From an optimization exercise on the open Yosys and OpenROAD flow, aimed at small area; shortcuts taken in it are not production practice.
At most, simulation tests tie the RTL to the original design; equivalence was not proved.
Some runs may be left out. An edit can pass the tests and still lose a function that they never use.
For run 8, only the layout was checked, not whether the RTL still works.

[flow/config.mk]
export PLATFORM = sky130hd
export DESIGN_NAME = TankGame
export DESIGN_NICKNAME = TankGame
export VERILOG_FILES = /design/flow/design.v
export SDC_FILE = /design/flow/constraint.sdc
export NUM_CORES = 4
export LEC_CHECK = 0
export CAP_MARGIN = 40
export CORE_MARGIN = 2
export CORE_UTILIZATION = 35
export SLEW_MARGIN = 20
[flow/constraint.sdc]
create_clock -name core_clock -period 12.0 [get_ports {clk}]
set_input_delay 2.4000 -clock core_clock [delete_from_list [all_inputs] [get_ports {clk}]]
set_output_delay 2.4000 -clock core_clock [all_outputs]
set_load 0.01 [all_outputs]
[flow/design.v]
module Direct (
    input wire clk,
    input wire reset,
    input wire[7:0] ascii,
    input wire press,
    output reg[1:0] direct,
    output reg moving,
    output reg shoot
    );
wire k_a = (ascii == 8'h61);
wire k_d = (ascii == 8'h64);
wire k_w = (ascii == 8'h77);
wire k_s = (ascii == 8'h73);
wire k_j = (ascii == 8'h6A);
always @(posedge clk) begin
    if (reset) begin
        direct <= 2'd0;
        moving <= 1'b0;
        shoot <= 1'b0;
    end
    else begin
        moving <= press & (k_a | k_d | k_w | k_s);
        shoot <= press & k_j;
        if (press & (k_a | k_d | k_w | k_s))
            direct <= {k_w | k_s, k_d | k_s};
    end
end
endmodule
module GameLoop (
    input wire clk,
    input wire reset,
    input wire clk_500ms,
    input wire clk_250ms,
    input wire clk_5s,
    input wire clk_bullet,
    input wire[1:0] direct,
    input wire moving,
    input wire shoot,
    input wire[9:0] pixel_x,
    input wire[9:0] pixel_y,
    input wire press,
    output reg[1:0] category,
    output reg[9:0] addr,
    output reg[1:0] tank_direct,
    output reg alive,
    output reg start,
    output reg[15:0] score,
    output reg player_tank
    );
localparam LEFT = 2'd0;
localparam RIGHT = 2'd1;
localparam UP = 2'd2;
localparam DOWN = 2'd3;
function [5:0] sel6(input [59:0] v, input [3:0] i);
    case (i[3] ? {3'b100, i[0]} : {1'b0, i[2:0]})
        4'd0: sel6 = v[5:0];
        4'd1: sel6 = v[11:6];
        4'd2: sel6 = v[17:12];
        4'd3: sel6 = v[23:18];
        4'd4: sel6 = v[29:24];
        4'd5: sel6 = v[35:30];
        4'd6: sel6 = v[41:36];
        4'd7: sel6 = v[47:42];
        4'd8: sel6 = v[53:48];
        default: sel6 = v[59:54];
    endcase
endfunction
function [1:0] sel2(input [19:0] v, input [3:0] i);
    case (i[3] ? {3'b100, i[0]} : {1'b0, i[2:0]})
        4'd0: sel2 = v[1:0];
        4'd1: sel2 = v[3:2];
        4'd2: sel2 = v[5:4];
        4'd3: sel2 = v[7:6];
        4'd4: sel2 = v[9:8];
        4'd5: sel2 = v[11:10];
        4'd6: sel2 = v[13:12];
        4'd7: sel2 = v[15:14];
        4'd8: sel2 = v[17:16];
        default: sel2 = v[19:18];
    endcase
endfunction
function sel1(input [9:0] v, input [3:0] i);
    case (i[3] ? {3'b100, i[0]} : {1'b0, i[2:0]})
        4'd0: sel1 = v[0];
        4'd1: sel1 = v[1];
        4'd2: sel1 = v[2];
        4'd3: sel1 = v[3];
        4'd4: sel1 = v[4];
        4'd5: sel1 = v[5];
        4'd6: sel1 = v[6];
        4'd7: sel1 = v[7];
        4'd8: sel1 = v[8];
        default: sel1 = v[9];
    endcase
endfunction
function in3(input [5:0] a, input [5:0] b);
    reg [5:0] d;
    begin
        d = a - b;
        in3 = (d[5:2] == 4'd0) & ~(d[1] & d[0]);
    end
endfunction
reg[4:0] random_pos;
always @(posedge clk) begin
    if (reset)
        random_pos <= 5'd0;
    else
        random_pos <= random_pos + 5'd1;
end
reg[2:0] moving_sync;
reg[2:0] clk500_sync;
reg[2:0] shoot_sync;
reg[2:0] clk250_sync;
reg[2:0] clk5s_sync;
reg[2:0] clkbullet_sync;
always @(posedge clk) begin
    if (reset) begin
        moving_sync <= 3'b0;
        clk500_sync <= 3'b0;
        shoot_sync <= 3'b0;
        clk250_sync <= 3'b0;
        clk5s_sync <= 3'b0;
        clkbullet_sync <= 3'b0;
    end
    else begin
        moving_sync <= {moving, moving_sync[2:1]};
        clk500_sync <= {clk_500ms, clk500_sync[2:1]};
        shoot_sync <= {shoot, shoot_sync[2:1]};
        clk250_sync <= {clk_250ms, clk250_sync[2:1]};
        clk5s_sync <= {clk_5s, clk5s_sync[2:1]};
        clkbullet_sync <= {clk_bullet, clkbullet_sync[2:1]};
    end
end
wire moving_edge = ~moving_sync[0] & moving_sync[1];
wire clk500_edge = ~clk500_sync[0] & clk500_sync[1];
wire shoot_edge = ~shoot_sync[0] & shoot_sync[1];
wire clk250_edge = ~clk250_sync[0] & clk250_sync[1];
wire clk5s_edge = ~clk5s_sync[0] & clk5s_sync[1];
wire clkbullet_edge = ~clkbullet_sync[0] & clkbullet_sync[1];
reg[59:0] tx, ty;
reg[19:0] td;
reg[3:0] n_tanks;
reg[3:0] tanks_ptr;
reg[3:0] tanks_p;
reg[3:0] tanks_cnt;
reg tanks_go;
reg tank_turn;
reg[1:0] random_direct;
reg[59:0] bx, by;
reg[19:0] bd;
reg[9:0] bp;
reg[3:0] n_bullets;
reg[3:0] bullets_ptr;
reg bullets_go;
wire[5:0] t0x = tx[5:0];
wire[5:0] t0y = ty[5:0];
wire[1:0] t0d = td[1:0];
wire b_room = (n_bullets < 4'd10);
wire pl_shoot = shoot_edge & b_room;
wire b_pass = ~pl_shoot & (clkbullet_edge | bullets_go);
wire en_shoot = ~pl_shoot & ~b_pass & clk250_edge & b_room;
wire en_fire = en_shoot & (tanks_cnt < n_tanks);
wire[3:0] s_idx = pl_shoot ? 4'd0 : tanks_cnt;
wire[5:0] s_x = sel6(tx, s_idx);
wire[5:0] s_y = sel6(ty, s_idx);
wire[1:0] s_d = sel2(td, s_idx);
reg[5:0] nb_x, nb_y;
reg nb_ok;
always @(*) begin
    case (s_d)
        LEFT:  begin nb_x = s_x - 6'd1; nb_y = s_y + 6'd1; nb_ok = (s_x != 6'd1); end
        RIGHT: begin nb_x = s_x + 6'd3; nb_y = s_y + 6'd1; nb_ok = 1'b1; end
        UP:    begin nb_x = s_x + 6'd1; nb_y = s_y - 6'd1; nb_ok = (s_y != 6'd1); end
        default: begin nb_x = s_x + 6'd1; nb_y = s_y + 6'd3; nb_ok = 1'b1; end
    endcase
end
wire create = (pl_shoot | en_fire) & nb_ok;
wire[9:0] b_out;
genvar g;
generate
    for (g = 0; g < 10; g = g + 1) begin : bo
        wire[5:0] sx = bx[6*g +: 6];
        wire[5:0] sy = by[6*g +: 6];
        assign b_out[g] = (sx == 6'd0) | (sx >= 6'd62) | (sy == 6'd0) | (sy >= 6'd47);
    end
endgenerate
wire p_act = b_pass & (bullets_ptr < n_bullets);
wire p_del = sel1(b_out, bullets_ptr);
wire[3:0] b_last = n_bullets - 4'd1;
wire[3:0] r_idx = p_del ? b_last : bullets_ptr;
wire[5:0] r_x = sel6(bx, r_idx);
wire[5:0] r_y = sel6(by, r_idx);
wire[1:0] r_d = sel2(bd, r_idx);
wire r_p = sel1(bp, r_idx);
reg[5:0] m_x, m_y;
always @(*) begin
    m_x = r_x;
    m_y = r_y;
    if (!p_del) begin
        case (r_d)
            LEFT:  m_x = r_x - 6'd1;
            RIGHT: m_x = r_x + 6'd1;
            UP:    m_y = r_y - 6'd1;
            default: m_y = r_y + 6'd1;
        endcase
    end
end
wire b_we = create | p_act;
wire[3:0] w_idx = create ? n_bullets : bullets_ptr;
wire[5:0] w_x = create ? nb_x : m_x;
wire[5:0] w_y = create ? nb_y : m_y;
wire[1:0] w_d = create ? s_d : r_d;
wire w_p = create ? pl_shoot : r_p;
integer k;
always @(posedge clk) begin
    if (start) begin
        for (k = 0; k < 10; k = k + 1) begin
            if (b_we && w_idx == k) begin
                bx[6*k +: 6] <= w_x;
                by[6*k +: 6] <= w_y;
                bd[2*k +: 2] <= w_d;
                bp[k] <= w_p;
            end
        end
    end
end
always @(posedge clk) begin
    if (reset) begin
        n_bullets <= 4'd0;
        bullets_ptr <= 4'd0;
        bullets_go <= 1'b0;
        tanks_cnt <= 4'd1;
    end
    else if (start) begin
        if (create)
            n_bullets <= n_bullets + 4'd1;
        else if (p_act & p_del)
            n_bullets <= b_last;
        if (b_pass) begin
            if (clkbullet_edge & ~bullets_go)
                bullets_go <= 1'b1;
            if (p_act) begin
                if (!p_del)
                    bullets_ptr <= bullets_ptr + 4'd1;
            end
            else begin
                bullets_ptr <= 4'd0;
                bullets_go <= 1'b0;
            end
        end
        if (en_shoot)
            tanks_cnt <= (tanks_cnt < n_tanks) ? tanks_cnt + 4'd1 : 4'd1;
    end
end
wire[5:0] c_x = sel6(tx, tanks_ptr);
wire[5:0] c_y = sel6(ty, tanks_ptr);
wire[1:0] c_d = sel2(td, tanks_ptr);
wire[3:0] t_last = n_tanks - 4'd1;
wire[5:0] l_x = sel6(tx, t_last);
wire[5:0] l_y = sel6(ty, t_last);
wire[1:0] l_d = sel2(td, t_last);
wire[9:0] hit_e, hit_p;
generate
    for (g = 0; g < 10; g = g + 1) begin : hc
        wire[5:0] sx = bx[6*g +: 6];
        wire[5:0] sy = by[6*g +: 6];
        wire v = (g < n_bullets);
        assign hit_e[g] = v & bp[g] & in3(sx, c_x) & in3(sy, c_y);
        assign hit_p[g] = v & ~bp[g] & in3(sx, t0x) & in3(sy, t0y);
    end
endgenerate
wire spawn = clk5s_edge & (n_tanks < 4'd10);
wire t_pass = clk250_edge | tanks_go;
wire t_act = t_pass & (tanks_ptr != n_tanks);
wire kill = t_act & (|hit_e);
wire turn_on = clk5s_edge | tank_turn;
wire turn_act = turn_on & (tanks_p < n_tanks);
reg[5:0] e_x, e_y;
reg e_bounce;
always @(*) begin
    e_x = c_x;
    e_y = c_y;
    e_bounce = 1'b0;
    case (c_d)
        LEFT:  if (c_x > 6'd1) e_x = c_x - 6'd1; else e_bounce = 1'b1;
        RIGHT: if (c_x < 6'd58) e_x = c_x + 6'd1; else e_bounce = 1'b1;
        UP:    if (c_y > 6'd1) e_y = c_y - 6'd1; else e_bounce = 1'b1;
        default: if (c_y < 6'd43) e_y = c_y + 6'd1; else e_bounce = 1'b1;
    endcase
end
wire[5:0] pw_x = kill ? l_x : e_x;
wire[5:0] pw_y = kill ? l_y : e_y;
wire[1:0] pw_d = kill ? l_d : (e_bounce ? random_direct : c_d);
wire[5:0] sp = {1'b0, random_pos} + 6'd1;
wire pl_move = (moving_edge | clk500_edge) & moving;
reg[5:0] p_x, p_y;
always @(*) begin
    p_x = t0x;
    p_y = t0y;
    case (direct)
        LEFT:  if (t0x > 6'd1) p_x = t0x - 6'd1;
        RIGHT: if (t0x < 6'd58) p_x = t0x + 6'd1;
        UP:    if (t0y > 6'd1) p_y = t0y - 6'd1;
        default: if (t0y < 6'd43) p_y = t0y + 6'd1;
    endcase
end
integer i;
always @(posedge clk) begin
    if (reset) begin
        tx[5:0] <= 6'd1;
        ty[5:0] <= 6'd1;
        td[1:0] <= RIGHT;
    end
    else if (start) begin
        if (pl_move) begin
            tx[5:0] <= p_x;
            ty[5:0] <= p_y;
            td[1:0] <= direct;
        end
    end
end
always @(posedge clk) begin
    if (start) begin
        for (i = 1; i < 10; i = i + 1) begin
            if (t_act && tanks_ptr == i) begin
                tx[6*i +: 6] <= pw_x;
                ty[6*i +: 6] <= pw_y;
            end
            else if (spawn && n_tanks == i) begin
                tx[6*i +: 6] <= sp;
                ty[6*i +: 6] <= sp;
            end
            if ((turn_act && tanks_p == i) || (spawn && n_tanks == i))
                td[2*i +: 2] <= random_direct;
            else if (t_act && tanks_ptr == i)
                td[2*i +: 2] <= pw_d;
        end
    end
end
always @(posedge clk) begin
    if (reset) begin
        n_tanks <= 4'd1;
        tanks_ptr <= 4'd1;
        tanks_go <= 1'b0;
        tanks_p <= 4'd1;
        tank_turn <= 1'b0;
        random_direct <= 2'b00;
        score <= 16'b0;
    end
    else if (start) begin
        if (kill)
            n_tanks <= t_last;
        else if (spawn)
            n_tanks <= n_tanks + 4'd1;
        if (spawn | (t_act & ~kill & e_bounce) | turn_act)
            random_direct <= random_direct + 2'b01;
        if (t_pass) begin
            if (clk250_edge & ~tanks_go)
                tanks_go <= 1'b1;
            if (t_act) begin
                if (!kill)
                    tanks_ptr <= tanks_ptr + 4'd1;
            end
            else begin
                tanks_ptr <= 4'd1;
                tanks_go <= 1'b0;
            end
        end
        if (turn_on) begin
            if (clk5s_edge & ~tank_turn)
                tank_turn <= 1'b1;
            if (turn_act)
                tanks_p <= tanks_p + 4'd1;
            else begin
                tanks_p <= 4'd1;
                tank_turn <= 1'b0;
            end
        end
        if (kill) begin
            if (score[3:0] < 4'd9)
                score[3:0] <= score[3:0] + 4'd1;
            else if (score[7:4] < 4'd9) begin
                score[7:4] <= score[7:4] + 4'd1;
                score[3:0] <= 4'd0;
            end
            else if (score[11:8] < 4'd9) begin
                score[11:8] <= score[11:8] + 4'd1;
                score[7:4] <= 4'd0;
                score[3:0] <= 4'd0;
            end
            else if (score[15:12] < 4'd9) begin
                score[15:12] <= score[15:12] + 4'd1;
                score[11:8] <= 4'd0;
                score[7:4] <= 4'd0;
                score[3:0] <= 4'd0;
            end
        end
    end
end
wire[17:0] px_m = pixel_x * 8'd205;
wire[17:0] py_m = pixel_y * 8'd205;
wire[6:0] qx7 = px_m[17:11];
wire[6:0] qy7 = py_m[17:11];
wire[5:0] qx = (pixel_x >= 10'd630) ? 6'd63 : qx7[5:0];
wire[5:0] qy = (pixel_y >= 10'd630) ? 6'd63 : qy7[5:0];
wire[3:0] rx = pixel_x[3:0] - {qx7[2:0], 1'b0} - {qx7[0], 3'b000};
wire[3:0] ry = pixel_y[3:0] - {qy7[2:0], 1'b0} - {qy7[0], 3'b000};
wire wall = (qx <= 6'd61) & (qy <= 6'd46) &
            ((qx == 6'd0) | (qx >= 6'd61) | (qy == 6'd0) | (qy >= 6'd46));
wire[9:0] b_hit;
wire[9:0] t_hit;
wire[19:0] t_dx, t_dy;
generate
    for (g = 0; g < 10; g = g + 1) begin : pc
        wire[5:0] dx = qx - tx[6*g +: 6];
        wire[5:0] dy = qy - ty[6*g +: 6];
        assign t_dx[2*g +: 2] = dx[1:0];
        assign t_dy[2*g +: 2] = dy[1:0];
        assign t_hit[g] = (g < n_tanks) & (dx[5:2] == 4'd0) & ~(dx[1] & dx[0]) &
                          (dy[5:2] == 4'd0) & ~(dy[1] & dy[0]);
        assign b_hit[g] = (g < n_bullets) & (bx[6*g +: 6] == qx) & (by[6*g +: 6] == qy);
    end
endgenerate
reg[1:0] w_dx, w_dy, w_dir;
integer j;
always @(*) begin
    w_dx = t_dx[1:0];
    w_dy = t_dy[1:0];
    w_dir = td[1:0];
    for (j = 1; j < 10; j = j + 1) begin
        if (t_hit[j]) begin
            w_dx = t_dx[2*j +: 2];
            w_dy = t_dy[2*j +: 2];
            w_dir = td[2*j +: 2];
        end
    end
end
wire w_player = ~(|t_hit[9:1]);
wire[9:0] a_base = {1'b0, ry, 5'd0} - {5'd0, ry, 1'b0} + {6'd0, rx} + 10'd1;
reg[9:0] a_off;
always @(*) begin
    case ({w_dy, w_dx})
        4'b0000: a_off = 10'd0;
        4'b0001: a_off = 10'd10;
        4'b0010: a_off = 10'd20;
        4'b0100: a_off = 10'd300;
        4'b0101: a_off = 10'd310;
        4'b0110: a_off = 10'd320;
        4'b1000: a_off = 10'd600;
        4'b1001: a_off = 10'd610;
        default: a_off = 10'd620;
    endcase
end
always @(posedge clk) begin
    if (reset) begin
        category <= 2'd0;
        tank_direct <= RIGHT;
        addr <= 10'b0;
        player_tank <= 1'b0;
    end
    else if (start) begin
        if (|t_hit) begin
            addr <= a_base + a_off;
            tank_direct <= w_dir;
            player_tank <= w_player;
        end
        if (|b_hit)
            category <= 2'd3;
        else if (|t_hit)
            category <= 2'd2;
        else if (wall)
            category <= 2'd1;
        else
            category <= 2'd0;
    end
end
always @(posedge clk) begin
    if (reset) begin
        alive <= 1'b1;
        start <= 1'b0;
    end
    else if (start) begin
        if (|hit_p)
            alive <= 1'b0;
    end
    else if (alive && press) begin
        start <= 1'b1;
    end
end
endmodule
module TankGame (
    input wire clk,
    input wire reset,
    input wire[7:0] ascii,
    input wire press,
    input wire tick_bullet,
    input wire tick_250ms,
    input wire tick_500ms,
    input wire tick_5s,
    input wire[9:0] pixel_x,
    input wire[9:0] pixel_y,
    output wire[3:0] category,
    output wire[9:0] addr,
    output wire[2:0] tank_direct,
    output wire alive,
    output wire start,
    output wire[15:0] score,
    output wire player_tank
    );
wire[1:0] moving_direct;
wire moving;
wire shoot;
wire[1:0] cat2;
wire[1:0] tdir2;
assign category = {2'b00, cat2};
assign tank_direct = {1'b0, tdir2};
Direct M2 (
    .clk(clk),
    .reset(reset),
    .ascii(ascii),
    .press(press),
    .direct(moving_direct),
    .moving(moving),
    .shoot(shoot)
    );
GameLoop M3 (
    .clk(clk),
    .reset(reset),
    .clk_500ms(tick_500ms),
    .clk_250ms(tick_250ms),
    .clk_5s(tick_5s),
    .clk_bullet(tick_bullet),
    .direct(moving_direct),
    .moving(moving),
    .pixel_x(pixel_x),
    .pixel_y(pixel_y),
    .shoot(shoot),
    .press(press),
    .category(cat2),
    .addr(addr),
    .tank_direct(tdir2),
    .alive(alive),
    .start(start),
    .score(score),
    .player_tank(player_tank)
    );
endmodule
[flow/run.sh]
#!/bin/bash
# synth_recipe.tcl (not shown) runs the flow's synth.tcl, then flattens the netlist and writes it again
# the make line also repeats each setting of config.mk as NAME=value (left out here)
make -C /OpenROAD-flow-scripts/flow DESIGN_CONFIG=/design/flow/config.mk WORK_HOME=/design/flow/orfs CLKGATE_MAP_FILE= SYNTH_SCRIPT=/design/flow/synth_recipe.tcl finish
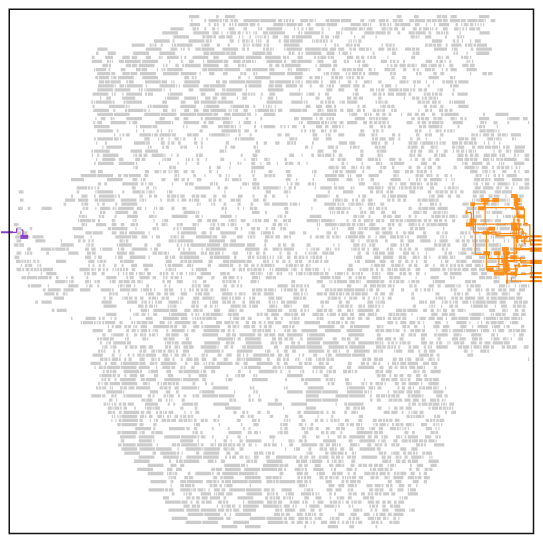
Fig. 1. I/O nets highlighted (run 1).
(1.5 px per um)
| port | colour | bits | direction | end cells | wire |
|---|---|---|---|---|---|
| press | purple | 1 | input | 2 | 15.0 um |
| pixel_y | orange | 10 | input | 34 | 702 um |

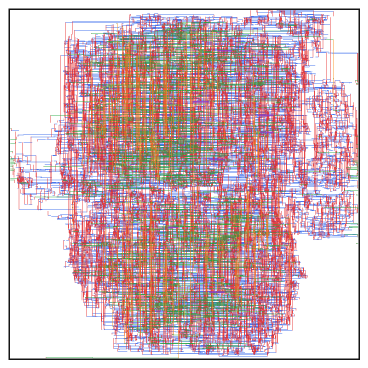
Fig. 2. Wiring by layer (run 1).
(1 px per um)
| layer | colour | wire length |
|---|---|---|
| M2 | red | 76.8 mm |
| M1 | blue | 78.9 mm |
| M3 | green | 22.3 mm |
| M4 | orange | 9080 um |
| M5 | purple | 89.2 um |
gr usage total: 30.0%
vias after detailed routing: 39.7k
Routed WL: 187000 um
DR WL/cell: 28.8 um

==> flow_metrics.py, run 1 <==
metrics = {
    "logic_synthesis": {
        "synthDistinctLibCells": 114,
        "synth_area_um2": 41500,
        "synthSimpleGateAreaFrac_pct": 15.2,
    },
    "clock_tree": {
        "path_clk_slew_ps": 60,
        "cts.sinks": 379,
        "htreeDepth": 2,
    },
    "worst_setup_path": {
        "crit_type": "in2reg",
    },
    "final_layout": {
        "buffers": 412,
        "n_all_inverters": 425,
        "stdcell_area_um2": 48100,
        "antennaDiodeCount": 3,
        "drive_gt1_share_pct": 12.5,
        "area_growth_pct": 15.8,
        "fillCellCount": 11675,
    },
    "placed_design": {
        "dpl.hpwl_um": 143000,
    },
    "floorplan": {
        "ioPinCount": 71,
        "row_count": 126,
        "die_w_um": 348,
    },
    "global_route": {
        "grt_use_met3_pct": 7.52,
    },
    "status": {
        "outcome": "complete, no violations",
    },
    "timing": {
        "setup_ws_ps": 585,
    },
    "drt": {
        "met2WireLength_um": 76800,
    },
}
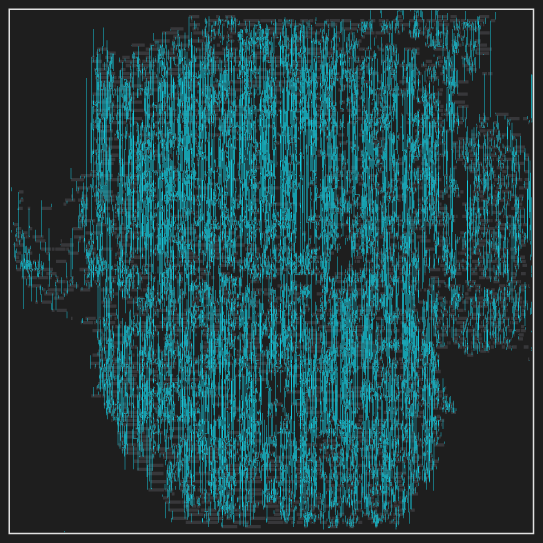
Fig. 3. M2 wires (run 1).
(1.5 px per um) Cells faint in the background.
share of all routed wire: 41%
nets with wire on the layer: 4602
main direction: vertical

==> inputs of run 2 (changes only) <==
--- a/flow/design.v
+++ b/flow/design.v
@@ -53,51 +53,41 @@
 localparam DOWN = 2'd3;
-function [5:0] sel6(input [59:0] v, input [3:0] i);
-    case (i[3] ? {3'b100, i[0]} : {1'b0, i[2:0]})
-        4'd0: sel6 = v[5:0];
-        4'd1: sel6 = v[11:6];
-        4'd2: sel6 = v[17:12];
-        4'd3: sel6 = v[23:18];
-        4'd4: sel6 = v[29:24];
-        4'd5: sel6 = v[35:30];
-        4'd6: sel6 = v[41:36];
-        4'd7: sel6 = v[47:42];
-        4'd8: sel6 = v[53:48];
-        default: sel6 = v[59:54];
-    endcase
-endfunction
-function [1:0] sel2(input [19:0] v, input [3:0] i);
-    case (i[3] ? {3'b100, i[0]} : {1'b0, i[2:0]})
-        4'd0: sel2 = v[1:0];
-        4'd1: sel2 = v[3:2];
-        4'd2: sel2 = v[5:4];
-        4'd3: sel2 = v[7:6];
-        4'd4: sel2 = v[9:8];
-        4'd5: sel2 = v[11:10];
-        4'd6: sel2 = v[13:12];
-        4'd7: sel2 = v[15:14];
-        4'd8: sel2 = v[17:16];
-        default: sel2 = v[19:18];
-    endcase
+function [9:0] dec10(input [3:0] i);
+    integer n;
+    begin
+        for (n = 0; n < 8; n = n + 1)
+            dec10[n] = ~i[3] & (i[2:0] == n);
+        dec10[8] = i[3] & ~i[0];
+        dec10[9] = i[3] & i[0];
+    end
 endfunction
-function sel1(input [9:0] v, input [3:0] i);
-    case (i[3] ? {3'b100, i[0]} : {1'b0, i[2:0]})
-        4'd0: sel1 = v[0];
-        4'd1: sel1 = v[1];
-        4'd2: sel1 = v[2];
-        4'd3: sel1 = v[3];
-        4'd4: sel1 = v[4];
-        4'd5: sel1 = v[5];
-        4'd6: sel1 = v[6];
-        4'd7: sel1 = v[7];
-        4'd8: sel1 = v[8];
-        default: sel1 = v[9];
-    endcase
+function [5:0] sel6(input [59:0] v, input [9:0] oh);
+    integer n;
+    begin
+        sel6 = 6'd0;
+        for (n = 0; n < 10; n = n + 1)
+            sel6 = sel6 | (v[6*n +: 6] & {6{oh[n]}});
+    end
 endfunction
-function in3(input [5:0] a, input [5:0] b);
-    reg [5:0] d;
+function [1:0] sel2(input [19:0] v, input [9:0] oh);
+    integer n;
     begin
-        d = a - b;
-        in3 = (d[5:2] == 4'd0) & ~(d[1] & d[0]);
+        sel2 = 2'd0;
+        for (n = 0; n < 10; n = n + 1)
+            sel2 = sel2 | (v[2*n +: 2] & {2{oh[n]}});
     end
 endfunction
+function sel1(input [9:0] v, input [9:0] oh);
+    sel1 = |(v & oh);
+endfunction
+function [7:0] wmask(input [1:0] bl);
+    case (bl)
+        2'd0: wmask = {4'b0000, 4'b0111};
+        2'd1: wmask = {4'b0000, 4'b1110};
+        2'd2: wmask = {4'b0001, 4'b1100};
+        default: wmask = {4'b0011, 4'b1000};
+    endcase
+endfunction
+function in3(input [5:0] a, input [3:0] bh, input [3:0] bh1, input [7:0] m);
+    in3 = ((a[5:2] == bh) & m[a[1:0]]) | ((a[5:2] == bh1) & m[4 + a[1:0]]);
+endfunction
 reg[4:0] random_pos;
@@ -162,3 +152,3 @@
 wire en_fire = en_shoot & (tanks_cnt < n_tanks);
-wire[3:0] s_idx = pl_shoot ? 4'd0 : tanks_cnt;
+wire[9:0] s_idx = pl_shoot ? 10'd1 : dec10(tanks_cnt);
 wire[5:0] s_x = sel6(tx, s_idx);
@@ -187,5 +177,6 @@
 wire p_act = b_pass & (bullets_ptr < n_bullets);
-wire p_del = sel1(b_out, bullets_ptr);
+wire[9:0] bptr_oh = dec10(bullets_ptr);
+wire p_del = sel1(b_out, bptr_oh);
 wire[3:0] b_last = n_bullets - 4'd1;
-wire[3:0] r_idx = p_del ? b_last : bullets_ptr;
+wire[9:0] r_idx = p_del ? dec10(b_last) : bptr_oh;
 wire[5:0] r_x = sel6(bx, r_idx);
@@ -254,9 +245,19 @@
 end
-wire[5:0] c_x = sel6(tx, tanks_ptr);
-wire[5:0] c_y = sel6(ty, tanks_ptr);
-wire[1:0] c_d = sel2(td, tanks_ptr);
+wire[9:0] tptr_oh = dec10(tanks_ptr);
+wire[5:0] c_x = sel6(tx, tptr_oh);
+wire[5:0] c_y = sel6(ty, tptr_oh);
+wire[1:0] c_d = sel2(td, tptr_oh);
+wire[3:0] c_xh1 = c_x[5:2] + 4'd1;
+wire[3:0] c_yh1 = c_y[5:2] + 4'd1;
+wire[3:0] t0_xh1 = t0x[5:2] + 4'd1;
+wire[3:0] t0_yh1 = t0y[5:2] + 4'd1;
+wire[7:0] c_xm = wmask(c_x[1:0]);
+wire[7:0] c_ym = wmask(c_y[1:0]);
+wire[7:0] t0_xm = wmask(t0x[1:0]);
+wire[7:0] t0_ym = wmask(t0y[1:0]);
 wire[3:0] t_last = n_tanks - 4'd1;
-wire[5:0] l_x = sel6(tx, t_last);
-wire[5:0] l_y = sel6(ty, t_last);
-wire[1:0] l_d = sel2(td, t_last);
+wire[9:0] tlast_oh = dec10(t_last);
+wire[5:0] l_x = sel6(tx, tlast_oh);
+wire[5:0] l_y = sel6(ty, tlast_oh);
+wire[1:0] l_d = sel2(td, tlast_oh);
 wire[9:0] hit_e, hit_p;
@@ -267,4 +268,4 @@
         wire v = (g < n_bullets);
-        assign hit_e[g] = v & bp[g] & in3(sx, c_x) & in3(sy, c_y);
-        assign hit_p[g] = v & ~bp[g] & in3(sx, t0x) & in3(sy, t0y);
+        assign hit_e[g] = v & bp[g] & in3(sx, c_x[5:2], c_xh1, c_xm) & in3(sy, c_y[5:2], c_yh1, c_ym);
+        assign hit_p[g] = v & ~bp[g] & in3(sx, t0x[5:2], t0_xh1, t0_xm) & in3(sy, t0y[5:2], t0_yh1, t0_ym);
     end
@@ -399,23 +400,33 @@
 end
-wire[17:0] px_m = pixel_x * 8'd205;
-wire[17:0] py_m = pixel_y * 8'd205;
-wire[6:0] qx7 = px_m[17:11];
-wire[6:0] qy7 = py_m[17:11];
-wire[5:0] qx = (pixel_x >= 10'd630) ? 6'd63 : qx7[5:0];
-wire[5:0] qy = (pixel_y >= 10'd630) ? 6'd63 : qy7[5:0];
-wire[3:0] rx = pixel_x[3:0] - {qx7[2:0], 1'b0} - {qx7[0], 3'b000};
-wire[3:0] ry = pixel_y[3:0] - {qy7[2:0], 1'b0} - {qy7[0], 3'b000};
+wire[9:0] qx10 = pixel_x / 10'd10;
+wire[9:0] qy10 = pixel_y / 10'd10;
+wire[9:0] rx10 = pixel_x % 10'd10;
+wire[9:0] ry10 = pixel_y % 10'd10;
+wire[5:0] qx = (pixel_x >= 10'd630) ? 6'd63 : qx10[5:0];
+wire[5:0] qy = (pixel_y >= 10'd630) ? 6'd63 : qy10[5:0];
+wire[3:0] rx = rx10[3:0];
+wire[3:0] ry = ry10[3:0];
 wire wall = (qx <= 6'd61) & (qy <= 6'd46) &
             ((qx == 6'd0) | (qx >= 6'd61) | (qy == 6'd0) | (qy >= 6'd46));
+wire[3:0] qxh1 = qx[5:2] - 4'd1;
+wire[3:0] qyh1 = qy[5:2] - 4'd1;
+function [7:0] qmask(input [1:0] ql);
+    case (ql)
+        2'd0: qmask = {4'b1100, 4'b0001};
+        2'd1: qmask = {4'b1000, 4'b0011};
+        2'd2: qmask = {4'b0000, 4'b0111};
+        default: qmask = {4'b0000, 4'b1110};
+    endcase
+endfunction
+wire[7:0] qxm = qmask(qx[1:0]);
+wire[7:0] qym = qmask(qy[1:0]);
 wire[9:0] b_hit;
 wire[9:0] t_hit;
-wire[19:0] t_dx, t_dy;
 generate
     for (g = 0; g < 10; g = g + 1) begin : pc
-        wire[5:0] dx = qx - tx[6*g +: 6];
-        wire[5:0] dy = qy - ty[6*g +: 6];
-        assign t_dx[2*g +: 2] = dx[1:0];
-        assign t_dy[2*g +: 2] = dy[1:0];
-        assign t_hit[g] = (g < n_tanks) & (dx[5:2] == 4'd0) & ~(dx[1] & dx[0]) &
-                          (dy[5:2] == 4'd0) & ~(dy[1] & dy[0]);
+        wire[5:0] ex = tx[6*g +: 6];
+        wire[5:0] ey = ty[6*g +: 6];
+        wire mx = ((qx[5:2] == ex[5:2]) & qxm[ex[1:0]]) | ((qxh1 == ex[5:2]) & qxm[4 + ex[1:0]]);
+        wire my = ((qy[5:2] == ey[5:2]) & qym[ey[1:0]]) | ((qyh1 == ey[5:2]) & qym[4 + ey[1:0]]);
+        assign t_hit[g] = (g < n_tanks) & mx & my;
         assign b_hit[g] = (g < n_bullets) & (bx[6*g +: 6] == qx) & (by[6*g +: 6] == qy);
@@ -423,7 +434,7 @@
 endgenerate
-reg[1:0] w_dx, w_dy, w_dir;
+reg[1:0] w_xl, w_yl, w_dir;
 integer j;
 always @(*) begin
-    w_dx = t_dx[1:0];
-    w_dy = t_dy[1:0];
+    w_xl = tx[1:0];
+    w_yl = ty[1:0];
     w_dir = td[1:0];
@@ -431,4 +442,4 @@
         if (t_hit[j]) begin
-            w_dx = t_dx[2*j +: 2];
-            w_dy = t_dy[2*j +: 2];
+            w_xl = tx[6*j +: 2];
+            w_yl = ty[6*j +: 2];
             w_dir = td[2*j +: 2];
@@ -437,2 +448,4 @@
 end
+wire[1:0] w_dx = qx[1:0] - w_xl;
+wire[1:0] w_dy = qy[1:0] - w_yl;
 wire w_player = ~(|t_hit[9:1]);
--- a/flow/config.mk
+++ b/flow/config.mk
@@ -7,2 +7,3 @@
 export LEC_CHECK = 0
+export ABC_AREA = 1
 export CAP_MARGIN = 40
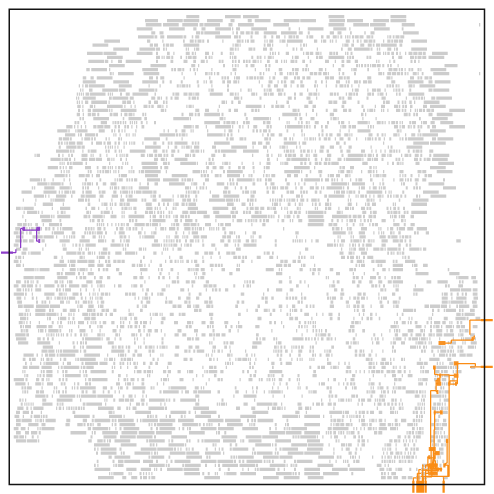
Fig. 4. I/O nets highlighted (run 2).
(1.5 px per um)
| port | colour | bits | direction | end cells | wire |
|---|---|---|---|---|---|
| pixel_y | orange | 10 | input | 32 | 523 um |
| press | purple | 1 | input | 4 | 43.4 um |
Port Buffers: 67
io pins: 71

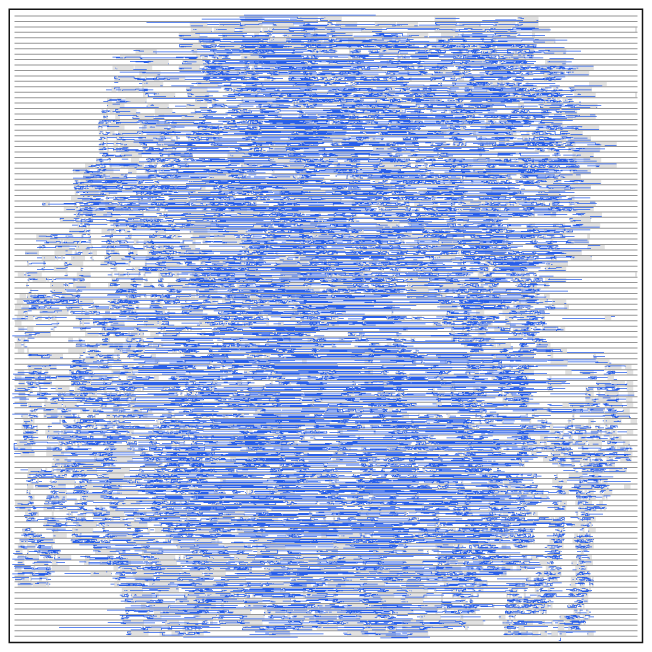
Fig. 5. Signal wires on met1 (run 2).
(2 px per um) Supply wires on this layer in grey. Cells faint in the background.
longest straight run: 168 um
share of all routed wire: 41%
Routed WL: 189000 um
met1 global-route usage: 50.0%
vias after detailed routing: 38.4k

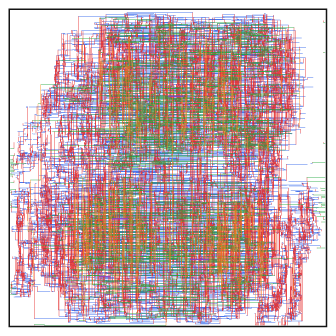
Fig. 6. Wiring by layer (run 2).
(1 px per um)
| layer | colour | wire length |
|---|---|---|
| M2 | red | 74.4 mm |
| M4 | orange | 10200 um |
| M1 | blue | 76.7 mm |
| M3 | green | 27.2 mm |
| M5 | purple | 56.8 um |

==> run 2 against run 1 <==
Effect of this change: cell area is 20% lower; register-to-register slack worse by 270 ps; synthesized cell count is 0.71% higher; first-iteration DRC count is 15% higher; critical path depth is 14 higher; core utilization is 1.0 points lower; sequential share of layout area is 5.4 points higher; critical path type unchanged.
==> flow_metrics.py, run 2 <==
metrics = {
    "status": {
        "outcome": "complete, no violations",
    },
    "clock_tree": {
        "htreeDepth": 2,
        "path_clk_slew_ps": 60,
        "cts_resized": 0,
        "cts.sinks": 379,
    },
    "logic_synthesis": {
        "synth_top_family_by_area": "compound AO/OA/AOI/OAI gates",
        "synth_area_um2": 34000,
        "synthSimpleGateAreaFrac_pct": 20.7,
        "synthDistinctLibCells": 82,
    },
    "drt": {
        "wl_per_cell_um": 31.1,
        "via_per_inst": 6.33,
        "drt_pre_antenna_iters": 9,
        "top_layer_used": "met5",
        "met2WireLength_um": 74400,
    },
    "final_layout": {
        "area_share_clock_buf_inv_pct": 4.12,
        "seq_share_pct": 27.0,
        "stdcell_area_um2": 38400,
        "fillCellCount": 10202,
        "drive_gt1_share_pct": 8.55,
        "antennaDiodeCount": 3,
        "nonClkBufAreaFrac_pct": 5.25,
        "n_all_inverters": 624,
        "buffers": 238,
        "area_growth_pct": 12.7,
    },
    "floorplan": {
        "row_count": 114,
        "die_area_um2": 99700,
        "die_w_um": 316,
    },
    "hold_path": {
        "hold_path_startpoint": "M3.clk500_sync[2]$_SDFF_PP0_",
        "hold_path.class": "reg2reg",
    },
    "worst_setup_path": {
        "crit_type": "in2reg",
        "endpoint_kind": "flip-flop",
        "crit_family": "simple AND/OR/NAND/NOR gates",
        "slowest_delay_ps": 560,
        "cp_num_cells": 57,
    },
    "timing": {
        "setup_ws_ps": 807,
        "finalMaxSlewViolations": 0,
        "rsz0062_at_grt": "no",
        "tns_ps": 0,
    },
    "placed_design": {
        "placed_cells": 5963,
        "dpl.hpwl_um": 146000,
    },
    "global_route": {
        "grt_most_used_layer": "met2",
        "grt_use_met3_pct": 13.6,
        "grt_usage_pct": 36.7,
        "use_met2_pct": 51.3,
        "grt_pass1_vias": 35088,
    },
}
==> inputs of run 3 (changes only) <==
--- a/flow/config.mk
+++ b/flow/config.mk
@@ -7,3 +7,2 @@
 export LEC_CHECK = 0
-export ABC_AREA = 1
 export CAP_MARGIN = 40
==> run 3 against run 2 <==
Effect of this change: critical path type unchanged; core utilization decreased by 0.51 points; worst setup slack got worse by 170 ps; still clean; first-iteration DRC count decreased by 0.66%; flip-flop and latch count unchanged; fmax decreased by 1.5%.
==> flow_metrics.py, run 3 <==
metrics = {
    "worst_setup_path": {
        "endpoint_kind": "flip-flop",
        "cp_num_cells": 41,
        "crit_type": "in2reg",
        "crit_family": "compound AO/OA/AOI/OAI gates",
        "slowest_delay_ps": 680,
        "crit_buf_inv": 6,
    },
    "floorplan": {
        "die_area_um2": 106000,
        "ioPinCount": 71,
    },
    "placed_design": {
        "dpl.hpwl_um": 125000,
        "placed_cells": 5481,
        "port_buffers": 67,
    },
    "status": {
        "outcome": "complete, no violations",
    },
    "final_layout": {
        "buffers": 297,
        "fillCellCount": 10457,
        "drive_gt1_share_pct": 10.9,
        "antennaDiodeCount": 1,
        "seq_share_pct": 25.6,
        "area_growth_pct": 11.6,
    },
    "logic_synthesis": {
        "synth_compound_area_share_pct": 22.8,
        "synthSimpleGateAreaFrac_pct": 17.1,
        "synthDistinctLibCells": 129,
        "synth_top_family_by_area": "compound AO/OA/AOI/OAI gates",
        "synth_area_um2": 36200,
    },
    "hold_path": {
        "hold_path_startpoint": "M3.shoot_sync[2]$_SDFF_PP0_",
        "hold_path.class": "reg2reg",
    },
    "clock_tree": {
        "cts_resized": 0,
        "path_clk_slew_ps": 60,
        "htreeDepth": 2,
    },
    "timing": {
        "setup_ws_ps": 633,
        "tns_ps": 0,
        "rsz0062_at_grt": "no",
        "finalMaxSlewViolations": 0,
    },
    "drt": {
        "drt_pre_antenna_iters": 13,
        "wl_per_cell_um": 30.6,
        "met2WireLength_um": 68700,
        "top_layer_used": "met5",
        "via_per_inst": 6.50,
    },
    "global_route": {
        "grt_pass1_vias": 32986,
        "grt_use_met3_pct": 8.81,
    },
}
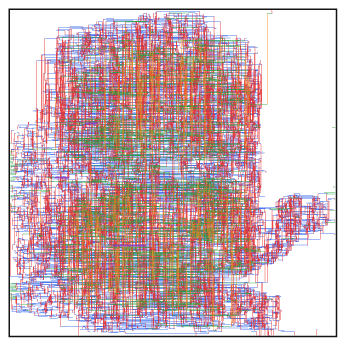
Fig. 7. Wiring by layer (run 3).
(1 px per um)
| layer | colour | wire length |
|---|---|---|
| M1 | blue | 70.6 mm |
| M3 | green | 21.7 mm |
| M4 | orange | 9750 um |
| M2 | red | 68.7 mm |
| M5 | purple | 55.2 um |
Routed WL: 171000 um
gr usage total: 30.8%
vias after detailed routing: 36.3k

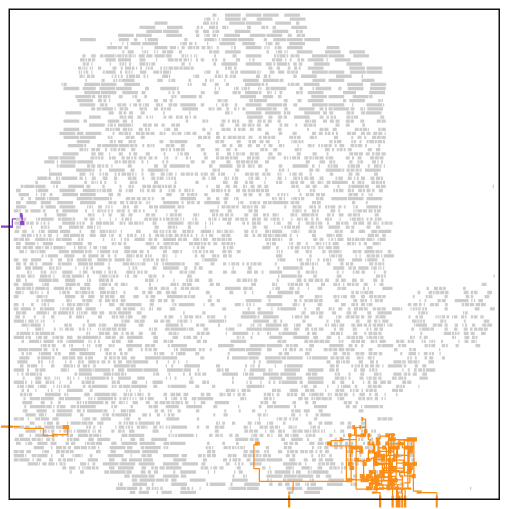
Fig. 8. I/O nets highlighted (run 3).
(1.5 px per um)
| port | colour | bits | direction | end cells | wire |
|---|---|---|---|---|---|
| pixel_y | orange | 10 | input | 86 | 1400 um |
| press | purple | 1 | input | 2 | 15.1 um |

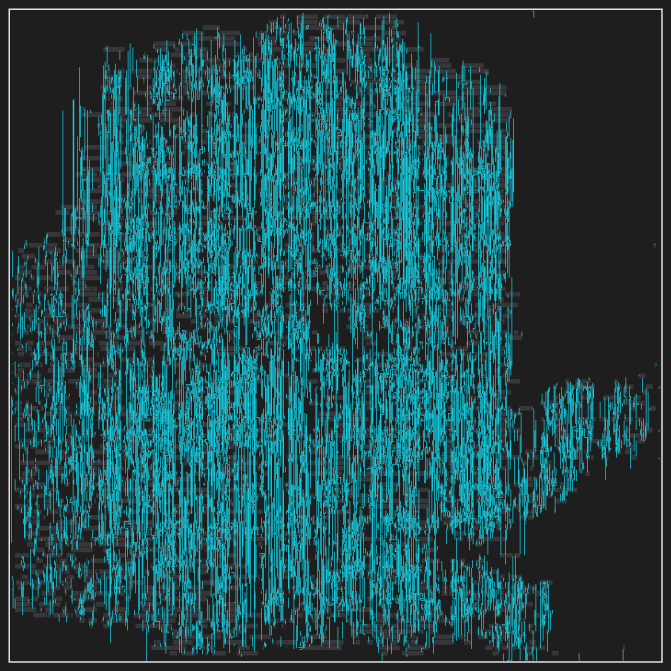
Fig. 9. M2 wires (run 3).
(2 px per um) Cells faint in the background.
nets with wire on the layer: 3440
share of all routed wire: 40%
wire length on this layer: 68.7 mm
main direction: vertical
longest straight run: 143 um
met2 GRT Util: 43.6%

==> inputs of run 4 (changes only) <==
--- a/flow/config.mk
+++ b/flow/config.mk
@@ -7,5 +7,8 @@
 export LEC_CHECK = 0
-export CAP_MARGIN = 40
+export ABC_AREA = 1
+export CAP_MARGIN = 15
 export CORE_MARGIN = 2
-export CORE_UTILIZATION = 35
-export SLEW_MARGIN = 20
+export CORE_UTILIZATION = 45
+export CTS_CLUSTER_DIAMETER = 60
+export CTS_CLUSTER_SIZE = 16
+export SLEW_MARGIN = 15
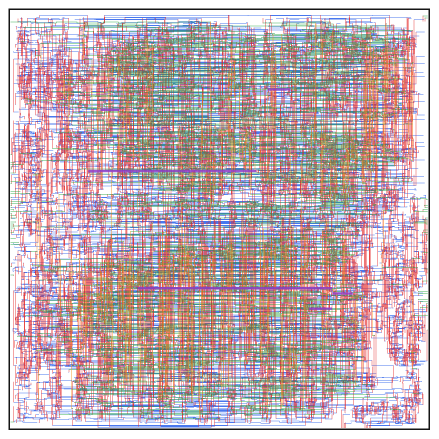
Fig. 10. Wiring by layer (run 4).
(1.5 px per um)
| layer | colour | wire length |
|---|---|---|
| M5 | purple | 289 um |
| M3 | green | 33.3 mm |
| M4 | orange | 10500 um |
| M1 | blue | 74.5 mm |
| M2 | red | 70.5 mm |
vias after detailed routing: 39.0k
gr usage total: 47.2%
DR WL/cell: 33.1 um
Routed WL: 189000 um

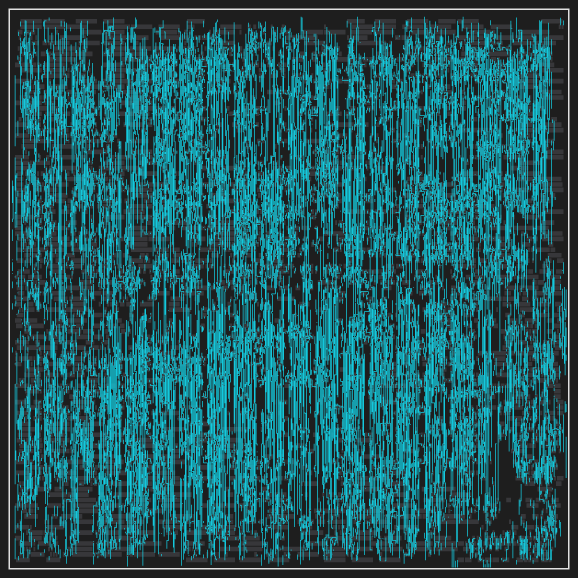
Fig. 11. M2 wires (run 4).
(2 px per um) Cells faint in the background.
main direction: vertical
nets with wire on the layer: 3855
longest straight run: 111 um
wire length on this layer: 70.5 mm
share of all routed wire: 37%

==> run 4 against run 3 <==
Effect of this change: flip-flop and latch count is the same; cell count grew 2.3%; critical path depth grew 18; fmax grew 4.3%; clock skew shrank 5.2 ps; clock-buffer cell count shrank 9; routed wire length grew 11%.
==> flow_metrics.py, run 4 <==
metrics = {
    "logic_synthesis": {
        "synth_top_family_by_area": "compound AO/OA/AOI/OAI gates",
        "synthSimpleGateAreaFrac_pct": 20.7,
    },
    "worst_setup_path": {
        "crit_family": "compound AO/OA/AOI/OAI gates",
        "crit_buf_inv": 7,
        "endpoint_kind": "flip-flop",
        "slowest_delay_ps": 580,
    },
    "drt": {
        "met2WireLength_um": 70500,
        "via_per_inst": 6.83,
        "top_layer_used": "met5",
    },
    "clock_tree": {
        "htreeDepth": 2,
        "cts_resized": 0,
        "path_clk_slew_ps": 70,
    },
    "hold_path": {
        "hold_path.class": "reg2reg",
        "hold_path_startpoint": "M3.clkbullet_sync[2]$_SDFF_PP0_",
    },
    "floorplan": {
        "die_area_um2": 77800,
    },
    "timing": {
        "finalMaxSlewViolations": 0,
        "tns_ps": 0,
    },
    "final_layout": {
        "antennaDiodeCount": 7,
        "seq_share_pct": 27.6,
    },
    "global_route": {
        "grt_pass1_vias": 34910,
    },
    "placed_design": {
        "port_buffers": 67,
    },
    "status": {
        "outcome": "complete, no violations",
    },
}
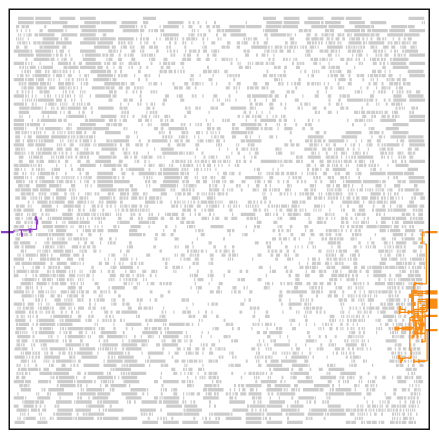
Fig. 12. I/O nets highlighted (run 4).
(1.5 px per um)
| port | colour | bits | direction | end cells | wire |
|---|---|---|---|---|---|
| pixel_y | orange | 10 | input | 32 | 415 um |
| press | purple | 1 | input | 4 | 27.9 um |

==> inputs of run 5 (changes only) <==
--- a/flow/design.v
+++ b/flow/design.v
@@ -249,10 +249,2 @@
 wire[1:0] c_d = sel2(td, tptr_oh);
-wire[3:0] c_xh1 = c_x[5:2] + 4'd1;
-wire[3:0] c_yh1 = c_y[5:2] + 4'd1;
-wire[3:0] t0_xh1 = t0x[5:2] + 4'd1;
-wire[3:0] t0_yh1 = t0y[5:2] + 4'd1;
-wire[7:0] c_xm = wmask(c_x[1:0]);
-wire[7:0] c_ym = wmask(c_y[1:0]);
-wire[7:0] t0_xm = wmask(t0x[1:0]);
-wire[7:0] t0_ym = wmask(t0y[1:0]);
 wire[3:0] t_last = n_tanks - 4'd1;
@@ -268,4 +260,9 @@
         wire v = (g < n_bullets);
-        assign hit_e[g] = v & bp[g] & in3(sx, c_x[5:2], c_xh1, c_xm) & in3(sy, c_y[5:2], c_yh1, c_ym);
-        assign hit_p[g] = v & ~bp[g] & in3(sx, t0x[5:2], t0_xh1, t0_xm) & in3(sy, t0y[5:2], t0_yh1, t0_ym);
+        wire[5:0] px_ = bp[g] ? c_x : t0x;
+        wire[5:0] py_ = bp[g] ? c_y : t0y;
+        wire[3:0] pxh1 = px_[5:2] + 4'd1;
+        wire[3:0] pyh1 = py_[5:2] + 4'd1;
+        wire h = v & in3(sx, px_[5:2], pxh1, wmask(px_[1:0])) & in3(sy, py_[5:2], pyh1, wmask(py_[1:0]));
+        assign hit_e[g] = h & bp[g];
+        assign hit_p[g] = h & ~bp[g];
     end
@@ -322,20 +319,24 @@
 end
-always @(posedge clk) begin
-    if (start) begin
-        for (i = 1; i < 10; i = i + 1) begin
-            if (t_act && tanks_ptr == i) begin
-                tx[6*i +: 6] <= pw_x;
-                ty[6*i +: 6] <= pw_y;
-            end
-            else if (spawn && n_tanks == i) begin
-                tx[6*i +: 6] <= sp;
-                ty[6*i +: 6] <= sp;
-            end
-            if ((turn_act && tanks_p == i) || (spawn && n_tanks == i))
-                td[2*i +: 2] <= random_direct;
-            else if (t_act && tanks_ptr == i)
-                td[2*i +: 2] <= pw_d;
-        end
+reg[59:0] tx_n, ty_n;
+reg[19:0] td_n;
+reg sa, sb, sc, sd;
+always @(*) begin
+    tx_n = tx;
+    ty_n = ty;
+    td_n = td;
+    for (i = 1; i < 10; i = i + 1) begin
+        sa = start & t_act & (tanks_ptr == i);
+        sb = start & spawn & (n_tanks == i) & ~sa;
+        tx_n[6*i +: 6] = ({6{sa}} & pw_x) | ({6{sb}} & sp) | ({6{~sa & ~sb}} & tx[6*i +: 6]);
+        ty_n[6*i +: 6] = ({6{sa}} & pw_y) | ({6{sb}} & sp) | ({6{~sa & ~sb}} & ty[6*i +: 6]);
+        sc = start & ((turn_act & (tanks_p == i)) | (spawn & (n_tanks == i)));
+        sd = start & t_act & (tanks_ptr == i) & ~sc;
+        td_n[2*i +: 2] = ({2{sc}} & random_direct) | ({2{sd}} & pw_d) | ({2{~sc & ~sd}} & td[2*i +: 2]);
     end
 end
+always @(posedge clk) begin
+    tx[59:6] <= tx_n[59:6];
+    ty[59:6] <= ty_n[59:6];
+    td[19:2] <= td_n[19:2];
+end
 always @(posedge clk) begin
--- a/flow/config.mk
+++ b/flow/config.mk
@@ -8,7 +8,7 @@
 export ABC_AREA = 1
-export CAP_MARGIN = 15
+export CAP_MARGIN = 25
 export CORE_MARGIN = 2
-export CORE_UTILIZATION = 45
-export CTS_CLUSTER_DIAMETER = 60
-export CTS_CLUSTER_SIZE = 16
-export SLEW_MARGIN = 15
+export CORE_UTILIZATION = 52
+export CTS_CLUSTER_DIAMETER = 80
+export CTS_CLUSTER_SIZE = 24
+export SLEW_MARGIN = 20
==> run 5 against run 4 <==
Effect of this change: fmax down 1.2%; first-iteration DRC count up 4.8%; synthesized cell count down 1.6%; flip-flop and latch count unchanged; cell area down 5.6%; clock skew down 2.2 ps; die area down 18%; worst hold slack better by 3.3 ps; cell count down 3.9%; critical endpoint unchanged; largest cell class unchanged; highest routed layer unchanged.
==> flow_metrics.py, run 5 <==
metrics = {
    "drt": {
        "via_per_inst": 6.98,
        "met2WireLength_um": 69600,
        "top_layer_used": "met5",
        "wl_per_cell_um": 32.6,
    },
    "logic_synthesis": {
        "synthSimpleGateAreaFrac_pct": 24.5,
        "yosysMostFrequentCell": "nand2_1",
        "synth_area_per_cell_um2": 7.00,
        "synthMuxAreaShare_pct": 0.124,
        "synth_top_family_by_area": "simple AND/OR/NAND/NOR gates",
    },
    "clock_tree": {
        "htreeDepth": 2,
        "path_clk_slew_ps": 80,
        "cts_resized": 0,
    },
    "timing": {
        "finalCritPeriodShare_pct": 91.9,
        "tns_ps": 0,
        "setup_ws_ps": 968,
        "finalMaxSlewViolations": 0,
    },
    "placed_design": {
        "dpl.hpwl_um": 127000,
        "port_buffers": 67,
    },
    "floorplan": {
        "die_w_um": 253,
        "die_area_um2": 63900,
        "initial_core_util_pct": 52.4,
    },
    "hold_path": {
        "hold_path_startpoint": "M3.clk500_sync[2]$_SDFF_PP0_",
        "hold_path.class": "reg2reg",
    },
    "worst_setup_path": {
        "endpoint_kind": "flip-flop",
        "crit_family": "simple AND/OR/NAND/NOR gates",
        "reg2reg_depth": 22,
        "crit_buf_inv": 9,
        "slowest_delay_ps": 700,
    },
    "final_layout": {
        "seq_share_pct": 25.6,
        "multi_input_area_um2": 20100,
        "antennaDiodeCount": 18,
    },
    "status": {
        "outcome": "complete, no violations",
    },
    "global_route": {
        "grt_pass1_vias": 34804,
    },
}
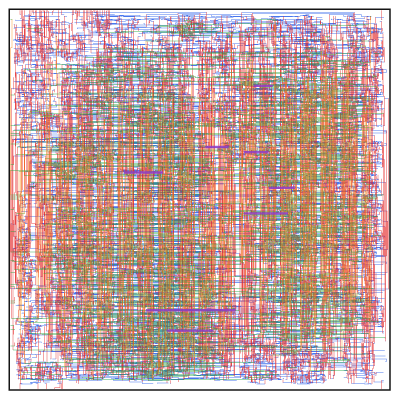
Fig. 13. Wiring by layer (run 5).
(1.5 px per um)
| layer | colour | wire length |
|---|---|---|
| M3 | green | 29.5 mm |
| M5 | purple | 195 um |
| M2 | red | 69.6 mm |
| M4 | orange | 21.2 mm |
| M1 | blue | 58.2 mm |

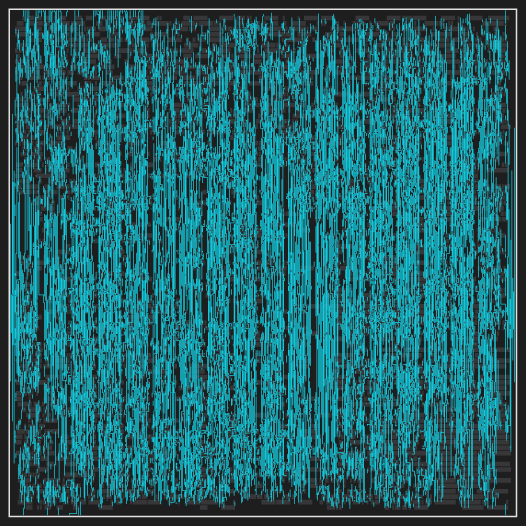
Fig. 14. M2 wires (run 5).
(2 px per um) Cells faint in the background.
wire length on this layer: 69.6 mm
share of all routed wire: 39%
longest straight run: 146 um
main direction: vertical
met2 GRT Util: 75.8%
Routed WL: 179000 um
vias after detailed routing: 38.2k

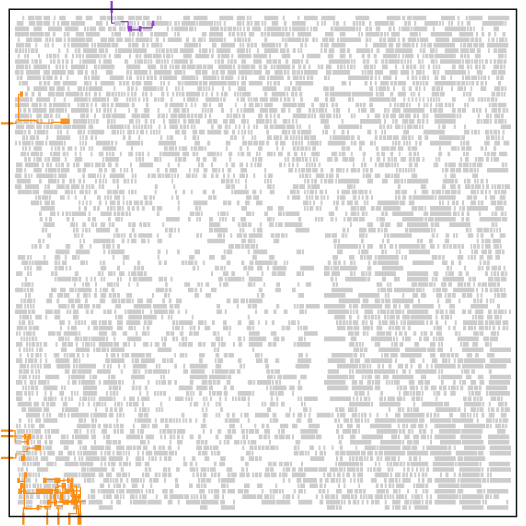
Fig. 15. I/O nets highlighted (run 5).
(2 px per um)
| port | colour | bits | direction | end cells | wire |
|---|---|---|---|---|---|
| press | purple | 1 | input | 3 | 30.8 um |
| pixel_y | orange | 10 | input | 33 | 326 um |

==> inputs of run 6 (changes only) <==
--- a/flow/config.mk
+++ b/flow/config.mk
@@ -10,3 +10,3 @@
 export CORE_MARGIN = 2
-export CORE_UTILIZATION = 52
+export CORE_UTILIZATION = 45
 export CTS_CLUSTER_DIAMETER = 80
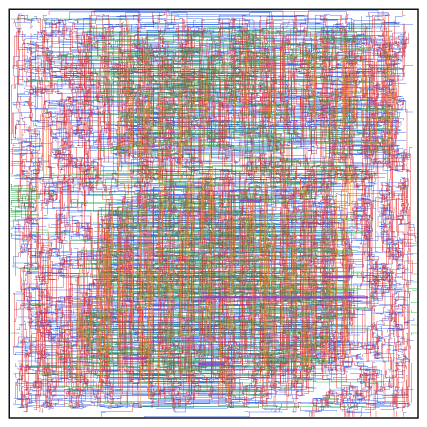
Fig. 16. Wiring by layer (run 6).
(1.5 px per um)
| layer | colour | wire length |
|---|---|---|
| M1 | blue | 67.9 mm |
| M4 | orange | 10900 um |
| M2 | red | 65.2 mm |
| M5 | purple | 169 um |
| M3 | green | 28.2 mm |
DR WL/cell: 30.5 um
gr usage total: 45.0%
vias after detailed routing: 37.1k
Routed WL: 172000 um

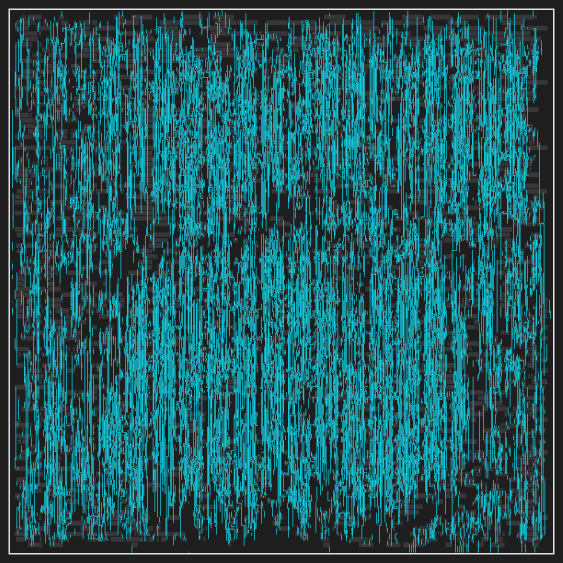
Fig. 17. M2 wires (run 6).
(2 px per um) Cells faint in the background.
share of all routed wire: 38%
longest straight run: 92.8 um
met2 GRT Util: 60.9%

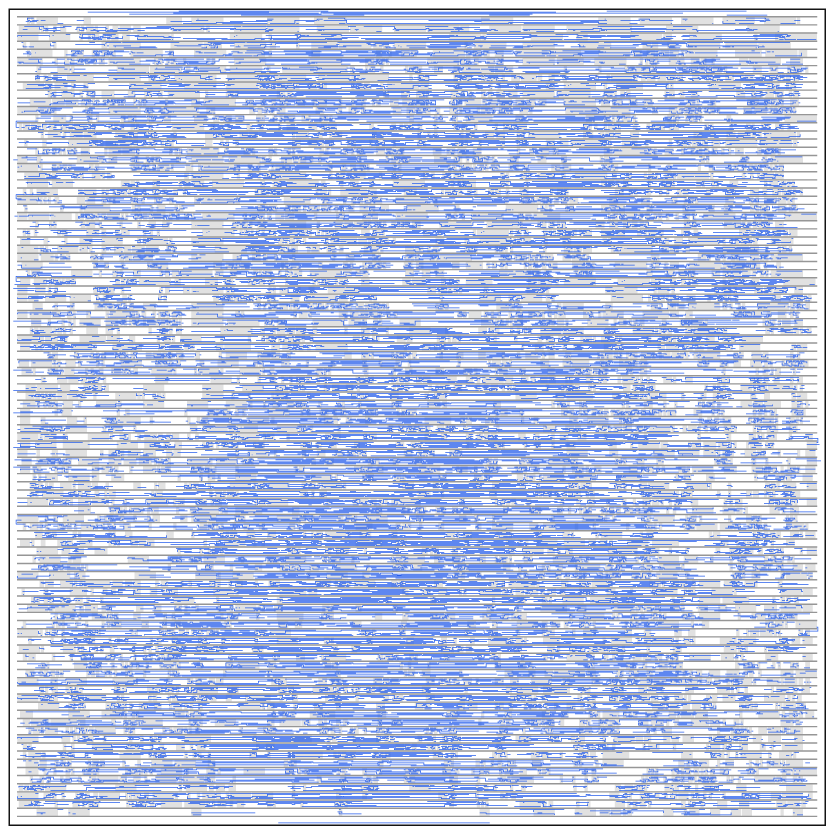
Fig. 18. Signal wires on met1 (run 6).
(3 px per um) Supply wires on this layer in grey. Cells faint in the background.
nets with wire on the layer: 4618
share of all routed wire: 39%
longest straight run: 120 um
main direction: horizontal
wire length on this layer: 67.9 mm

==> run 6 against run 5 <==
Effect of this change: global-route usage down 10 points; clock skew increased by 9.5 ps; register-to-register slack improved by 70 ps; core utilization shrank 7.5 points; critical endpoint unchanged.
==> flow_metrics.py, run 6 <==
metrics = {
    "floorplan": {
        "initial_core_util_pct": 45.3,
        "die_w_um": 272,
        "die_area_um2": 73700,
    },
    "drt": {
        "top_layer_used": "met5",
        "via_per_inst": 6.55,
        "met2WireLength_um": 65200,
        "drc": 0,
    },
    "logic_synthesis": {
        "synth_top_family_by_area": "simple AND/OR/NAND/NOR gates",
        "yosysMostFrequentCell": "nand2_1",
        "synth_area_per_cell_um2": 7.00,
        "synthMuxAreaShare_pct": 0.124,
        "synthSimpleGateAreaFrac_pct": 24.5,
    },
    "timing": {
        "setup_ws_ps": 1090,
        "tns_ps": 0,
        "finalCritPeriodShare_pct": 90.9,
        "finalMaxSlewViolations": 0,
    },
    "clock_tree": {
        "cts_resized": 0,
        "cts.sinks": 379,
        "path_clk_slew_ps": 90,
        "htreeDepth": 2,
    },
    "final_layout": {
        "regArea_um2": 9090,
        "seq_share_pct": 25.5,
        "multi_input_area_um2": 20100,
        "antennaDiodeCount": 5,
    },
    "global_route": {
        "grt_pass1_vias": 33500,
    },
    "placed_design": {
        "dpl.hpwl_um": 131000,
        "port_buffers": 67,
    },
    "worst_setup_path": {
        "crit_buf_inv": 9,
        "reg2reg_depth": 31,
        "crit_type": "in2reg",
        "endpoint_kind": "flip-flop",
        "crit_family": "simple AND/OR/NAND/NOR gates",
        "slowest_delay_ps": 580,
    },
    "hold_path": {
        "hold_path.class": "reg2reg",
        "hold_path_startpoint": "M3.shoot_sync[2]$_SDFF_PP0_",
    },
    "status": {
        "outcome": "complete, no violations",
    },
}
Fig. 19: run 6, I/O nets highlighted
(1.5 px per um)
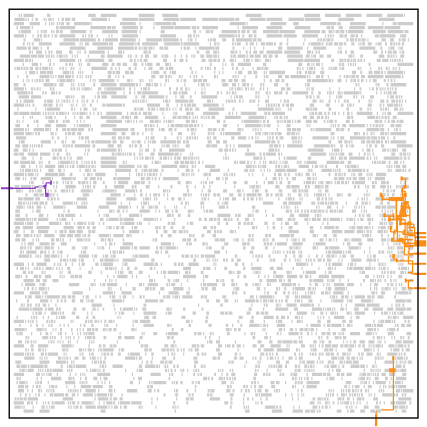

==> inputs of run 7 (changes only) <==
--- a/flow/config.mk
+++ b/flow/config.mk
@@ -11,4 +11,4 @@
 export CORE_UTILIZATION = 45
-export CTS_CLUSTER_DIAMETER = 80
-export CTS_CLUSTER_SIZE = 24
+export CTS_CLUSTER_DIAMETER = 90
+export CTS_CLUSTER_SIZE = 27
 export SLEW_MARGIN = 20
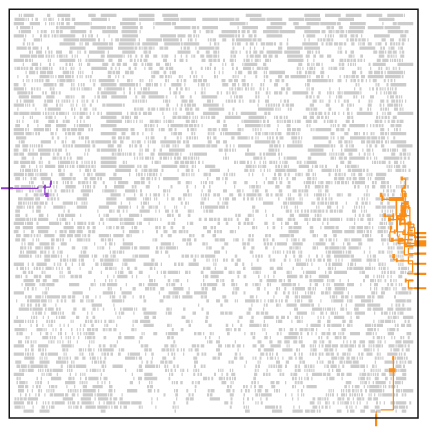
Fig. 20. I/O nets highlighted (run 7).
(1.5 px per um)
| port | colour | bits | direction | end cells | wire |
|---|---|---|---|---|---|
| press | purple | 1 | input | 3 | 33.0 um |
| pixel_y | orange | 10 | input | 33 | 477 um |

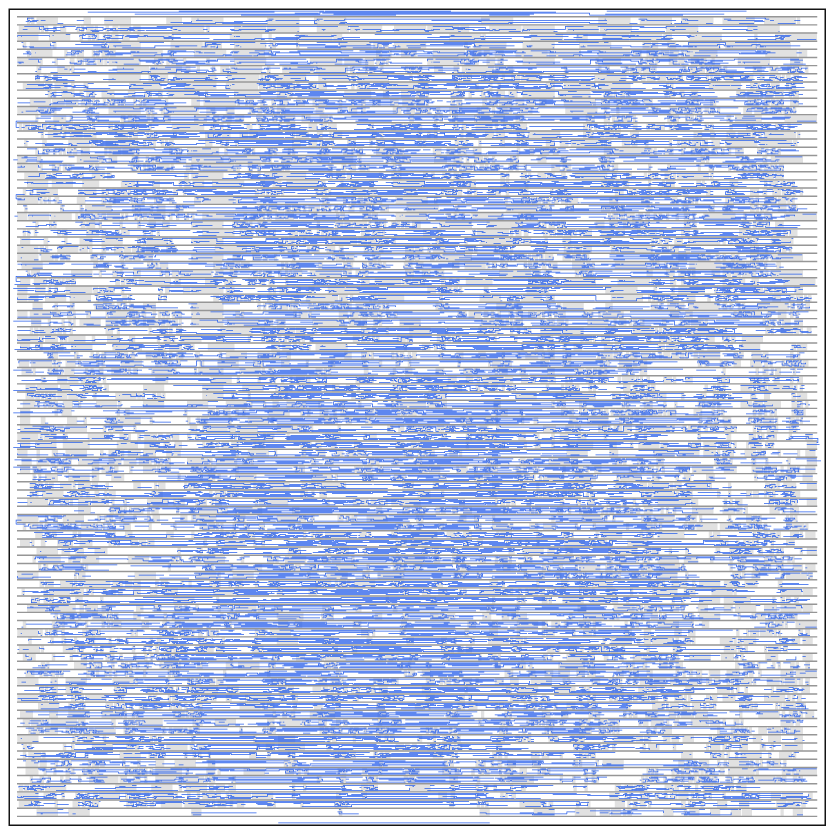
Fig. 21. Signal wires on met1 (run 7).
(3 px per um) Supply wires on this layer in grey. Cells faint in the background.
wire length on this layer: 68.1 mm
main direction: horizontal
share of all routed wire: 39%
nets with wire on the layer: 4613
longest straight run: 89.0 um
vias after detailed routing: 37.1k
Routed WL: 173000 um

==> run 7 against run 6 <==
Effect of this change: non-clock buffer count did not move; core utilization fell by 0.20 points; critical path depth rose by 3; cell count fell by 0.12%; first-iteration DRC count fell by 4.3%; fmax rose by 0.58%; synthesized cell count did not move; global-route usage fell by 0.19 points; routed wire length rose by 0.10%; critical path type unchanged; critical endpoint unchanged.
==> flow_metrics.py, run 7 <==
metrics = {
    "clock_tree": {
        "cts_resized": 0,
        "cts.sinks": 379,
        "cts_tree": "built",
        "htreeDepth": 1,
        "path_clk_slew_ps": 110,
        "cts_made_buffers": 28,
    },
    "worst_setup_path": {
        "cp_num_cells": 64,
        "crit_type": "in2reg",
        "slowest_delay_ps": 640,
        "crit_buf_inv": 8,
        "reg2reg_depth": 31,
        "endpoint_kind": "flip-flop",
        "crit_family": "simple AND/OR/NAND/NOR gates",
    },
    "hold_path": {
        "hold_path.class": "reg2reg",
        "hold_path_startpoint": "M3.shoot_sync[2]$_SDFF_PP0_",
    },
    "logic_synthesis": {
        "synthMuxAreaShare_pct": 0.124,
        "synthSimpleGateAreaFrac_pct": 24.5,
        "synthArstFlopShare_pct": 0,
        "synth_top_family_by_area": "simple AND/OR/NAND/NOR gates",
        "yosysMostFrequentCell": "nand2_1",
        "synth_area_per_cell_um2": 7.00,
    },
    "final_layout": {
        "multi_input_area_um2": 20100,
        "seq_share_pct": 25.6,
        "area_share_clock_buf_inv_pct": 3.00,
        "largest_cell_class": "multi-input gates",
        "area_growth_pct": 10.3,
        "layout_commonest_cell": "nand2_1",
        "antennaDiodeCount": 7,
        "regArea_um2": 9090,
        "nonClkBufAreaFrac_pct": 4.73,
    },
    "floorplan": {
        "die_area_um2": 73700,
        "initial_core_util_pct": 45.3,
        "die_w_um": 272,
    },
    "global_route": {
        "antenna_found_initial": 12,
        "grt_pass1_vias": 33535,
        "use_met2_pct": 60.3,
    },
    "drt": {
        "top_layer_used": "met5",
        "drc": 0,
        "met2WireLength_um": 65200,
    },
    "timing": {
        "finalMaxSlewViolations": 0,
        "finalCritPeriodShare_pct": 90.4,
        "setup_ws_ps": 1150,
        "tns_ps": 0,
    },
    "placed_design": {
        "port_buffers": 67,
    },
    "status": {
        "outcome": "complete, no violations",
    },
}
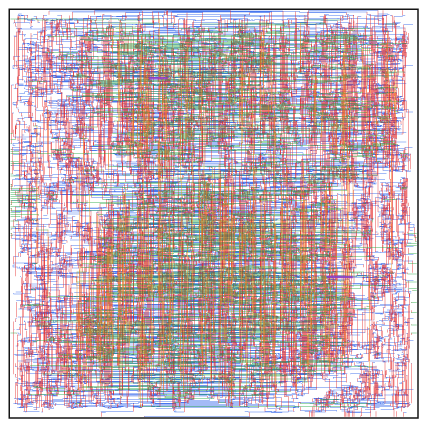
Fig. 22. Wiring by layer (run 7).
(1.5 px per um)
| layer | colour | wire length |
|---|---|---|
| M4 | orange | 10900 um |
| M1 | blue | 68.1 mm |
| M3 | green | 28.3 mm |
| M5 | purple | 26.7 um |
| M2 | red | 65.2 mm |
gr usage total: 44.8%
DR WL/cell: 30.6 um

==> run 8: a larger rewrite; changed files in full <==
==> flow/design.v <==
module Direct (
    input wire clk,
    input wire reset,
    input wire[7:0] ascii,
    input wire press,
    output reg[2:0] direct,
    output reg moving,
    output reg shoot
    );
parameter LEFT = 3'b000;
parameter RIGHT = 3'b001;
parameter UP = 3'b010;
parameter DOWN = 3'b011;
always @(posedge clk) begin
    if (reset) begin
        direct <= LEFT;
        moving <= 1'b0;
        shoot <= 1'b0;
    end
    else if (press) begin
        case (ascii)
            8'h61: begin
                direct <= LEFT;
                moving <= 1'b1;
                shoot <= 1'b0;
            end 
            8'h64: begin
                direct <= RIGHT;
                moving <= 1'b1;
                shoot <= 1'b0;
            end 
            8'h77: begin
                direct <= UP;
                moving <= 1'b1;
                shoot <= 1'b0;
            end 
            8'h73: begin
                direct <= DOWN;
                moving <= 1'b1;
                shoot <= 1'b0;
            end
            8'h6A: begin
                shoot <= 1'b1;
                moving <= 1'b0;
                direct <= direct;
            end
            default: begin
                direct <= direct;
                moving <= 1'b0;
                shoot <= 1'b0;
            end
        endcase
    end
    else begin
        moving <= 1'b0;
        shoot <= 1'b0;
        direct <= direct;
    end
end
endmodule
module GameLoop (
    input wire clk_100mhz,
    input wire reset,
    input wire clk_500ms,
    input wire clk_250ms,
    input wire clk_5s,
    input wire clk_bullet,
    input wire[2:0] direct,
    input wire moving,
    input wire shoot,
    input wire[9:0] pixel_x,
    input wire[9:0] pixel_y,
    input wire rst,
	 input wire press,
    output reg[3:0] category,
    output reg[9:0] addr,
    output reg[2:0] tank_direct,
    output reg alive,
    output reg start,
    output reg[15:0] score,
    output reg player_tank
    ); 
parameter MAX_TANKS = 6'd10;            
parameter MAX_BULLETS = 7'd10;          
parameter WIDTH = 10'd60;
parameter HEIGHT = 10'd45;
parameter BLOCK_SIZE = 10'd10;
parameter BOUNDARY_WIDTH = 10'd10;
parameter LEFT = 3'b000;
parameter RIGHT = 3'b001;
parameter UP = 3'b010;
parameter DOWN = 3'b011;
parameter NONE = 4'd0;
parameter WALL = 4'd1;
parameter TANK = 4'd2;
parameter BULLET = 4'd3;
reg[9:0] tanks_x[MAX_TANKS : 0];
reg[9:0] tanks_y[MAX_TANKS : 0];
reg[2:0] tanks_direct[MAX_TANKS : 0];
reg[5:0] n_tanks;
reg[9:0] bullets_x[MAX_BULLETS : 0];
reg[9:0] bullets_y[MAX_BULLETS : 0];
reg[2:0] bullets_direct[MAX_BULLETS : 0];
reg[6:0] n_bullets;
reg is_player[MAX_BULLETS : 0];
integer i, j, k, m, n;
reg[6:0] bullets_ptr;
reg[5:0] tanks_ptr;
reg[5:0] tanks_cnt;
reg[5:0] tanks_p;
reg bullets_go;
reg tanks_go;
reg tank_turn;
reg[4:0] random_pos;
reg[1:0] random_direct;
always @(posedge clk_100mhz) begin
    if (reset)
        random_pos <= 5'd0;
    else
        random_pos <= random_pos + 1'd1;
end
reg[2:0] moving_sync;
reg[2:0] clk500_sync;
reg[2:0] shoot_sync;
reg[2:0] clk250_sync;
reg[2:0] clk5s_sync;
reg[2:0] clkbullet_sync;
always @(posedge clk_100mhz) begin
  if (reset) begin
    moving_sync <= 3'b0;
    clk500_sync <= 3'b0;
    shoot_sync <= 3'b0;
    clk250_sync <= 3'b0;
    clk5s_sync <= 3'b0;
    clkbullet_sync <= 3'b0;
  end
  else begin
    moving_sync <= {moving, moving_sync[2:1]};
    clk500_sync <= {clk_500ms, clk500_sync[2:1]};
    shoot_sync <= {shoot, shoot_sync[2:1]};
    clk250_sync <= {clk_250ms, clk250_sync[2:1]};
    clk5s_sync <= {clk_5s, clk5s_sync[2:1]};
    clkbullet_sync <= {clk_bullet, clkbullet_sync[2:1]};
  end
end
assign moving_edge = ~moving_sync[0] & moving_sync[1];
assign clk500_edge = ~clk500_sync[0] & clk500_sync[1];
assign shoot_edge = ~shoot_sync[0] & shoot_sync[1];
assign clk250_edge = ~clk250_sync[0] & clk250_sync[1];
assign clk5s_edge = ~clk5s_sync[0] & clk5s_sync[1];
assign clkbullet_edge = ~clkbullet_sync[0] & clkbullet_sync[1];
always @(posedge clk_100mhz) begin
if (reset) begin
    n_bullets <= 7'd0;
    bullets_ptr <= 7'd0;
    bullets_go <= 1'b0;
    tanks_cnt <= 6'd1;
end
else if (start) begin  
if (rst) begin
    n_bullets <= 7'd0;
    bullets_ptr <= 7'd0;
    bullets_go <= 1'b0;
    tanks_cnt <= 6'd1;  
end
else begin
    if (shoot_edge && n_bullets < MAX_BULLETS) begin
        case (tanks_direct[0])
        LEFT: begin
            if (tanks_x[0] > 10'd0) begin
                n_bullets <= n_bullets + 7'd1;
                bullets_x[n_bullets] <= tanks_x[0] - 10'd1;
                bullets_y[n_bullets] <= tanks_y[0] + 10'd1;
                bullets_direct[n_bullets] <= tanks_direct[0];
                is_player[n_bullets] <= 1'b1;
            end
        end
        RIGHT: begin
            if (tanks_x[0] < WIDTH - 1) begin
                n_bullets <= n_bullets + 7'd1;
                bullets_x[n_bullets] <= tanks_x[0] + 10'd3;
                bullets_y[n_bullets] <= tanks_y[0] + 10'd1;
                bullets_direct[n_bullets] <= tanks_direct[0];
                is_player[n_bullets] <= 1'b1;
            end
        end
        UP: begin
            if (tanks_y[0] > 10'd0) begin
                n_bullets <= n_bullets + 7'd1;
                bullets_x[n_bullets] <= tanks_x[0] + 10'd1;
                bullets_y[n_bullets] <= tanks_y[0] - 10'd1;
                bullets_direct[n_bullets] <= tanks_direct[0];
                is_player[n_bullets] <= 1'b1;
            end
        end
        DOWN: begin
            if (tanks_y[0] < HEIGHT - 1) begin
                n_bullets <= n_bullets + 7'd1;
                bullets_x[n_bullets] <= tanks_x[0] + 10'd1;
                bullets_y[n_bullets] <= tanks_y[0] + 10'd3;
                bullets_direct[n_bullets] <= tanks_direct[0];
                is_player[n_bullets] <= 1'b1;
            end
        end
        endcase
    end
    else if (clkbullet_edge | bullets_go) begin
        if (clkbullet_edge & ~bullets_go) begin
            bullets_go <= 1'b1;
        end
        if (bullets_ptr < n_bullets) begin
            if (bullets_x[bullets_ptr] < 0 | bullets_x[bullets_ptr] > WIDTH | bullets_y[bullets_ptr] < 0 | bullets_y[bullets_ptr] > HEIGHT) begin
                n_bullets <= n_bullets - 7'd1;
                if (n_bullets != 7'd0) begin
                    bullets_x[bullets_ptr] <= bullets_x[n_bullets - 7'd1];
                    bullets_y[bullets_ptr] <= bullets_y[n_bullets - 7'd1];
                    bullets_direct[bullets_ptr] <= bullets_direct[n_bullets - 7'd1];
                    is_player[bullets_ptr] <= is_player[n_bullets - 7'd1];
                end
            end
            else begin
                case (bullets_direct[bullets_ptr])
                    LEFT: begin
                        bullets_x[bullets_ptr] <= bullets_x[bullets_ptr] - 10'd1;
                    end
                    RIGHT: begin
                        bullets_x[bullets_ptr] <= bullets_x[bullets_ptr] + 10'd1;
                    end
                    UP: begin
                        bullets_y[bullets_ptr] <= bullets_y[bullets_ptr] - 10'd1;
                    end
                    DOWN: begin
                        bullets_y[bullets_ptr] <= bullets_y[bullets_ptr] + 10'd1;
                    end
                endcase
                bullets_ptr <= bullets_ptr + 7'd1;
            end
        end
        else begin
            bullets_ptr <= 7'd0;
            bullets_go <= 1'b0;
        end
    end
    else if (clk250_edge && n_bullets < MAX_BULLETS) begin
        if (tanks_cnt < n_tanks && tanks_cnt != 6'd0) begin
            case (tanks_direct[tanks_cnt])
            LEFT: begin
                if (tanks_x[tanks_cnt] > 10'd0) begin
                    n_bullets <= n_bullets + 7'd1;
                    bullets_x[n_bullets] <= tanks_x[tanks_cnt] - 10'd1;
                    bullets_y[n_bullets] <= tanks_y[tanks_cnt] + 10'd1;
                    bullets_direct[n_bullets] <= LEFT;
                    is_player[n_bullets] <= 1'b0;
                end
            end
            RIGHT: begin
                if (tanks_x[tanks_cnt] < WIDTH - 1) begin
                    n_bullets <= n_bullets + 7'd1;
                    bullets_x[n_bullets] <= tanks_x[tanks_cnt] + 10'd3;
                    bullets_y[n_bullets] <= tanks_y[tanks_cnt] + 10'd1;
                    bullets_direct[n_bullets] <= RIGHT;
                    is_player[n_bullets] <= 1'b0;
                end
            end
            UP: begin
                if (tanks_y[tanks_cnt] > 10'd0) begin
                    n_bullets <= n_bullets + 7'd1;
                    bullets_x[n_bullets] <= tanks_x[tanks_cnt] + 10'd1;
                    bullets_y[n_bullets] <= tanks_y[tanks_cnt] - 10'd1;
                    bullets_direct[n_bullets] <= UP;
                    is_player[n_bullets] <= 1'b0;
                end
            end
            DOWN: begin
                if (tanks_y[tanks_cnt] < HEIGHT - 1) begin
                    n_bullets <= n_bullets + 7'd1;
                    bullets_x[n_bullets] <= tanks_x[tanks_cnt] + 10'd1;
                    bullets_y[n_bullets] <= tanks_y[tanks_cnt] + 10'd3;
                    bullets_direct[n_bullets] <= DOWN;
                    is_player[n_bullets] <= 1'b0;
                end
            end
            endcase 
            tanks_cnt <= tanks_cnt + 6'd1;       
        end
        else begin
            tanks_cnt <= 6'd1;
        end
    end
end
end  
end
always @(posedge clk_100mhz) begin
if (reset) begin
    tanks_x[0] <= 10'd0;
    tanks_y[0] <= 10'd0;
    tanks_direct[0] <= RIGHT;
    n_tanks <= 6'd1;
    tanks_ptr <= 6'd1;
    tanks_go <= 1'b0;
    tanks_p <= 6'd1;
    tank_turn <= 1'b0;
    random_direct <= 2'b00;
    score <= 16'b0;
end
else if (start) begin  
if (rst) begin
    tanks_x[0] <= 10'd0;
    tanks_y[0] <= 10'd0;
    tanks_direct[0] <= RIGHT;
    n_tanks <= 6'd1;
    tanks_ptr <= 6'd1;
    tanks_go <= 1'b0;
    score <= 16'b0;
end
else begin
    if (clk5s_edge && (n_tanks < MAX_TANKS)) begin
        n_tanks <= n_tanks + 6'd1;
        tanks_x[n_tanks] <= {5'b00, random_pos};
        tanks_y[n_tanks] <= {5'b00, random_pos};
        tanks_direct[n_tanks] <= {1'b0, random_direct};
        random_direct <= random_direct + 2'b01;
    end
    if (moving_edge | clk500_edge) begin  
        if (moving) begin
            if (tanks_x[0] >= 10'd0 && tanks_x[0] < WIDTH - 10'd2 && tanks_y[0] >= 0 && tanks_y[0] < HEIGHT - 10'd2) begin
                case (direct)
                LEFT:
                    if (tanks_x[0] > 10'd0) begin
                        tanks_x[0] <= tanks_x[0] - 10'd1;
                    end
                RIGHT:
                    if (tanks_x[0] < WIDTH - 10'd3) begin
                        tanks_x[0] <= tanks_x[0] + 10'd1;
                    end
                UP:
                    if (tanks_y[0] > 10'd0) begin
                        tanks_y[0] <= tanks_y[0] - 10'd1;
                    end
                DOWN:
                    if (tanks_y[0] < HEIGHT - 10'd3) begin
                        tanks_y[0] <= tanks_y[0] + 10'd1;
                    end
                endcase 
                tanks_direct[0] <= direct;
            end
        end
    end
    n = 0;
    if (clk250_edge | tanks_go) begin    
        if (clk250_edge & ~tanks_go) begin
            tanks_go <= 1'b1;
        end
        if (tanks_ptr != n_tanks) begin
            for (m = 0; m < MAX_BULLETS; m = m + 1) begin
                if (m < n_bullets && is_player[m] == 1'b1) begin
                    if (bullets_x[m] >= tanks_x[tanks_ptr] && bullets_x[m] < tanks_x[tanks_ptr] + 10'd3 && 
                        bullets_y[m] >= tanks_y[tanks_ptr] && bullets_y[m] < tanks_y[tanks_ptr] + 10'd3) begin
                        n = 1;    
                    end
                end
            end
            if (n == 1) begin
                n_tanks <= n_tanks - 6'b1;
                tanks_x[tanks_ptr] <= tanks_x[n_tanks - 6'd1];
                tanks_y[tanks_ptr] <= tanks_y[n_tanks - 6'd1];
                tanks_direct[tanks_ptr] <= tanks_direct[n_tanks - 6'd1];
                if (score[3:0] < 4'b1001)
                    score[3:0] <= score[3:0] + 4'b0001;   
                else if (score[7:4] < 4'b1001) begin
                    score[7:4] <= score[7:4] + 4'b0001;
                    score[3:0] <= 4'b0000;
                end
                else if (score[11:8] < 4'b1001) begin
                    score[11:8] <= score[11:8] + 4'b0001;
                    score[7:4] <= 4'b0000;
                    score[3:0] <= 4'b0000;
                end
                else if (score[15:12] < 4'b1001) begin
                    score[15:12] <= score[15:12] + 4'b0001;
                    score[11:8] <= 4'b0000;
                    score[7:4] <= 4'b0000;
                    score[3:0] <= 4'b0000;                    
                end
            end
            else begin
                case (tanks_direct[tanks_ptr])
                LEFT:
                    if (tanks_x[tanks_ptr] > 10'd0) begin
                        tanks_x[tanks_ptr] <= tanks_x[tanks_ptr] - 10'd1;
                    end
                    else begin
                        tanks_direct[tanks_ptr] <= {1'b0, random_direct};
                        random_direct <= random_direct + 2'b01;
                    end
                RIGHT: begin
                    if (tanks_x[tanks_ptr] < WIDTH - 10'd3) begin
                        tanks_x[tanks_ptr] <= tanks_x[tanks_ptr] + 10'd1;
                    end
                    else begin
                        tanks_direct[tanks_ptr] <= {1'b0, random_direct};
                        random_direct <= random_direct + 2'b01;
                    end                    
                end
                UP:
                    if (tanks_y[tanks_ptr] > 10'd0) begin
                        tanks_y[tanks_ptr] <= tanks_y[tanks_ptr] - 10'd1;
                    end
                    else begin
                        tanks_direct[tanks_ptr] <= {1'b0, random_direct};
                        random_direct <= random_direct + 2'b01;
                    end                    
                DOWN:
                    if (tanks_y[tanks_ptr] < HEIGHT - 10'd3) begin
                        tanks_y[tanks_ptr] <= tanks_y[tanks_ptr] + 10'd1;
                    end
                    else begin
                        tanks_direct[tanks_ptr] <= {1'b0, random_direct};
                        random_direct <= random_direct + 2'b01;
                    end                    
                endcase
                tanks_ptr <= tanks_ptr + 6'd1;
            end
        end
        else begin
            tanks_ptr <= 6'd1;
            tanks_go <= 1'b0;
        end
    end
    if (clk5s_edge | tank_turn) begin
        if (clk5s_edge & ~tank_turn) begin
            tank_turn <= 1'b1;
        end
        if (tanks_p < n_tanks && tanks_p != 6'd0) begin
            tanks_direct[tanks_p] <= random_direct;
            random_direct <= random_direct + 2'b01;
            tanks_p <= tanks_p + 6'd1;
        end
        else begin
            tanks_p <= 6'd1;
            tank_turn <= 1'b0;
        end
    end
end
end  
end
always @(posedge clk_100mhz) begin
if (reset) begin
    category <= NONE;
    tank_direct <= RIGHT;
    addr <= 10'b0;
    player_tank <= 1'b0;
end
else if (start) begin  
    j = 0;
    if (pixel_x >= 0 && pixel_x < (WIDTH) * BLOCK_SIZE + 2 * BOUNDARY_WIDTH && pixel_y >= 0 && pixel_y < (HEIGHT) * BLOCK_SIZE + 2 * BOUNDARY_WIDTH &&
        (pixel_x < BOUNDARY_WIDTH || pixel_x >= (WIDTH) * BLOCK_SIZE + BOUNDARY_WIDTH || pixel_y < BOUNDARY_WIDTH || pixel_y >= (HEIGHT) * BLOCK_SIZE + BOUNDARY_WIDTH)) begin
        j = 1;   
    end
    for (i = 0; i < MAX_TANKS; i = i + 1) begin
        if (i < n_tanks) begin
            if (pixel_x >= tanks_x[i] * BLOCK_SIZE + BOUNDARY_WIDTH && pixel_x < (tanks_x[i] + 10'd3) * BLOCK_SIZE + BOUNDARY_WIDTH &&
                pixel_y >= tanks_y[i] * BLOCK_SIZE + BOUNDARY_WIDTH && pixel_y < (tanks_y[i] + 10'd3) * BLOCK_SIZE + BOUNDARY_WIDTH) begin
                j = 2;
                addr <= (pixel_y - tanks_y[i] * BLOCK_SIZE - BOUNDARY_WIDTH) * 10'd30 + (pixel_x - tanks_x[i] * BLOCK_SIZE - BOUNDARY_WIDTH) + 10'b1;
                tank_direct <= tanks_direct[i];
                player_tank <= (i == 0) ? 1'b1 : 1'b0;
            end
        end
	end
    for (k = 0; k < MAX_BULLETS; k = k + 1) begin
        if (k < n_bullets) begin
            if (pixel_x >= bullets_x[k] * BLOCK_SIZE + BOUNDARY_WIDTH && pixel_x < (bullets_x[k] + 10'd1) * BLOCK_SIZE + BOUNDARY_WIDTH &&
                pixel_y >= bullets_y[k] * BLOCK_SIZE + BOUNDARY_WIDTH && pixel_y < (bullets_y[k] + 10'd1) * BLOCK_SIZE + BOUNDARY_WIDTH) begin
                j = 3;
            end            
        end
    end
    if (j == 0) begin
        category <= NONE;
    end 
    else if (j == 1) begin
        category <= WALL;
    end
    else if (j == 2) begin
        category <= TANK;
    end
    else if (j == 3) begin
        category <= BULLET;
    end
    else begin
        category <= NONE;
    end
end  
end
integer a, b, c;
always @(posedge clk_100mhz) begin
if (reset) begin
    alive <= 1'b1;
    start <= 1'b0;
end
else if (start) begin  
if (rst) begin
    alive <= 1'b1;
    start <= 1'b0;
end
else begin
    b = 0;
    for (a = 0; a < MAX_BULLETS; a = a + 1) begin
        if (a < n_bullets && is_player[a] == 1'b0) begin
            if (bullets_x[a] >= tanks_x[0] && bullets_x[a] < tanks_x[0] + 10'd3 && 
                bullets_y[a] >= tanks_y[0] && bullets_y[a] < tanks_y[0] + 10'd3) begin
                b = 1;    
            end            
        end
    end
    if (b == 1) begin
        alive <= 1'b0;    
    end
end
end  
else begin 
    if (alive && press) begin
        start <= 1'b1;
    end
end
end
endmodule
module TankGame (
    input wire clk,
    input wire reset,
    input wire[7:0] ascii,
    input wire press,
    input wire tick_bullet,
    input wire tick_250ms,
    input wire tick_500ms,
    input wire tick_5s,
    input wire[9:0] pixel_x,
    input wire[9:0] pixel_y,
    output wire[3:0] category,
    output wire[9:0] addr,
    output wire[2:0] tank_direct,
    output wire alive,
    output wire start,
    output wire[15:0] score,
    output wire player_tank
    );
wire[2:0] moving_direct;
wire moving;
wire shoot;
Direct M2 (
    .clk(clk),
    .reset(reset),
    .ascii(ascii),
    .press(press),
    .direct(moving_direct),
    .moving(moving),
    .shoot(shoot)
    );
GameLoop M3 (
    .clk_100mhz(clk),
    .reset(reset),
    .clk_500ms(tick_500ms),
    .clk_250ms(tick_250ms),
    .clk_5s(tick_5s),
    .clk_bullet(tick_bullet),
    .direct(moving_direct),
    .moving(moving),
    .pixel_x(pixel_x),
    .pixel_y(pixel_y),
    .shoot(shoot),
    .rst(1'b0),
    .press(press),
    .category(category),
    .addr(addr),
    .tank_direct(tank_direct),
    .alive(alive),
    .start(start),
    .score(score),
    .player_tank(player_tank)
    );
endmodule
==> flow/config.mk <==
export PLATFORM = sky130hd
export DESIGN_NAME = TankGame
export DESIGN_NICKNAME = TankGame
export VERILOG_FILES = /design/flow/design.v
export SDC_FILE = /design/flow/constraint.sdc
export NUM_CORES = 4
export LEC_CHECK = 0
export CAP_MARGIN = 40
export CORE_MARGIN = 2
export CORE_UTILIZATION = 35
export SLEW_MARGIN = 20
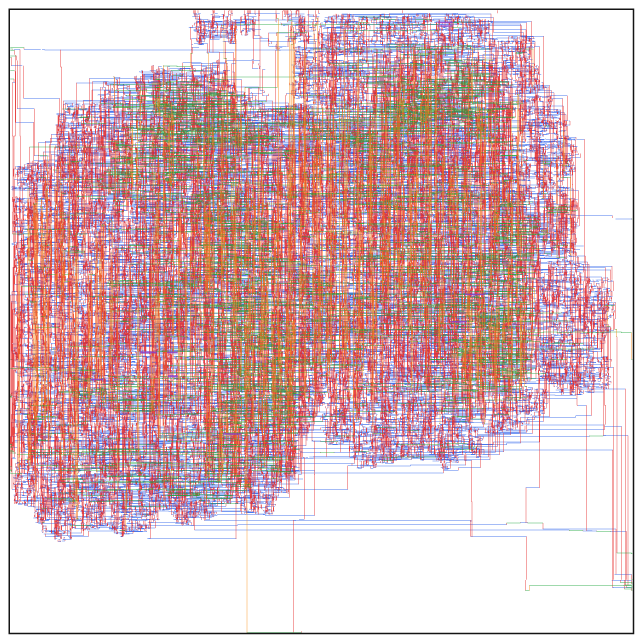
Fig. 23. Wiring by layer (run 8).
(1 px per um)
| layer | colour | wire length |
|---|---|---|
| M3 | green | 51.1 mm |
| M5 | purple | 119 um |
| M2 | red | 236 mm |
| M1 | blue | 205 mm |
| M4 | orange | 44.5 mm |
vias after detailed routing: 113k
DR WL/cell: 28.2 um

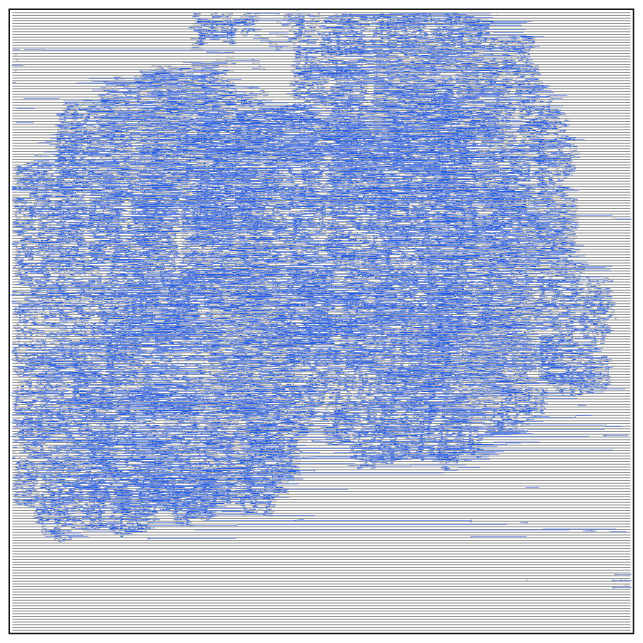
Fig. 24. Signal wires on met1 (run 8).
(1 px per um) Supply wires on this layer in grey. Cells faint in the background.
share of all routed wire: 38%
longest straight run: 374 um
wire length on this layer: 205 mm
main direction: horizontal
nets with wire on the layer: 16314

==> run 8 against run 7 <==
Effect of this change: still clean on timing, DRC and antenna; register-to-register slack gained 180 ps; core utilization down 12 points; non-clock buffer count up 325; sequential share of layout area down 9.0 points; worst setup slack improved by 1800 ps; clock-buffer cell count rose by 81.
==> flow_metrics.py, run 8 <==
metrics = {
    "final_layout": {
        "multi_input_area_um2": 104000,
        "layout_commonest_cell": "ha_1",
        "nonClkBufAreaFrac_pct": 2.93,
        "antennaDiodeCount": 10,
        "largest_cell_class": "multi-input gates",
        "area_share_clock_buf_inv_pct": 2.42,
        "seq_share_pct": 16.6,
        "regArea_um2": 24300,
        "area_growth_pct": 9.47,
    },
    "floorplan": {
        "initial_core_util_pct": 35.1,
        "die_w_um": 623,
        "die_area_um2": 388000,
    },
    "worst_setup_path": {
        "crit_buf_inv": 7,
        "crit_type": "in2reg",
        "slowest_delay_ps": 530,
        "crit_family": "adder cells",
        "reg2reg_depth": 20,
        "cp_num_cells": 27,
    },
    "timing": {
        "finalCritPeriodShare_pct": 75.3,
        "tns_ps": 0,
        "setup_ws_ps": 2960,
    },
    "clock_tree": {
        "clk_latency_ps": 830,
        "path_clk_slew_ps": 70,
        "cts_made_buffers": 101,
        "htreeDepth": 3,
        "cts.sinks": 853,
        "cts_resized": 0,
        "cts_tree": "built",
    },
    "drt": {
        "met2WireLength_um": 236000,
        "top_layer_used": "met5",
        "drc": 0,
        "m1WireLength_um": 205000,
        "drt-total-wl_um": 537000,
    },
    "hold_path": {
        "hold_path.class": "reg2reg",
        "hold_path_startpoint": "M3.clk5s_sync[2]$_SDFF_PP0_",
    },
    "logic_synthesis": {
        "synthSimpleGateAreaFrac_pct": 10.1,
        "yosysMostFrequentCell": "ha_1",
        "synth_top_family_by_area": "adder cells",
        "synth_seq_cells": 853,
        "synth_top_cell_by_area": "ha_1",
        "synth_area_per_cell_um2": 9.78,
    },
    "global_route": {
        "grt_pass1_vias": 109000,
        "use_met2_pct": 42.6,
    },
    "status": {
        "outcome": "complete, no violations",
    },
    "placed_design": {
        "port_buffers": 68,
    },
}
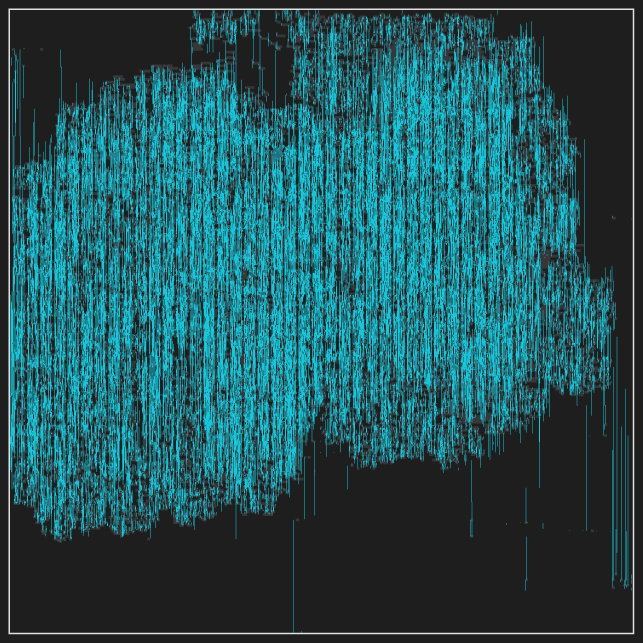
Fig. 25. M2 wires (run 8).
(1 px per um) Cells faint in the background.
longest straight run: 242 um
wire length on this layer: 236 mm

-- port drivers added, routing unchanged --
The results above use ideal ports. As a check the final layouts listed here were re-extracted and re-timed, cells and wires unchanged.
Step 1, drivers: a clkbuf_16 drives clk and a buf_2 each remaining input, both assumed.
Step 2 times the ports against the registers' clock, not the clock port: input delays grow and output delays shrink by t, the midpoint of the rising clock arrivals with the driver on.
Slacks: ideal / step 1 / step 2; pairs: ideal / step 1.
run | t (ns) | setup slack, ns | worst setup path at the end
run 1 | 0.714 | 0.585 / 0.623 / -0.091 | input to register
run 2 | 0.722 | 0.807 / 0.854 / 0.132 | input to register
run 3 | 0.708 | 0.633 / 0.681 / -0.027 | input to register
run 4 | 0.696 | 1.099 / 1.146 / 0.450 | input to register
run 5 | 0.681 | 0.968 / 1.003 / 0.322 | input to register
run 6 | 0.659 | 1.090 / 1.137 / 0.479 | input to register
run 7 | 0.722 | 1.153 / 1.197 / 0.475 | input to register
run 8 | 0.893 | 2.959 / 2.861 / 1.968 | input to register
With both steps, setup timing fails in run 1 and run 3, where it was met with ideal ports. The setup slack of run 8, which loses most, moves by -0.098 ns with the drivers and by -0.991 ns with both steps.
